Background: an optimization exercise with open tools, aiming at small area. Do not read the settings as production practice.
Where RTL was checked, it was by simulation tests only, not by an equivalence proof against the original.
The series may have gaps, and a smaller design here may also do less where the tests do not look.
The RTL of run 2 was laid out without a check of its function.

run_1/routed.png
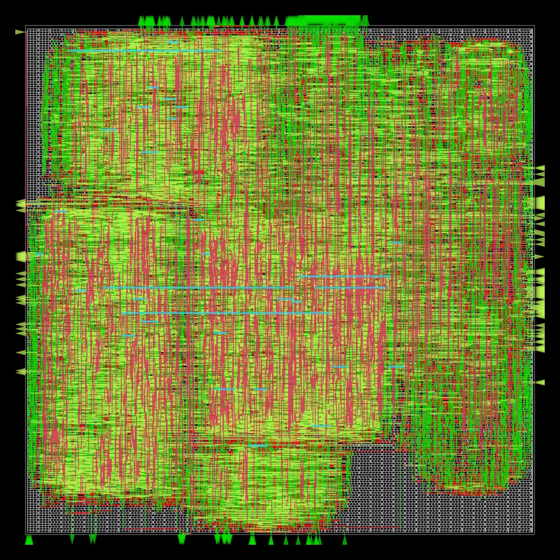
run_1/closeup.png
Scale bar: 10 microns. Region (138, 445) to (168, 475) microns. Cells in gray, sequential cells in the stronger gray; small squares are vias.
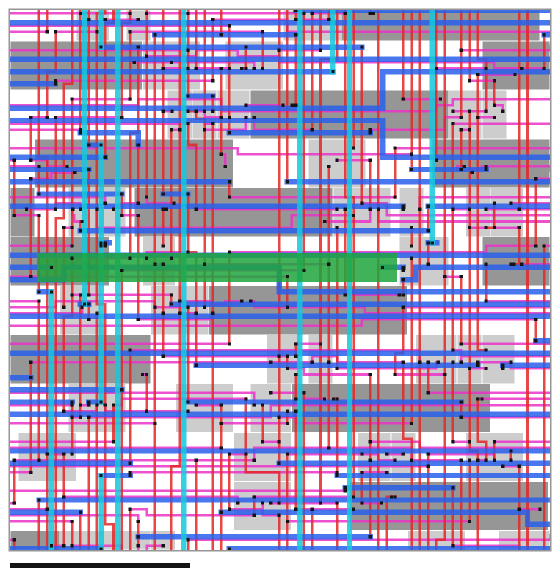
run_1/port_trees.png
Scale bar: 200 microns.
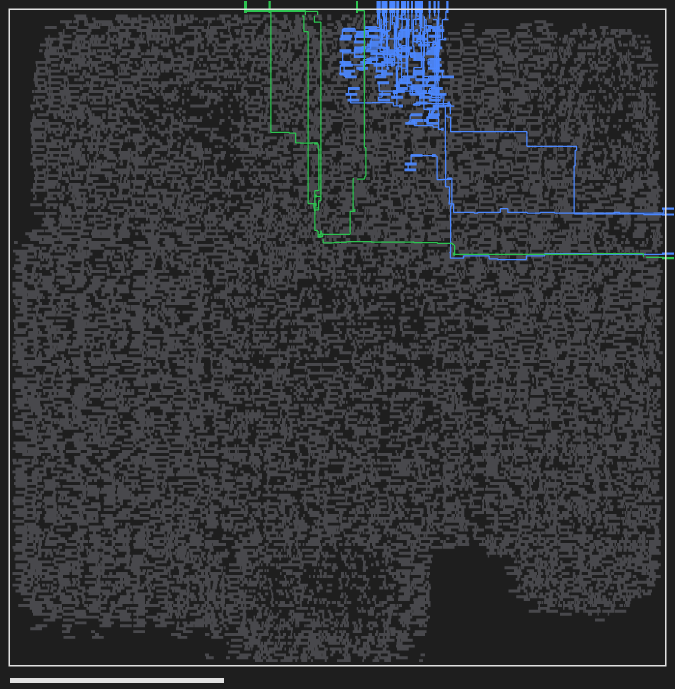
<file path="flow/run.sh">
#!/bin/bash
# synth_recipe.tcl (not shown) runs the flow's synth.tcl, then flattens the netlist and writes it again
# the make line also repeats each setting of config.mk as NAME=value (left out here)
make -C /OpenROAD-flow-scripts/flow DESIGN_CONFIG=/design/flow/config.mk WORK_HOME=/design/flow/orfs CLKGATE_MAP_FILE= SYNTH_SCRIPT=/design/flow/synth_recipe.tcl finish
</file>
<file path="flow/config.mk">
export PLATFORM = sky130hd
export DESIGN_NAME = RiscvCoreTop
export DESIGN_NICKNAME = RiscvCoreTop
export VERILOG_FILES = /design/flow/design.v
export SDC_FILE = /design/flow/constraint.sdc
export NUM_CORES = 8
export LEC_CHECK = 0
export CAP_MARGIN = 40
export CORE_MARGIN = 2
export CORE_UTILIZATION = 50
export CTS_CLUSTER_DIAMETER = 100
export CTS_CLUSTER_SIZE = 20
export PLACE_DENSITY = 0.62
export SETUP_SLACK_MARGIN = 5
export SLEW_MARGIN = 40
</file>
<file path="flow/constraint.sdc">
create_clock -name core_clock -period 100.0 [get_ports {clock}]
set_input_delay 20.0000 -clock core_clock [delete_from_list [all_inputs] [get_ports {clock}]]
set_output_delay 20.0000 -clock core_clock [all_outputs]
set_load 0.01 [all_outputs]
</file>
<file path="flow/design.v">
module integer_operation(
  input         clock,
  input         reset,
  input         clear,
  input         valid,
  input  [19:0] op,
  input  [31:0] in_1,
  input  [31:0] in_2,
  input  [4:0]  RS_idx_i,
  input         hold,           
  output reg        result_valid,
  output reg [31:0] result,
  output reg [4:0]  RS_idx_o,
  output reg        branch_finish,
  output reg        branch_true
);
  function [32:0] add33;
    input [32:0] a, b;
    input        cin;
    integer k;
    reg c;
    begin
      c = cin;
      for (k = 0; k < 33; k = k + 1) begin
        add33[k] = a[k] ^ b[k] ^ c;
        c = (a[k] & b[k]) | (c & (a[k] ^ b[k]));
      end
    end
  endfunction
  wire        use_sub = op[3] | (~op[4] & (op[5] | (~op[6] & ~op[7] & ~op[8] & op[9])));
  wire [32:0] sum = add33({in_1[31], in_1}, {in_2[31], in_2} ^ {33{use_sub}}, use_sub);
  wire        eq  = ~|sum[31:0];
  wire        lt  = sum[32];
  wire        gt  = ~lt & ~eq;
  wire        cmp = (op[13] & eq) | (op[11] & lt) | (op[12] & gt);
  wire        left = op[6];
  reg  [31:0] sh_in, sh_rev;
  integer i;
  always @(*)
    for (i = 0; i < 32; i = i + 1) sh_in[i] = left ? in_1[31 - i] : in_1[i];
  wire [31:0] sh_out = $signed({op[8] & ~op[7] & ~left & in_1[31], sh_in}) >>> in_2[4:0];
  always @(*)
    for (i = 0; i < 32; i = i + 1) sh_rev[i] = left ? sh_out[31 - i] : sh_out[i];
  reg  [31:0] alu;
  always @(*) begin
    if (op[0])      alu = in_1 & in_2;
    else if (op[1]) alu = in_1 | in_2;
    else if (op[2]) alu = in_1 ^ in_2;
    else if (op[3]) alu = {31'h0, cmp};
    else if (op[4]) alu = sum[31:0];
    else if (op[5]) alu = sum[31:0];
    else if (op[6] | op[7] | op[8]) alu = sh_rev;
    else if (op[9]) alu = {31'h0, cmp};
    else            alu = sum[31:0];
  end
  always @(posedge clock or posedge reset) begin
    if (reset) begin
      result_valid  <= 1'b0;
      branch_finish <= 1'b0;
      branch_true   <= 1'b0;
    end else if (clear) begin
      result_valid  <= 1'b0;
      branch_finish <= 1'b0;
      branch_true   <= 1'b0;
    end else begin
      result_valid  <= valid;
      branch_finish <= valid & op[9];
      branch_true   <= cmp;
    end
  end
  always @(posedge clock) begin
    if (!hold) begin
      result   <= alu;
      RS_idx_o <= RS_idx_i;
    end
  end
endmodule
module muldiv_operation #(
  parameter DIV_CYCLE = 10,
  parameter MUL_CYCLE = 6
) (
  input         clock,
  input         reset,
  input         clear,
  input         valid,
  input         mul1_div0,
  input  [1:0]  in_sign,
  input  [31:0] operation_in_1,
  input  [31:0] operation_in_2,
  input  [4:0]  RS_idx_i,
  output reg        result_valid,
  output     [31:0] result,
  output reg [4:0]  RS_idx_o
);
  function [32:0] add33;
    input [32:0] a, b;
    input        cin;
    integer k;
    reg c;
    begin
      c = cin;
      for (k = 0; k < 33; k = k + 1) begin
        add33[k] = a[k] ^ b[k] ^ c;
        c = (a[k] & b[k]) | (c & (a[k] ^ b[k]));
      end
    end
  endfunction
  function [31:0] cneg32;
    input [31:0] a;
    input        n;
    integer k;
    reg c;
    begin
      c = n;
      for (k = 0; k < 32; k = k + 1) begin
        cneg32[k] = a[k] ^ n ^ c;
        c = (a[k] ^ n) & c;
      end
    end
  endfunction
  reg  [3:0]  cnt;
  reg         busy;
  reg         m_mul;
  reg         d_neg;     
  reg         q_neg;     
  reg  [31:0] ra;        
  reg  [31:0] rb;        
  reg  [32:0] acc;       
  wire        a_neg = in_sign[0] & operation_in_1[31];
  wire        b_neg = in_sign[1] & operation_in_2[31];
  reg  [32:0] x, xs, yb, y;
  reg  [3:0]  qb;
  reg         hi, mid, lo, two, zero, inv;
  integer k;
  always @(*) begin
    x = acc;
    for (k = 0; k < 4; k = k + 1) begin
      hi  = rb[31 - 2*k];
      mid = rb[30 - 2*k];
      lo  = rb[29 - 2*k];
      if (m_mul) begin
        two  = (hi & ~mid & ~lo) | (~hi & mid & lo);
        zero = (hi & mid & lo) | (~hi & ~mid & ~lo);
        inv  = hi;
        xs   = {x[30:0], 2'b00};
      end else begin
        two  = 1'b0;
        zero = 1'b0;
        inv  = ~(x[32] ^ d_neg);
        xs   = {x[31:0], rb[31 - k]};
      end
      yb = two ? {ra, 1'b0} : {d_neg, ra};
      y  = (yb & {33{~zero}}) ^ {33{inv}};
      x  = add33(xs, y, inv);
      qb[3 - k] = ~x[32];
    end
  end
  assign result = m_mul ? acc[31:0] : cneg32(rb, q_neg);
  always @(posedge clock or posedge reset) begin
    if (reset) begin
      cnt <= 4'h0; busy <= 1'b0; result_valid <= 1'b0;
    end else if (clear) begin
      cnt <= 4'h0; busy <= 1'b0; result_valid <= 1'b0;
    end else begin
      result_valid <= 1'b0;
      if (!busy) begin
        if (valid) begin
          busy <= 1'b1;
          cnt  <= mul1_div0 ? MUL_CYCLE - 1 : DIV_CYCLE - 1;
        end
      end else if (cnt == 4'h1) begin
        busy         <= 1'b0;
        cnt          <= 4'h0;
        result_valid <= 1'b1;
      end else begin
        cnt <= cnt - 4'h1;
      end
    end
  end
  always @(posedge clock) begin
    if (!busy) begin
      if (valid) begin
        m_mul    <= mul1_div0;
        d_neg    <= ~mul1_div0 & b_neg;
        q_neg    <= (a_neg ^ b_neg) & (|operation_in_2);
        ra       <= mul1_div0 ? operation_in_1 : operation_in_2;
        rb       <= mul1_div0 ? operation_in_2 : cneg32(operation_in_1, a_neg);
        acc      <= 33'h0;
        RS_idx_o <= RS_idx_i;
      end
    end else if (cnt != 4'h1) begin
      acc <= x;
      rb  <= m_mul ? {rb[23:0], 8'h00} : {rb[27:0], qb};
    end
  end
endmodule
module RiscvCoreTop(
  input         clock,
  input         reset,
  input         decoder_if_inst_valid,
  input         decoder_if_exe_op_store,
  input         decoder_if_exe_op_load,
  input         decoder_if_exe_op_muldivb_s,
  input         decoder_if_exe_op_muldiva_s,
  input         decoder_if_exe_op_div,
  input         decoder_if_exe_op_mul,
  input         decoder_if_exe_op_equal,
  input         decoder_if_exe_op_large,
  input         decoder_if_exe_op_less,
  input         decoder_if_exe_op_jr,
  input         decoder_if_exe_op_br,
  input         decoder_if_exe_op_sra,
  input         decoder_if_exe_op_srl,
  input         decoder_if_exe_op_sll,
  input         decoder_if_exe_op_sub,
  input         decoder_if_exe_op_add,
  input         decoder_if_exe_op_set,
  input         decoder_if_exe_op_xor,
  input         decoder_if_exe_op_or,
  input         decoder_if_exe_op_and,
  input  [31:0] decoder_if_imm,
  input         decoder_if_imm_valid,
  input  [31:0] decoder_if_pc_out,
  input         decoder_if_pc_valid,
  input  [4:0]  decoder_if_rs_idx,
  input         decoder_if_rs_idx_valid,
  input  [4:0]  decoder_if_rt_idx,
  input         decoder_if_rt_idx_valid,
  input  [4:0]  decoder_if_rd_idx,
  input         decoder_if_rd_idx_valid,
  output        fetcher_if_stall_fetch,
  output        fetcher_if_re_jump_en,
  output [31:0] fetcher_if_re_jump_addr,
  output [4:0]  datamem_if_RS_idx_i,
  input  [4:0]  datamem_if_RS_idx_o,
  output        datamem_if_st_valid,
  input         datamem_if_st_ready,
  output [31:0] datamem_if_st_addr,
  output [31:0] datamem_if_st_data,
  output        datamem_if_ld_valid,
  input         datamem_if_ld_ready,
  output [31:0] datamem_if_ld_addr,
  input  [31:0] datamem_if_ld_data,
  input         datamem_if_ld_data_valid
);
  integer i, j;
  function [31:0] add32;
    input [31:0] a, b;
    integer k;
    reg c;
    begin
      c = 1'b0;
      for (k = 0; k < 32; k = k + 1) begin
        add32[k] = a[k] ^ b[k] ^ c;
        c = (a[k] & b[k]) | (c & (a[k] ^ b[k]));
      end
    end
  endfunction
  function [31:0] dec5;
    input [4:0] a;
    integer k;
    for (k = 0; k < 32; k = k + 1) dec5[k] = (a == k);
  endfunction
  function [15:0] dec4;
    input [3:0] a;
    integer k;
    for (k = 0; k < 16; k = k + 1) dec4[k] = (a == k);
  endfunction
  reg  [31:0] rf    [1:31];
  reg  [31:1] rf_w;                
  reg  [31:0] rs_busy;
  reg  [3:0]  rs_slot [0:31];      
  reg  [3:0]  rob_h, rob_t;
  reg  [1:0]  rob_type  [0:15];    
  reg         rob_ready [0:15];
  reg  [31:0] rob_value [0:15];
  reg  [31:0] rob_dest  [0:15];
  reg  [3:0]  irs_v;
  reg         irs_old [0:3][0:3];  
  reg  [3:0]  irs_fn   [0:3];      
  reg  [2:0]  irs_cm   [0:3];      
  reg  [4:0]  irs_dest [0:3];
  reg  [4:0]  irs_qj   [0:3];
  reg  [4:0]  irs_qk   [0:3];
  reg  [31:0] irs_vj   [0:3];
  reg  [31:0] irs_vk   [0:3];
  reg  [2:0]  mrs_h, mrs_t;
  reg  [1:0]  mrs_n;
  reg  [2:0]  mrs_op   [0:2];      
  reg  [4:0]  mrs_dest [0:2];
  reg  [4:0]  mrs_qj   [0:2];
  reg  [4:0]  mrs_qk   [0:2];
  reg  [31:0] mrs_vj   [0:2];
  reg  [31:0] mrs_vk   [0:2];
  reg  [2:0]  lrs_h, lrs_t;
  reg  [1:0]  lrs_n;
  reg  [1:0]  lrs_op   [0:2];      
  reg  [4:0]  lrs_dest [0:2];
  reg  [4:0]  lrs_qj   [0:2];
  reg  [4:0]  lrs_qk   [0:2];
  reg  [31:0] lrs_vj   [0:2];
  reg  [31:0] lrs_vk   [0:2];
  reg  [31:0] lrs_a    [0:2];
  reg  [1:0]  cdb_st;              
  reg         cdb_v;
  reg  [31:0] cdb_res;
  reg  [4:0]  cdb_dst;
  reg  [31:0] mem_rcy_res;
  reg  [4:0]  mem_rcy_dst;
  reg         int_st, md_st, ld_st;
  reg         stall_st;
  reg         r_int, r_br, r_st, r_ld, r_md;
  wire [15:0] t_oh = dec4(rob_t);
  wire [15:0] h_oh = dec4(rob_h);
  reg  [1:0]  hd_type;
  reg         hd_ready;
  reg  [31:0] hd_value, hd_dest;
  always @(*) begin
    hd_type = 2'h0; hd_ready = 1'b0; hd_value = 32'h0; hd_dest = 32'h0;
    for (i = 0; i < 16; i = i + 1) begin
      hd_type  = hd_type  | (rob_type[i]  & {2{t_oh[i]}});
      hd_ready = hd_ready | (rob_ready[i] & t_oh[i]);
      hd_value = hd_value | (rob_value[i] & {32{t_oh[i]}});
      hd_dest  = hd_dest  | (rob_dest[i]  & {32{t_oh[i]}});
    end
  end
  wire        rob_empty = rob_h == rob_t;
  wire        rob_full  = (rob_h + 4'h1) == rob_t;
  wire        rob_deq   = hd_ready & ~rob_empty;
  wire        flush     = rob_deq & (hd_type == 2'h2) & ~hd_value[0];
  wire        commit_rf = rob_deq & (hd_type == 2'h1);
  assign fetcher_if_re_jump_en   = flush;
  assign fetcher_if_re_jump_addr = hd_dest;
  assign datamem_if_st_valid     = hd_ready & (hd_type == 2'h3);
  assign datamem_if_st_addr      = hd_dest;
  assign datamem_if_st_data      = hd_value;
  wire [19:0] op = {decoder_if_exe_op_store, decoder_if_exe_op_load,
    decoder_if_exe_op_muldivb_s, decoder_if_exe_op_muldiva_s,
    decoder_if_exe_op_div, decoder_if_exe_op_mul, decoder_if_exe_op_equal,
    decoder_if_exe_op_large, decoder_if_exe_op_less, decoder_if_exe_op_jr,
    decoder_if_exe_op_br, decoder_if_exe_op_sra, decoder_if_exe_op_srl,
    decoder_if_exe_op_sll, decoder_if_exe_op_sub, decoder_if_exe_op_add,
    decoder_if_exe_op_set, decoder_if_exe_op_xor, decoder_if_exe_op_or,
    decoder_if_exe_op_and};
  wire c_int = (|op[8:0]) | (~op[9] & (|op[13:11]));
  wire c_br  = op[9];
  wire c_st  = op[19];
  wire c_ld  = op[18];
  wire c_md  = op[14] | op[15];
  wire is_ib = c_int | c_br;                  
  wire is_ls = ~is_ib & (c_st | c_ld);        
  wire is_md = ~is_ib & ~c_st & ~c_ld & c_md;
  wire is_st = is_ls & c_st;
  wire irs_full  = &irs_v;
  wire mrs_full  = mrs_n == 2'h3;
  wire lrs_full  = lrs_n == 2'h3;
  wire mrs_empty = mrs_n == 2'h0;
  wire lrs_empty = lrs_n == 2'h0;
  wire dv     = decoder_if_inst_valid;
  wire enq_ib = dv & is_ib & ~irs_full & ~rob_full;
  wire enq_ls = dv & is_ls & ~lrs_full & ~rob_full;
  wire enq_md = dv & is_md & ~mrs_full & ~rob_full;
  wire enq    = enq_ib | enq_ls | enq_md;
  wire wr_rd  = (enq_ib & c_int) | (enq_ls & ~c_st) | enq_md;
  wire [4:0] enq_tag = {1'b0, rob_h} + 5'h1;
  wire stall0 = dv & (is_ib ? (irs_full | rob_full) :
                      (c_st | c_ld) ? (lrs_full | rob_full) :
                      c_md & (mrs_full | rob_full));
  wire stall1 = rob_full | (irs_full & (r_int | r_br)) |
                (lrs_full & (r_st | r_ld)) | (mrs_full & r_md);
  assign fetcher_if_stall_fetch = stall_st ? stall1 : stall0;
  wire [31:0] ra_oh = dec5(decoder_if_rs_idx);
  wire [31:0] rb_oh = dec5(decoder_if_rt_idx);
  reg  [31:0] rf_a, rf_b;
  reg  [3:0]  a_slot, b_slot;
  always @(*) begin
    rf_a = 32'h0; rf_b = 32'h0; a_slot = 4'h0; b_slot = 4'h0;
    for (i = 1; i < 32; i = i + 1) begin
      rf_a = rf_a | (rf[i] & {32{ra_oh[i] & rf_w[i]}});
      rf_b = rf_b | (rf[i] & {32{rb_oh[i] & rf_w[i]}});
    end
    for (i = 0; i < 32; i = i + 1) begin
      a_slot = a_slot | (rs_slot[i] & {4{ra_oh[i]}});
      b_slot = b_slot | (rs_slot[i] & {4{rb_oh[i]}});
    end
  end
  wire        a_busy = |(rs_busy & ra_oh);
  wire        b_busy = |(rs_busy & rb_oh);
  wire [15:0] as_oh  = dec4(a_slot);
  wire [15:0] bs_oh  = dec4(b_slot);
  reg         a_rdy, b_rdy;
  reg  [31:0] a_rv, b_rv;
  always @(*) begin
    a_rdy = 1'b0; b_rdy = 1'b0; a_rv = 32'h0; b_rv = 32'h0;
    for (i = 0; i < 16; i = i + 1) begin
      a_rdy = a_rdy | (rob_ready[i] & as_oh[i]);
      b_rdy = b_rdy | (rob_ready[i] & bs_oh[i]);
      a_rv  = a_rv  | (rob_value[i] & {32{as_oh[i]}});
      b_rv  = b_rv  | (rob_value[i] & {32{bs_oh[i]}});
    end
  end
  wire [4:0]  a_tag  = {1'b0, a_slot} + 5'h1;
  wire [4:0]  b_tag  = {1'b0, b_slot} + 5'h1;
  wire        a_cdb  = cdb_v & (cdb_dst == a_tag);
  wire        b_cdb  = cdb_v & (cdb_dst == b_tag);
  wire [31:0] va = ~a_busy ? rf_a : a_rdy ? a_rv : cdb_res;
  wire [31:0] vb = ~b_busy ? rf_b : b_rdy ? b_rv : cdb_res;
  wire [4:0]  qa = (a_busy & ~a_rdy & ~a_cdb) ? a_tag : 5'h0;
  wire [4:0]  qb = (b_busy & ~b_rdy & ~b_cdb) ? b_tag : 5'h0;
  localparam F_AND = 4'd0, F_OR = 4'd1, F_XOR = 4'd2, F_CMP = 4'd3, F_ADD = 4'd4,
             F_SUB = 4'd5, F_SLL = 4'd6, F_SRL = 4'd7, F_SRA = 4'd8;
  wire [3:0] ib_fn = op[0] ? F_AND : op[1] ? F_OR : op[2] ? F_XOR : op[3] ? F_CMP :
                     op[4] ? F_ADD : op[5] ? F_SUB : op[6] ? F_SLL : op[7] ? F_SRL :
                     op[8] ? F_SRA : op[9] ? F_CMP : F_ADD;
  wire [31:0] ib_vk = (c_int & ~decoder_if_rt_idx_valid) ?
                      (decoder_if_exe_op_jr ? decoder_if_pc_out : decoder_if_imm) : vb;
  wire [4:0]  ib_qk = (c_int & ~decoder_if_rt_idx_valid) ? 5'h0 : qb;
  wire [3:0] irs_rdy;
  genvar g;
  generate for (g = 0; g < 4; g = g + 1) begin : g_irs_rdy
    assign irs_rdy[g] = irs_v[g] & (irs_qj[g] == 5'h0) & (irs_qk[g] == 5'h0);
  end endgenerate
  reg  [3:0] irs_sel;
  always @(*) begin
    for (i = 0; i < 4; i = i + 1) begin
      irs_sel[i] = irs_rdy[i];
      for (j = 0; j < 4; j = j + 1)
        if (j < i && irs_rdy[j] && irs_old[j][i]) irs_sel[i] = 1'b0;
        else if (j > i && irs_rdy[j] && !irs_old[i][j]) irs_sel[i] = 1'b0;
    end
  end
  wire        int_ready;
  wire        int_issue = (|irs_rdy) & (~int_st | int_ready);
  reg  [3:0]  alu_fn;
  reg  [2:0]  alu_cm;
  reg  [4:0]  alu_dest;
  reg  [31:0] alu_a, alu_b;
  always @(*) begin
    alu_fn = 4'h0; alu_cm = 3'h0; alu_dest = 5'h0; alu_a = 32'h0; alu_b = 32'h0;
    for (i = 0; i < 4; i = i + 1) begin
      alu_fn   = alu_fn   | (irs_fn[i]   & {4{irs_sel[i]}});
      alu_cm   = alu_cm   | (irs_cm[i]   & {3{irs_sel[i]}});
      alu_dest = alu_dest | (irs_dest[i] & {5{irs_sel[i]}});
      alu_a    = alu_a    | (irs_vj[i]   & {32{irs_sel[i]}});
      alu_b    = alu_b    | (irs_vk[i]   & {32{irs_sel[i]}});
    end
  end
  wire [8:0]  alu_oh = 9'h1 << alu_fn;
  wire        int_v;
  wire        int_hold;
  wire [31:0] int_res;
  wire [4:0]  int_dst;
  wire        int_unused_bf, int_unused_bt;
  integer_operation u_alu (
    .clock(clock), .reset(reset), .clear(flush), .valid(int_issue),
    .op({6'h0, alu_cm, 2'h0, alu_oh[8:0]}),
    .in_1(alu_a), .in_2(alu_b), .RS_idx_i(alu_dest), .hold(int_hold),
    .result_valid(int_v), .result(int_res), .RS_idx_o(int_dst),
    .branch_finish(int_unused_bf), .branch_true(int_unused_bt));
  wire        md_ready;
  reg  [2:0]  md_op;
  reg  [4:0]  md_hqj, md_hqk, md_hdest;
  reg  [31:0] md_hvj, md_hvk;
  always @(*) begin
    md_op = 3'h0; md_hqj = 5'h0; md_hqk = 5'h0; md_hdest = 5'h0; md_hvj = 32'h0; md_hvk = 32'h0;
    for (i = 0; i < 3; i = i + 1) begin
      md_op    = md_op    | (mrs_op[i]   & {3{mrs_t[i]}});
      md_hqj   = md_hqj   | (mrs_qj[i]   & {5{mrs_t[i]}});
      md_hqk   = md_hqk   | (mrs_qk[i]   & {5{mrs_t[i]}});
      md_hdest = md_hdest | (mrs_dest[i] & {5{mrs_t[i]}});
      md_hvj   = md_hvj   | (mrs_vj[i]   & {32{mrs_t[i]}});
      md_hvk   = md_hvk   | (mrs_vk[i]   & {32{mrs_t[i]}});
    end
  end
  wire        md_hd_rdy = ~mrs_empty & (md_hqj == 5'h0) & (md_hqk == 5'h0);
  wire        md_issue  = md_hd_rdy & (~md_st | md_ready);
  wire        md_v;
  wire [31:0] md_res;
  wire [4:0]  md_dst;
  muldiv_operation #(.DIV_CYCLE(10), .MUL_CYCLE(6)) u_md (
    .clock(clock), .reset(reset), .clear(flush), .valid(md_issue),
    .mul1_div0(md_op[0]), .in_sign(md_op[2:1]),
    .operation_in_1(md_hvj), .operation_in_2(md_hvk),
    .RS_idx_i(md_hdest),
    .result_valid(md_v), .result(md_res), .RS_idx_o(md_dst));
  wire        mem_ready;
  reg  [1:0]  ls_op;
  reg  [4:0]  ls_hqj, ls_hqk, ls_dest;
  reg  [31:0] ls_hvj, ls_ha, ls_data;
  always @(*) begin
    ls_op = 2'h0; ls_hqj = 5'h0; ls_hqk = 5'h0; ls_dest = 5'h0;
    ls_hvj = 32'h0; ls_ha = 32'h0; ls_data = 32'h0;
    for (i = 0; i < 3; i = i + 1) begin
      ls_op   = ls_op   | (lrs_op[i]   & {2{lrs_t[i]}});
      ls_hqj  = ls_hqj  | (lrs_qj[i]   & {5{lrs_t[i]}});
      ls_hqk  = ls_hqk  | (lrs_qk[i]   & {5{lrs_t[i]}});
      ls_dest = ls_dest | (lrs_dest[i] & {5{lrs_t[i]}});
      ls_hvj  = ls_hvj  | (lrs_vj[i]   & {32{lrs_t[i]}});
      ls_ha   = ls_ha   | (lrs_a[i]    & {32{lrs_t[i]}});
      ls_data = ls_data | (lrs_vk[i]   & {32{lrs_t[i]}});
    end
  end
  wire        ls_rdy  = ~lrs_empty & (ls_hqj == 5'h0) & (ls_hqk == 5'h0);
  wire [31:0] ls_addr = add32(ls_hvj, ls_ha);
  wire        st_set  = ls_op[1] & ls_rdy;
  reg         addr_match;
  always @(*) begin
    addr_match = 1'b0;
    for (i = 0; i < 16; i = i + 1)
      addr_match = addr_match | ((rob_type[i] == 2'h3) & (rob_dest[i] == ls_addr));
  end
  wire        ld_issue = ~addr_match & ls_op[0] & ls_rdy & (~ld_st | mem_ready);
  wire        ls_deq   = ld_issue | st_set;
  assign datamem_if_ld_valid = ld_issue;
  assign datamem_if_ld_addr  = ls_addr;
  assign datamem_if_RS_idx_i = ls_dest;
  wire mem_v = datamem_if_ld_data_valid;
  assign int_ready = (int_v & ~mem_v & ~md_v & (cdb_st == 2'h0)) | (cdb_st == 2'h2);
  assign md_ready  = md_v & (cdb_st == 2'h0);
  assign int_hold  = (cdb_st == 2'h0) & int_v & (mem_v | md_v) & ~(mem_v & md_v);
  assign mem_ready = (mem_v & ~md_v & (cdb_st == 2'h0)) | (cdb_st == 2'h1);
  always @(posedge clock or posedge reset) begin
    if (reset) begin
      cdb_st <= 2'h0;
      cdb_v  <= 1'b0;
    end else if (flush) begin
      cdb_st <= 2'h0;
      cdb_v  <= 1'b0;
    end else if (cdb_st == 2'h0) begin
      cdb_v  <= md_v | mem_v | int_v;
      cdb_st <= (md_v & mem_v) ? 2'h1 : (int_v & (mem_v | md_v)) ? 2'h2 : 2'h0;
    end else if (cdb_st == 2'h1 || cdb_st == 2'h2) begin
      cdb_v  <= 1'b1;
      cdb_st <= 2'h0;
    end else begin
      cdb_v  <= 1'b0;
    end
  end
  always @(posedge clock) begin
    mem_rcy_res <= datamem_if_ld_data;
    mem_rcy_dst <= datamem_if_RS_idx_o;
    if (cdb_st == 2'h1) begin
      cdb_res <= mem_rcy_res;
      cdb_dst <= mem_rcy_dst;
    end else if (cdb_st == 2'h2) begin
      cdb_res <= int_res;
      cdb_dst <= int_dst;
    end else if (md_v) begin
      cdb_res <= md_res;
      cdb_dst <= md_dst;
    end else if (mem_v) begin
      cdb_res <= datamem_if_ld_data;
      cdb_dst <= datamem_if_RS_idx_o;
    end else begin
      cdb_res <= int_res;
      cdb_dst <= int_dst;
    end
  end
  wire [15:0] cdb_oh;
  generate for (g = 0; g < 16; g = g + 1) begin : g_cdb_oh
    assign cdb_oh[g] = cdb_v & (cdb_dst == g + 1);
  end endgenerate
  always @(posedge clock or posedge reset) begin
    if (reset) begin
      int_st <= 1'b0; md_st <= 1'b0; ld_st <= 1'b0; stall_st <= 1'b0;
      r_int <= 1'b0; r_br <= 1'b0; r_st <= 1'b0; r_ld <= 1'b0; r_md <= 1'b0;
    end else if (flush) begin
      int_st <= 1'b0; md_st <= 1'b0; ld_st <= 1'b0; stall_st <= 1'b0;
      r_int <= 1'b0; r_br <= 1'b0; r_st <= 1'b0; r_ld <= 1'b0; r_md <= 1'b0;
    end else begin
      int_st   <= int_st ? ~int_ready : int_issue;
      md_st    <= md_st  ? ~md_ready  : md_issue;
      ld_st    <= ld_st  ? ~mem_ready : ld_issue;
      stall_st <= fetcher_if_stall_fetch;
      r_int <= c_int; r_br <= c_br; r_st <= c_st; r_ld <= c_ld; r_md <= c_md;
    end
  end
  wire [31:0] wr_oh  = dec5(hd_dest[4:0]) & {32{~hd_dest[5]}};
  wire [31:0] rd_oh  = dec5(decoder_if_rd_idx);
  always @(posedge clock or posedge reset) begin
    if (reset) begin
      rf_w <= 31'h0;
    end else begin
      for (i = 1; i < 32; i = i + 1)
        if (commit_rf && wr_oh[i]) rf_w[i] <= 1'b1;
    end
  end
  always @(posedge clock) begin
    for (i = 1; i < 32; i = i + 1)
      if (commit_rf && wr_oh[i]) rf[i] <= hd_value;
  end
  wire [31:0] cm_oh = dec5(hd_dest[4:0]);
  always @(posedge clock or posedge reset) begin
    if (reset) begin
      rs_busy <= 32'h0;
    end else if (flush) begin
      rs_busy <= 32'h0;
    end else begin
      for (i = 0; i < 32; i = i + 1) begin
        if (wr_rd && rd_oh[i])
          rs_busy[i] <= 1'b1;
        else if (commit_rf && cm_oh[i] && rs_slot[i] == rob_t)
          rs_busy[i] <= 1'b0;
      end
    end
  end
  always @(posedge clock) begin
    for (i = 0; i < 32; i = i + 1)
      if (wr_rd && rd_oh[i]) rs_slot[i] <= rob_h;
  end
  wire [31:0] pc_inc   = add32({2'b00, decoder_if_pc_out[31:2]}, 32'h1);
  wire [31:0] enq_dest = is_ib ? (c_int ? {27'h0, decoder_if_rd_idx} :
                                          {pc_inc[29:0], decoder_if_pc_out[1:0]}) :
                         is_st ? 32'h0 : {27'h0, decoder_if_rd_idx};
  wire [1:0]  enq_type = is_ib ? (c_int ? 2'h1 : 2'h2) : is_st ? 2'h3 : 2'h1;
  wire [15:0] st_oh;
  generate for (g = 0; g < 16; g = g + 1) begin : g_st_oh
    assign st_oh[g] = st_set & (ls_dest == g + 1);
  end endgenerate
  always @(posedge clock or posedge reset) begin
    if (reset) begin
      rob_h <= 4'h0; rob_t <= 4'h0;
      for (i = 0; i < 16; i = i + 1) begin rob_type[i] <= 2'h0; rob_ready[i] <= 1'b0; end
    end else if (flush) begin
      rob_h <= 4'h0; rob_t <= 4'h0;
      for (i = 0; i < 16; i = i + 1) begin rob_type[i] <= 2'h0; rob_ready[i] <= 1'b0; end
    end else begin
      if (enq) rob_h <= rob_h + 4'h1;
      if (rob_deq) rob_t <= rob_t + 4'h1;
      for (i = 0; i < 16; i = i + 1) begin
        if (rob_deq && t_oh[i]) begin
          rob_type[i]  <= 2'h0;
          rob_ready[i] <= 1'b0;
        end else if (enq && h_oh[i]) begin
          rob_type[i]  <= enq_type;
          rob_ready[i] <= 1'b0;
        end else if (cdb_oh[i] || st_oh[i]) begin
          rob_ready[i] <= 1'b1;
        end
      end
    end
  end
  always @(posedge clock) begin
    for (i = 0; i < 16; i = i + 1) begin
      if (enq && h_oh[i]) begin
        rob_dest[i]  <= enq_dest;
      end else if (cdb_oh[i]) begin
        rob_value[i] <= cdb_res;
      end else if (st_oh[i]) begin
        rob_value[i] <= ls_data;
        rob_dest[i]  <= ls_addr;
      end
    end
  end
  wire [3:0] irs_free = ~irs_v;
  wire [3:0] irs_at   = enq_ib ? (irs_free & ~{irs_free[2:0], 1'b0} & ~{irs_free[1:0], 2'b0} &
                                  ~{irs_free[0], 3'b0}) : 4'h0;
  always @(posedge clock or posedge reset) begin
    if (reset) irs_v <= 4'h0;
    else if (flush) irs_v <= 4'h0;
    else irs_v <= (irs_v & ~(irs_sel & {4{int_issue}})) | irs_at;
  end
  always @(posedge clock) begin
    for (i = 0; i < 4; i = i + 1) begin
      if (irs_at[i]) begin
        irs_fn[i] <= ib_fn; irs_cm[i] <= op[13:11]; irs_dest[i] <= enq_tag;
        irs_qj[i] <= qa; irs_vj[i] <= va;
        irs_qk[i] <= ib_qk; irs_vk[i] <= ib_vk;
        for (j = 0; j < 4; j = j + 1) begin
          if (j < i) irs_old[j][i] <= 1'b1;
          if (j > i) irs_old[i][j] <= 1'b0;
        end
      end else if (cdb_v) begin
        if (irs_qj[i] == cdb_dst) begin irs_qj[i] <= 5'h0; irs_vj[i] <= cdb_res; end
        if (irs_qk[i] == cdb_dst) begin irs_qk[i] <= 5'h0; irs_vk[i] <= cdb_res; end
      end
    end
  end
  always @(posedge clock or posedge reset) begin
    if (reset) begin
      mrs_h <= 3'h1; mrs_t <= 3'h1; mrs_n <= 2'h0;
      lrs_h <= 3'h1; lrs_t <= 3'h1; lrs_n <= 2'h0;
    end else if (flush) begin
      mrs_h <= 3'h1; mrs_t <= 3'h1; mrs_n <= 2'h0;
      lrs_h <= 3'h1; lrs_t <= 3'h1; lrs_n <= 2'h0;
    end else begin
      if (enq_md) mrs_h <= {mrs_h[1:0], mrs_h[2]};
      if (md_issue) mrs_t <= {mrs_t[1:0], mrs_t[2]};
      mrs_n <= mrs_n + {1'b0, enq_md} - {1'b0, md_issue};
      if (enq_ls) lrs_h <= {lrs_h[1:0], lrs_h[2]};
      if (ls_deq) lrs_t <= {lrs_t[1:0], lrs_t[2]};
      lrs_n <= lrs_n + {1'b0, enq_ls} - {1'b0, ls_deq};
    end
  end
  always @(posedge clock) begin
    for (i = 0; i < 3; i = i + 1) begin
      if (enq_md && mrs_h[i]) begin
        mrs_op[i] <= {op[17], op[16], op[14]}; mrs_dest[i] <= enq_tag;
        mrs_qj[i] <= qa; mrs_vj[i] <= va;
        mrs_qk[i] <= qb; mrs_vk[i] <= vb;
      end else if (cdb_v) begin
        if (mrs_qj[i] == cdb_dst) begin mrs_qj[i] <= 5'h0; mrs_vj[i] <= cdb_res; end
        if (mrs_qk[i] == cdb_dst) begin mrs_qk[i] <= 5'h0; mrs_vk[i] <= cdb_res; end
      end
      if (enq_ls && lrs_h[i]) begin
        lrs_op[i] <= {op[19], op[18]}; lrs_dest[i] <= enq_tag;
        lrs_qj[i] <= qa; lrs_vj[i] <= va;
        lrs_qk[i] <= is_st ? qb : 5'h0; lrs_vk[i] <= vb;
        lrs_a[i] <= decoder_if_imm;
      end else if (cdb_v) begin
        if (lrs_qj[i] == cdb_dst) begin lrs_qj[i] <= 5'h0; lrs_vj[i] <= cdb_res; end
        if (lrs_qk[i] == cdb_dst) begin lrs_qk[i] <= 5'h0; lrs_vk[i] <= cdb_res; end
      end
    end
  end
endmodule
</file>
==> parameters.txt, run 1 <==
Parameter                              Value

Die
  Area of the core    about 370000 sq um
  Io pins    284
  Chip Width    613.5 microns
  Number of well-tap cells placed    between 4000 and 5000
  Row cnt    ~220
  Initial Util    0.5028
  DIE AREA    376400 sq um
  Height of the die    between 600 and 700 microns

Synth
  Leading area contributor after synthesis    edfxtp_1
  Share of synthesized area spent on multiplexers    0.02823
  Number of flip-flops and latches in the synthesized netlist    roughly 3500
  Ranking of synthesized cells by area    edfxtp_1 52%, a221oi_1 3.3%, a22o_1 3.3%
  Count of flip-flops with a built-in enable after synthesis    roughly 3200
  Net count after synthesis    17180
  Cell types with the highest counts after synthesis    3215 x edfxtp_1, 1386 x clkbuf_1, 1300 x nand2_1
  Cell count after synthesis    16670
  Synth Cell Area    185700 sq um
  Yosys cell types    110
  Fraction of synthesized cell area in xor and xnor cells    0.04734
  Dominant register cell in the synthesized netlist    edfxtp_1
  Cell with the most instances after synthesis    edfxtp_1
  Asr flop ratio synth    0.04576
  YS warnings    30
  Portion of the post-synthesis area used by sequential elements    0.5497
  Combinational family with the most area after synthesis    compound AO/OA/AOI/OAI gates
  Average size of a mapped cell    11.14 sq um
  Post-Synth Adder-Cell Area    0.03200
  Compound-gate portion of the synthesized area    0.1909
  Share of the synthesized area in the top cell type    0.5198
  Post-synthesis share of cell area spent on and, or, nand and nor gates    0.1090

Clock tree
  TritonCTS buffer count    200
  Clock tree root driver cell    clkbuf_16
  Maximum clock insertion buffer count    4
  Clk slew on worst S/H paths    roughly 90 ps
  Postcts setup bufs    0
  H-tree depth    4
  Clock latency (worst-skew pair)    approximately 1000 ps
  Number of sinks driven by the clock tree    3453
  Total of hold buffers inserted after clock tree synthesis    0
  Cells resized by post-CTS repair    0
  Clock tree from TritonCTS    yes

Detailed routing
  Top Layer Used    met5
  Met1 wire length    between 300000 and 400000 microns
  Detailed route wirelength on metal2    364500 microns
  Antenna-violating nets left    0
  Via total after detailed routing    163700
  Final WL    between 900000 and 1000000 microns
  Count of TritonRoute iterations in the first routing pass    15
  # DRC    0
  Via density    between 7 and 8
  Drt initial violations    roughly 37000

Final layout
  Register with the most flip-flops    rf
  Filler Cell Count    32000
  Final standard cell count with taps included and fillers excluded    approximately 21000
  Number of non-clock inverters    between 300 and 400
  Most frequent standard cell in the layout excluding fill and tap cells    edfxtp_1
  Multi-input gate area    a little under 80000 sq um
  Net count reported at finish    between 15000 and 20000
  Register fraction of the total cell area    0.5064
  Layout clock buffers    298
  Commonest non-fill, non-tap cells in the layout    3215 x edfxtp_1, 1266 x nand2_1, 1193 x nor2_1
  Number of flip-flops under the largest register name    992
  Clk tree area frac    0.02873
  Multi-input logic cell count    around 11000
  Dominant class by area    registers
  Final antenna diode count    slightly below 60
  Post-route cell area    between 200000 and 250000 sq um
  Number of non-clock buffers in the layout    between 900 and 1000
  Final core utilization    0.5462
  Flip-flop and latch count    approximately 3500
  Largest registers    rf (992), rob_dest (512), rob_value (512)
  Storage element area    slightly above 100000 sq um
  Share of layout cells above drive strength 1    0.1063
  Synth-to-Final Area Change    8.640%
  Data buffer area share    0.04155

Worst setup path
  Crit path top cell by count    fa_1
  R2r worst-path depth    161
  Biggest cell delay along the critical path    about 660 ps
  Category of cells accounting for the largest share of critical-path delay    adder cells
  Startpoint type of the worst setup path    flop
  Kind of critical path    reg2reg
  Critical Path Sink Type    flop
  Launch point of the critical path    u_md.rb[29]$_DFFE_PP_
  Crit path buf inv count    9
  R2R Path Start    u_md.rb[29]$_DFFE_PP_
  Largest fanout on the critical path    33
  Number of logic stages on the critical path including buffering    around 160
  Required arrival time at the worst endpoint    approximately 100000 ps
  End of the worst register-to-register path    u_md.rb[0]$_DFFE_PP_
  Destination of the critical timing path    u_md.rb[0]$_DFFE_PP_
  Setup slack of the most critical reg-to-reg path    35960 ps
  Worst EP arrival    ~65000 ps
  Cell at the slowest stage of the critical path    o21ai_4

Place
  Total instance count after detailed placement    about 21000
  Area after DPL    around 200000 sq um
  Pre-CTS setup slack    around 36000 ps
  Weighted congestion reported at the end of routability-driven placement    1.044
  DP Wirelength    572800 microns
  Count of input and output buffers    approximately 280

Timing
  Min cycle time layout    ~64000 ps
  Number of slew-limit violations in the final report    0
  Worst relative slew slack    0.2548
  Setup Total Neg Slack    0 ps
  Final Cycle Share    0.6404
  Max Clock Skew    approximately 120 ps
  Minimum setup slack in the final design    roughly 36000 ps
  Finish-stage setup viols    0
  Max frequency    around 16 MHz
  Actual slew at the worst max-slew pin    around 1100 ps
  Number of hold-slack violations in the final timing report    0
  Setup repair after global routing missed its margin    no
  Hold_ws    roughly 450 ps

Hold path
  Classification of the worst-slack hold path    reg2reg
  Hold depth    2
  End point of the most critical hold path    cdb_dst[1]$_DFF_P_
  Hold_sp    mem_rcy_dst[1]$_DFF_P_

GRT
  Global routing usage on met2    0.6508
  Total Routing Usage GR    0.4795
  GRT busiest layer    met2
  Vias in the first global route    between 100k and 150k
  Maximum number of pins on one net before global-route repair    about 100
  Global-route wire length before repair    roughly 1200000 microns
  Global-route met1 utilization    0.5884
  GRT Residual Overflow    0
  Antenna violations before repair    66
  Global-route met3 utilization    0.2238

Run status
  Result of the run  timing/DRC/antenna clean

Job
  Max-cap violations    0
Notes on routed.png above:
met3 wire length: 166500 microns
wire length per cell: 43.82 microns

Notes on closeup.png above:
legend:
  blue:
    layer: M3
  cyan:
    layer: M4
  red:
    layer: M2
  green:
    layer: M5
  magenta:
    layer: M1
cells with their middle in the window: 46
netlist names of flops here include: rob_dest (11)
most frequent: edfxtp_1 (11), nand2_1 (8), o21ai_0 (7)
sequential cells in the window: 11

Notes on port_trees.png above:
legend:
  green:
    port: datamem_if_RS_idx_i
    direction: output
    end_cells: 5
    buffers: 5
    wire: 1410 microns
  blue:
    port: decoder_if_imm
    direction: input
    end_cells: 128
    buffers: 32
    wire: 3780 microns

--- run 2: outline of the changes from run 1 ---
flow/design.v: 716 -> 6302 lines; modules unchanged: 0
  integer_operation: edited, 77 -> 57 lines
  muldiv_operation: edited, 119 -> 62 lines
  prim_ff_cl: new, 110 lines
  prim_ff_cl_4: new, 19 lines
  integer_RS: new, 459 lines
  prim_ff_cl_5: new, 19 lines
  FIFO: new, 361 lines
  prim_ff_cl_17: new, 19 lines
  prim_ff_cl_19: new, 58 lines
  FIFO_2: new, 764 lines
  FIFO_ROB: new, 61 lines
  prim_ff_cl_36: new, 45 lines
  CDB: new, 152 lines
  IntOp: new, 76 lines
  MulDivOp: new, 54 lines
  prim_ff_cl_39: new, 19 lines
  prim_ff_cl_71: new, 32 lines
  prim_ff_cl_103: new, 19 lines
  RiscvCoreTop: edited, 520 -> 3916 lines
==> module prim_ff_cl_103 as of run 2 <==
module prim_ff_cl_103(
  input   clock,
  input   reset,
  output  io_q, 
  input   io_d, 
  input   io_clear 
);
  reg  m_reg; 
  assign io_q = m_reg; 
  always @(posedge clock or posedge reset) begin
    if (reset) begin 
      m_reg <= 1'h0; 
    end else if (io_clear) begin 
      m_reg <= 1'h0;
    end else begin
      m_reg <= io_d;
    end
  end
endmodule
==> module prim_ff_cl_39 as of run 2 <==
module prim_ff_cl_39(
  input         clock,
  input         reset,
  output [31:0] io_q, 
  input  [31:0] io_d, 
  input         io_clear 
);
  reg [31:0] m_reg; 
  assign io_q = m_reg; 
  always @(posedge clock or posedge reset) begin
    if (reset) begin 
      m_reg <= 32'h0; 
    end else if (io_clear) begin 
      m_reg <= 32'h0;
    end else begin
      m_reg <= io_d;
    end
  end
endmodule
==> module integer_operation as of run 2 <==
module integer_operation(
  input         clock,
  input         reset,
  input         clear,
  input         valid,
  input  [19:0] op,
  input  [31:0] in_1,
  input  [31:0] in_2,
  input  [4:0]  RS_idx_i,
  output reg        result_valid,
  output reg [31:0] result,
  output reg [4:0]  RS_idx_o,
  output reg        branch_finish,
  output reg        branch_true
);
  wire        eq  = in_1 == in_2;
  wire        lt  = $signed(in_1) < $signed(in_2);
  wire        gt  = $signed(in_1) > $signed(in_2);
  wire        cmp = (op[13] & eq) | (op[11] & lt) | (op[12] & gt);
  reg  [31:0] alu;
  always @(*) begin
    if (op[0])      alu = in_1 & in_2;
    else if (op[1]) alu = in_1 | in_2;
    else if (op[2]) alu = in_1 ^ in_2;
    else if (op[3]) alu = {31'h0, cmp};
    else if (op[4]) alu = in_1 + in_2;
    else if (op[5]) alu = in_1 - in_2;
    else if (op[6]) alu = in_1 << in_2[4:0];
    else if (op[7]) alu = in_1 >> in_2[4:0];
    else if (op[8]) alu = $signed(in_1) >>> in_2[4:0];
    else if (op[9]) alu = {31'h0, cmp};
    else            alu = in_1 + in_2;
  end
  always @(posedge clock or posedge reset) begin
    if (reset) begin
      result_valid  <= 1'b0;
      result        <= 32'h0;
      RS_idx_o      <= 5'h0;
      branch_finish <= 1'b0;
      branch_true   <= 1'b0;
    end else if (clear) begin
      result_valid  <= 1'b0;
      result        <= 32'h0;
      RS_idx_o      <= 5'h0;
      branch_finish <= 1'b0;
      branch_true   <= 1'b0;
    end else begin
      result_valid  <= valid;
      branch_finish <= valid & op[9];
      branch_true   <= cmp;
      if (valid) begin
        result   <= alu;
        RS_idx_o <= RS_idx_i;
      end
    end
  end
endmodule
==> module IntOp as of run 2 <==
module IntOp(
  input         clock,
  input         reset,
  input         io_clear, 
  input         io_in_valid, 
  input  [31:0] io_in_in1, 
  input  [31:0] io_in_in2, 
  input         io_in_op_store, 
  input         io_in_op_load, 
  input         io_in_op_muldivb_s, 
  input         io_in_op_muldiva_s, 
  input         io_in_op_div, 
  input         io_in_op_mul, 
  input         io_in_op_equal, 
  input         io_in_op_large, 
  input         io_in_op_less, 
  input         io_in_op_jr, 
  input         io_in_op_br, 
  input         io_in_op_sra, 
  input         io_in_op_srl, 
  input         io_in_op_sll, 
  input         io_in_op_sub, 
  input         io_in_op_add, 
  input         io_in_op_set, 
  input         io_in_op_xor, 
  input         io_in_op_or, 
  input         io_in_op_and, 
  input  [4:0]  io_in_dest, 
  output        io_out_valid, 
  output [31:0] io_out_result, 
  output [4:0]  io_out_dest 
);
  wire  uOp_clock; 
  wire  uOp_reset; 
  wire  uOp_clear; 
  wire  uOp_valid; 
  wire [19:0] uOp_op; 
  wire [31:0] uOp_in_1; 
  wire [31:0] uOp_in_2; 
  wire [4:0] uOp_RS_idx_i; 
  wire  uOp_result_valid; 
  wire [31:0] uOp_result; 
  wire [4:0] uOp_RS_idx_o; 
  wire  uOp_branch_finish; 
  wire  uOp_branch_true; 
  wire [9:0] uOp_io_op_lo = {io_in_op_br,io_in_op_sra,io_in_op_srl,io_in_op_sll,io_in_op_sub,io_in_op_add,io_in_op_set,
    io_in_op_xor,io_in_op_or,io_in_op_and}; 
  wire [9:0] uOp_io_op_hi = {io_in_op_store,io_in_op_load,io_in_op_muldivb_s,io_in_op_muldiva_s,io_in_op_div,
    io_in_op_mul,io_in_op_equal,io_in_op_large,io_in_op_less,io_in_op_jr}; 
  integer_operation uOp ( 
    .clock(uOp_clock),
    .reset(uOp_reset),
    .clear(uOp_clear),
    .valid(uOp_valid),
    .op(uOp_op),
    .in_1(uOp_in_1),
    .in_2(uOp_in_2),
    .RS_idx_i(uOp_RS_idx_i),
    .result_valid(uOp_result_valid),
    .result(uOp_result),
    .RS_idx_o(uOp_RS_idx_o),
    .branch_finish(uOp_branch_finish),
    .branch_true(uOp_branch_true)
  );
  assign io_out_valid = uOp_result_valid; 
  assign io_out_result = uOp_result; 
  assign io_out_dest = uOp_RS_idx_o; 
  assign uOp_clock = clock; 
  assign uOp_reset = reset; 
  assign uOp_clear = io_clear; 
  assign uOp_valid = io_in_valid; 
  assign uOp_op = {uOp_io_op_hi,uOp_io_op_lo}; 
  assign uOp_in_1 = io_in_in1; 
  assign uOp_in_2 = io_in_in2; 
  assign uOp_RS_idx_i = io_in_dest; 
endmodule
==> module prim_ff_cl as of run 2 <==
module prim_ff_cl(
  input         clock,
  input         reset,
  output [19:0] io_q_op, 
  output [4:0]  io_q_dest, 
  output [4:0]  io_q_qj, 
  output [4:0]  io_q_qk, 
  output [31:0] io_q_a, 
  output [31:0] io_q_vj, 
  output [31:0] io_q_vk, 
  output        io_q_busy, 
  input  [19:0] io_d_op, 
  input  [4:0]  io_d_dest, 
  input  [4:0]  io_d_qj, 
  input  [4:0]  io_d_qk, 
  input  [31:0] io_d_a, 
  input  [31:0] io_d_vj, 
  input  [31:0] io_d_vk, 
  input         io_d_busy, 
  input         io_clear 
);
  reg [19:0] m_reg_op; 
  reg [4:0] m_reg_dest; 
  reg [4:0] m_reg_qj; 
  reg [4:0] m_reg_qk; 
  reg [31:0] m_reg_a; 
  reg [31:0] m_reg_vj; 
  reg [31:0] m_reg_vk; 
  reg  m_reg_busy; 
  assign io_q_op = m_reg_op; 
  assign io_q_dest = m_reg_dest; 
  assign io_q_qj = m_reg_qj; 
  assign io_q_qk = m_reg_qk; 
  assign io_q_a = m_reg_a; 
  assign io_q_vj = m_reg_vj; 
  assign io_q_vk = m_reg_vk; 
  assign io_q_busy = m_reg_busy; 
  always @(posedge clock or posedge reset) begin
    if (reset) begin 
      m_reg_op <= 20'h0; 
    end else if (io_clear) begin 
      m_reg_op <= 20'h0;
    end else begin
      m_reg_op <= io_d_op;
    end
  end
  always @(posedge clock or posedge reset) begin
    if (reset) begin 
      m_reg_dest <= 5'h0; 
    end else if (io_clear) begin 
      m_reg_dest <= 5'h0;
    end else begin
      m_reg_dest <= io_d_dest;
    end
  end
  always @(posedge clock or posedge reset) begin
    if (reset) begin 
      m_reg_qj <= 5'h0; 
    end else if (io_clear) begin 
      m_reg_qj <= 5'h0;
    end else begin
      m_reg_qj <= io_d_qj;
    end
  end
  always @(posedge clock or posedge reset) begin
    if (reset) begin 
      m_reg_qk <= 5'h0; 
    end else if (io_clear) begin 
      m_reg_qk <= 5'h0;
    end else begin
      m_reg_qk <= io_d_qk;
    end
  end
  always @(posedge clock or posedge reset) begin
    if (reset) begin 
      m_reg_a <= 32'h0; 
    end else if (io_clear) begin 
      m_reg_a <= 32'h0;
    end else begin
      m_reg_a <= io_d_a;
    end
  end
  always @(posedge clock or posedge reset) begin
    if (reset) begin 
      m_reg_vj <= 32'h0; 
    end else if (io_clear) begin 
      m_reg_vj <= 32'h0;
    end else begin
      m_reg_vj <= io_d_vj;
    end
  end
  always @(posedge clock or posedge reset) begin
    if (reset) begin 
      m_reg_vk <= 32'h0; 
    end else if (io_clear) begin 
      m_reg_vk <= 32'h0;
    end else begin
      m_reg_vk <= io_d_vk;
    end
  end
  always @(posedge clock or posedge reset) begin
    if (reset) begin 
      m_reg_busy <= 1'h0; 
    end else if (io_clear) begin 
      m_reg_busy <= 1'h0;
    end else begin
      m_reg_busy <= io_d_busy;
    end
  end
endmodule
==> module CDB as of run 2 <==
module CDB(
  input         clock,
  input         reset,
  input         io_clear, 
  input         io_int_valid, 
  output        io_int_ready, 
  input  [31:0] io_int_result, 
  input  [4:0]  io_int_dest, 
  input         io_muldiv_valid, 
  output        io_muldiv_ready, 
  input  [31:0] io_muldiv_result, 
  input  [4:0]  io_muldiv_dest, 
  input         io_mem_valid, 
  output        io_mem_ready, 
  input  [31:0] io_mem_result, 
  input  [4:0]  io_mem_dest, 
  output        io_cdb_valid, 
  output [31:0] io_cdb_result, 
  output [4:0]  io_cdb_dest 
);
  wire  mState_clock; 
  wire  mState_reset; 
  wire [1:0] mState_io_q; 
  wire [1:0] mState_io_d; 
  wire  mState_io_clear; 
  wire  out_clock; 
  wire  out_reset; 
  wire  out_io_q_valid; 
  wire [31:0] out_io_q_result; 
  wire [4:0] out_io_q_dest; 
  wire  out_io_d_valid; 
  wire [31:0] out_io_d_result; 
  wire [4:0] out_io_d_dest; 
  wire  out_io_clear; 
  wire  m_mem_rcy_clock; 
  wire  m_mem_rcy_reset; 
  wire  m_mem_rcy_io_q_valid; 
  wire [31:0] m_mem_rcy_io_q_result; 
  wire [4:0] m_mem_rcy_io_q_dest; 
  wire  m_mem_rcy_io_d_valid; 
  wire [31:0] m_mem_rcy_io_d_result; 
  wire [4:0] m_mem_rcy_io_d_dest; 
  wire  m_mem_rcy_io_clear; 
  wire  m_int_rcy_clock; 
  wire  m_int_rcy_reset; 
  wire  m_int_rcy_io_q_valid; 
  wire [31:0] m_int_rcy_io_q_result; 
  wire [4:0] m_int_rcy_io_q_dest; 
  wire  m_int_rcy_io_d_valid; 
  wire [31:0] m_int_rcy_io_d_result; 
  wire [4:0] m_int_rcy_io_d_dest; 
  wire  m_int_rcy_io_clear; 
  wire  _io_muldiv_ready_T_2 = mState_io_q == 2'h0; 
  wire  _io_mem_ready_T = ~io_muldiv_valid; 
  wire  _io_int_ready_T_7 = io_int_valid & ~io_mem_valid & _io_mem_ready_T & _io_muldiv_ready_T_2; 
  wire [1:0] mStateEnum = mState_io_q; 
  wire [4:0] _GEN_0 = io_int_valid ? io_int_dest : out_io_q_dest; 
  wire [31:0] _GEN_1 = io_int_valid ? io_int_result : out_io_q_result; 
  wire [4:0] _GEN_3 = io_mem_valid ? io_mem_dest : _GEN_0; 
  wire [31:0] _GEN_4 = io_mem_valid ? io_mem_result : _GEN_1; 
  wire  _GEN_5 = io_mem_valid | io_int_valid; 
  wire [4:0] _GEN_7 = io_muldiv_valid ? io_muldiv_dest : _GEN_3; 
  wire [31:0] _GEN_8 = io_muldiv_valid ? io_muldiv_result : _GEN_4; 
  wire  _GEN_9 = io_muldiv_valid | _GEN_5; 
  wire  _T_10 = io_muldiv_valid & io_mem_valid; 
  wire  _T_13 = io_int_valid & (io_mem_valid | io_muldiv_valid); 
  wire [1:0] _GEN_11 = io_int_valid & (io_mem_valid | io_muldiv_valid) ? 2'h2 : 2'h0; 
  wire [4:0] _GEN_12 = io_int_valid & (io_mem_valid | io_muldiv_valid) ? io_int_dest : m_int_rcy_io_q_dest; 
  wire [31:0] _GEN_13 = io_int_valid & (io_mem_valid | io_muldiv_valid) ? io_int_result : m_int_rcy_io_q_result; 
  wire [1:0] _GEN_15 = io_muldiv_valid & io_mem_valid ? 2'h1 : _GEN_11; 
  wire [4:0] _GEN_16 = io_muldiv_valid & io_mem_valid ? io_mem_dest : m_mem_rcy_io_q_dest; 
  wire [31:0] _GEN_17 = io_muldiv_valid & io_mem_valid ? io_mem_result : m_mem_rcy_io_q_result; 
  wire [4:0] _GEN_19 = io_muldiv_valid & io_mem_valid ? m_int_rcy_io_q_dest : _GEN_12; 
  wire [31:0] _GEN_20 = io_muldiv_valid & io_mem_valid ? m_int_rcy_io_q_result : _GEN_13; 
  wire  _GEN_21 = io_muldiv_valid & io_mem_valid ? 1'h0 : _T_13; 
  wire [1:0] _GEN_22 = m_int_rcy_io_q_valid ? 2'h2 : 2'h0; 
  wire [4:0] _GEN_23 = 2'h2 == mStateEnum ? m_int_rcy_io_q_dest : out_io_q_dest; 
  wire [31:0] _GEN_24 = 2'h2 == mStateEnum ? m_int_rcy_io_q_result : out_io_q_result; 
  wire [1:0] _GEN_26 = 2'h2 == mStateEnum ? 2'h0 : mState_io_q; 
  wire [4:0] _GEN_27 = 2'h1 == mStateEnum ? m_mem_rcy_io_q_dest : _GEN_23; 
  wire [31:0] _GEN_28 = 2'h1 == mStateEnum ? m_mem_rcy_io_q_result : _GEN_24; 
  wire  _GEN_29 = 2'h1 == mStateEnum | 2'h2 == mStateEnum; 
  wire [1:0] _GEN_31 = 2'h1 == mStateEnum ? _GEN_22 : _GEN_26; 
  prim_ff_cl_5 mState ( 
    .clock(mState_clock),
    .reset(mState_reset),
    .io_q(mState_io_q),
    .io_d(mState_io_d),
    .io_clear(mState_io_clear)
  );
  prim_ff_cl_36 out ( 
    .clock(out_clock),
    .reset(out_reset),
    .io_q_valid(out_io_q_valid),
    .io_q_result(out_io_q_result),
    .io_q_dest(out_io_q_dest),
    .io_d_valid(out_io_d_valid),
    .io_d_result(out_io_d_result),
    .io_d_dest(out_io_d_dest),
    .io_clear(out_io_clear)
  );
  prim_ff_cl_36 m_mem_rcy ( 
    .clock(m_mem_rcy_clock),
    .reset(m_mem_rcy_reset),
    .io_q_valid(m_mem_rcy_io_q_valid),
    .io_q_result(m_mem_rcy_io_q_result),
    .io_q_dest(m_mem_rcy_io_q_dest),
    .io_d_valid(m_mem_rcy_io_d_valid),
    .io_d_result(m_mem_rcy_io_d_result),
    .io_d_dest(m_mem_rcy_io_d_dest),
    .io_clear(m_mem_rcy_io_clear)
  );
  prim_ff_cl_36 m_int_rcy ( 
    .clock(m_int_rcy_clock),
    .reset(m_int_rcy_reset),
    .io_q_valid(m_int_rcy_io_q_valid),
    .io_q_result(m_int_rcy_io_q_result),
    .io_q_dest(m_int_rcy_io_q_dest),
    .io_d_valid(m_int_rcy_io_d_valid),
    .io_d_result(m_int_rcy_io_d_result),
    .io_d_dest(m_int_rcy_io_d_dest),
    .io_clear(m_int_rcy_io_clear)
  );
  assign io_int_ready = _io_int_ready_T_7 | mState_io_q == 2'h2; 
  assign io_muldiv_ready = io_muldiv_valid & mState_io_q == 2'h0; 
  assign io_mem_ready = io_mem_valid & ~io_muldiv_valid & _io_muldiv_ready_T_2 | mState_io_q == 2'h1; 
  assign io_cdb_valid = out_io_q_valid; 
  assign io_cdb_result = out_io_q_result; 
  assign io_cdb_dest = out_io_q_dest; 
  assign mState_clock = clock;
  assign mState_reset = reset;
  assign mState_io_d = 2'h0 == mStateEnum ? _GEN_15 : _GEN_31; 
  assign mState_io_clear = io_clear; 
  assign out_clock = clock;
  assign out_reset = reset;
  assign out_io_d_valid = 2'h0 == mStateEnum ? _GEN_9 : _GEN_29; 
  assign out_io_d_result = 2'h0 == mStateEnum ? _GEN_8 : _GEN_28; 
  assign out_io_d_dest = 2'h0 == mStateEnum ? _GEN_7 : _GEN_27; 
  assign out_io_clear = io_clear; 
  assign m_mem_rcy_clock = clock;
  assign m_mem_rcy_reset = reset;
  assign m_mem_rcy_io_d_valid = 2'h0 == mStateEnum & _T_10; 
  assign m_mem_rcy_io_d_result = 2'h0 == mStateEnum ? _GEN_17 : m_mem_rcy_io_q_result; 
  assign m_mem_rcy_io_d_dest = 2'h0 == mStateEnum ? _GEN_16 : m_mem_rcy_io_q_dest; 
  assign m_mem_rcy_io_clear = io_clear; 
  assign m_int_rcy_clock = clock;
  assign m_int_rcy_reset = reset;
  assign m_int_rcy_io_d_valid = 2'h0 == mStateEnum & _GEN_21; 
  assign m_int_rcy_io_d_result = 2'h0 == mStateEnum ? _GEN_20 : m_int_rcy_io_q_result; 
  assign m_int_rcy_io_d_dest = 2'h0 == mStateEnum ? _GEN_19 : m_int_rcy_io_q_dest; 
  assign m_int_rcy_io_clear = io_clear; 
endmodule
==> module prim_ff_cl_5 as of run 2 <==
module prim_ff_cl_5(
  input        clock,
  input        reset,
  output [1:0] io_q, 
  input  [1:0] io_d, 
  input        io_clear 
);
  reg [1:0] m_reg; 
  assign io_q = m_reg; 
  always @(posedge clock or posedge reset) begin
    if (reset) begin 
      m_reg <= 2'h0; 
    end else if (io_clear) begin 
      m_reg <= 2'h0;
    end else begin
      m_reg <= io_d;
    end
  end
endmodule
==> module prim_ff_cl_71 as of run 2 <==
module prim_ff_cl_71(
  input        clock,
  input        reset,
  output       io_q_busy, 
  output [4:0] io_q_reorder, 
  input        io_d_busy, 
  input  [4:0] io_d_reorder, 
  input        io_clear 
);
  reg  m_reg_busy; 
  reg [4:0] m_reg_reorder; 
  assign io_q_busy = m_reg_busy; 
  assign io_q_reorder = m_reg_reorder; 
  always @(posedge clock or posedge reset) begin
    if (reset) begin 
      m_reg_busy <= 1'h0; 
    end else if (io_clear) begin 
      m_reg_busy <= 1'h0;
    end else begin
      m_reg_busy <= io_d_busy;
    end
  end
  always @(posedge clock or posedge reset) begin
    if (reset) begin 
      m_reg_reorder <= 5'h0; 
    end else if (io_clear) begin 
      m_reg_reorder <= 5'h0;
    end else begin
      m_reg_reorder <= io_d_reorder;
    end
  end
endmodule
==> module prim_ff_cl_4 as of run 2 <==
module prim_ff_cl_4(
  input        clock,
  input        reset,
  output [3:0] io_q, 
  input  [3:0] io_d, 
  input        io_clear 
);
  reg [3:0] m_reg; 
  assign io_q = m_reg; 
  always @(posedge clock or posedge reset) begin
    if (reset) begin 
      m_reg <= 4'hf; 
    end else if (io_clear) begin 
      m_reg <= 4'hf;
    end else begin
      m_reg <= io_d;
    end
  end
endmodule
==> flow/config.mk (replaced) <==
export PLATFORM = sky130hd
export DESIGN_NAME = RiscvCoreTop
export DESIGN_NICKNAME = RiscvCoreTop
export VERILOG_FILES = /design/flow/design.v
export SDC_FILE = /design/flow/constraint.sdc
export NUM_CORES = 8
export LEC_CHECK = 0
export CAP_MARGIN = 20
export CORE_MARGIN = 2
export CORE_UTILIZATION = 40
export PLACE_DENSITY = 0.6
export SETUP_SLACK_MARGIN = 5
export SLEW_MARGIN = 20
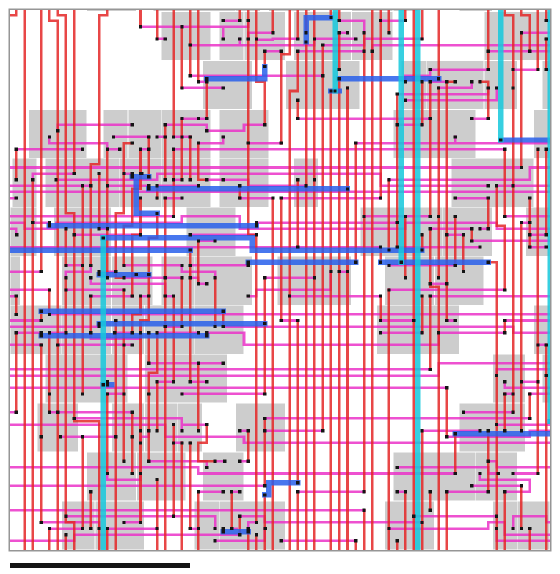
run_2/closeup.png
Scale bar: 10 microns. Region (194, 612) to (224, 642) microns. Cells in gray, sequential cells in the stronger gray; small squares are vias.
legend:
  red:
    layer: M2
  cyan:
    layer: M4
  magenta:
    layer: M1
  blue:
    layer: M3
most frequent: buf_4 (12), ha_1 (9)
sequential cells in the window: 0
cells with their middle in the window: 63

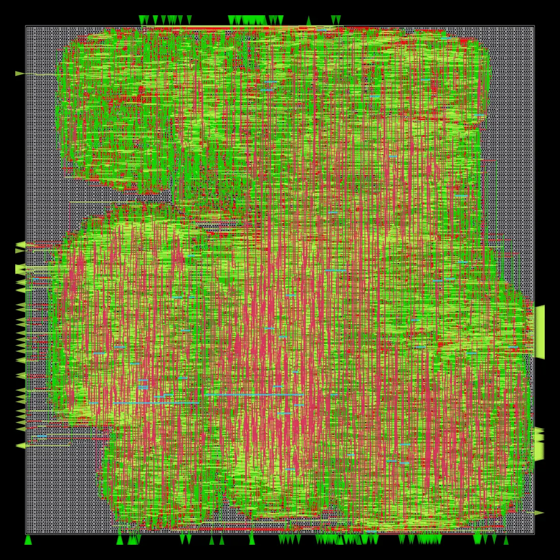
run_2/routed.png
Total Routing Usage GR: 0.4227
final WL: 1547000 microns
met3 wire length: 213400 microns

==> run 2 against run 1 <==
Largest cell class is now multi-input gates. Cell count is 100% higher. Sequential share of layout area is 20 points lower. Critical path type unchanged. Design area is 53% higher. Global-route usage is 5.7 points lower. Still clean.
==> parameters.txt, run 2 <==
Parameter                              Value

Final layout
  Layout clock buffers    slightly above 600
  Net count reported at finish    34830
  Storage element area    just over 90000 sq um
  Final core utilization    0.4488
  Flip-flop and latch count    around 3700
  Register fraction of the total cell area    0.3021
  Number of non-clock inverters    939
  Most frequent standard cell in the layout excluding fill and tap cells    nor2_1
  Final antenna diode count    between 100 and 150
  Share of layout cells above drive strength 1    0.09383
  Post-route cell area    309300 sq um
  Commonest non-fill, non-tap cells in the layout    4918 x nor2_1, 3686 x dfrtp_1, 3434 x nand2_1
  Filler Cell Count    roughly 70000
  Final standard cell count with taps included and fillers excluded    43160

Place
  Total instance count after detailed placement    between 40000 and 50000
  Count of input and output buffers    roughly 280
  Pre-CTS setup slack    ~5000 ps

GRT
  Antenna violations before repair    between 150 and 200
  GRT busiest layer    met2
  Vias in the first global route    between 200k and 300k
  Maximum number of pins on one net before global-route repair    roughly 160
  Global-route wire length before repair    about 2100000 microns
  Global routing usage on met2    0.5930

Worst setup path
  R2r worst-path depth    roughly 370
  Biggest cell delay along the critical path    670 ps
  R2R Path Start    uMulDivOp.uOp.m_b[1]$_DFFE_PP0P_
  Largest fanout on the critical path    37
  Worst EP arrival    91260 ps
  Startpoint type of the worst setup path    flop
  Kind of critical path    reg2reg
  Crit path top cell by count    ha_1
  Category of cells accounting for the largest share of critical-path delay    compound AO/OA/AOI/OAI gates
  Cell at the slowest stage of the critical path    or4b_2
  Destination of the critical timing path    uMulDivOp.uOp.result[26]$_DFFE_PP0P_
  End of the worst register-to-register path    uMulDivOp.uOp.result[26]$_DFFE_PP0P_

Run status
  Result of the run  timing/DRC/antenna clean

Synth
  Average size of a mapped cell    ~8.0 sq um
  Post-Synth Adder-Cell Area    0.06659
  Portion of the post-synthesis area used by sequential elements    0.3378
  Cell with the most instances after synthesis    nor2_1
  Ranking of synthesized cells by area    dfrtp_1 34%, nor2_1 6.8%, a21oi_1 6.1%
  Share of the synthesized area in the top cell type    0.3374
  Cell count after synthesis    roughly 35000
  Combinational family with the most area after synthesis    compound AO/OA/AOI/OAI gates
  Cell types with the highest counts after synthesis    5043 x nor2_1, 3728 x dfrtp_1, 3484 x nand2_1
  Number of flip-flops and latches in the synthesized netlist    between 3000 and 4000
  YS warnings    11
  Compound-gate portion of the synthesized area    0.2682
  Leading area contributor after synthesis    dfrtp_1
  Dominant register cell in the synthesized netlist    dfrtp_1

Die
  Area of the core    689200 sq um
  DIE AREA    approximately 700000 sq um
  Initial Util    0.4012
  Height of the die    between 800 and 900 microns
  Chip Width    around 840 microns
  Io pins    approximately 280
  Row cnt    just over 300

Timing
  Minimum setup slack in the final design    a little under 10000 ps
  Max Clock Skew    212.9 ps
  Finish-stage setup viols    0
  Setup Total Neg Slack    0 ps
  Number of slew-limit violations in the final report    0
  Worst relative slew slack    0.09138
  Min cycle time layout    approximately 90000 ps

Clock tree
  TritonCTS buffer count    around 440
  Total of hold buffers inserted after clock tree synthesis    0
  Clock tree from TritonCTS    yes
  Clock tree root driver cell    clkbuf_16
  Clock latency (worst-skew pair)    between 1000 and 1500 ps
  Cells resized by post-CTS repair    2
  Number of sinks driven by the clock tree    around 3700

Hold path
  Classification of the worst-slack hold path    reg2reg
  End point of the most critical hold path    uMulDivOp.uOp.result[9]$_DFFE_PP0P_

Job
  Max-cap violations    0

Detailed routing
  Detailed route wirelength on metal2    between 600000 and 700000 microns
  Met1 wire length    569000 microns
  Antenna-violating nets left    0
  # DRC    0
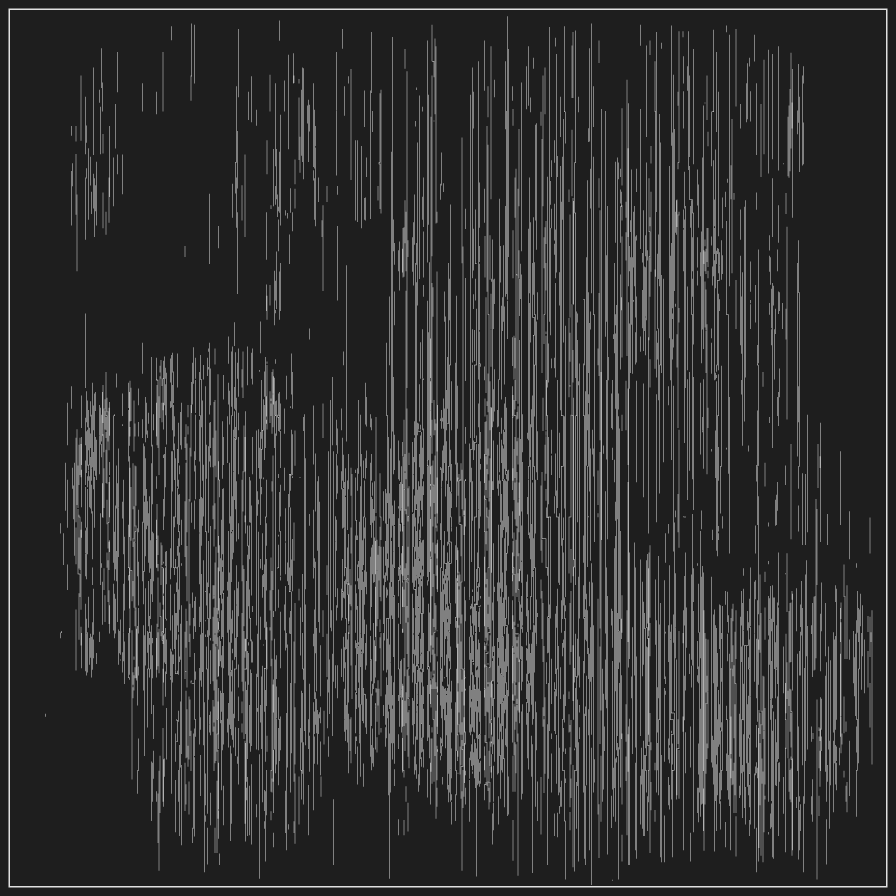
run_2/m4.png
longest straight run: 424 microns
share of all routed wire: 9.5%
main direction: vertical
via total after detailed routing: 296800

==> what the ideal ports hide <==
How much do the figures lean on ideal ports? The routed layouts below were timed once more, with nothing changed but the port constraints. Step 1, drivers: a clkbuf_16 drives clock and a buf_2 each remaining input, both assumed. Step 2 also shifts input and output timing later by t, the mid clock arrival at the registers, as if the neighbouring blocks saw the same clock. Slacks: ideal / step 1 / step 2; pairs: ideal / step 1.
run	t, ns	setup slack, ns	latest minus earliest clock arrival (ns)
run 1	1.109	35.962 / 35.962 / 35.962	0.120 / 0.120
run 2	1.260	9.733 / 9.733 / 9.733	0.222 / 0.222
After both steps setup and hold are still met in every run listed.
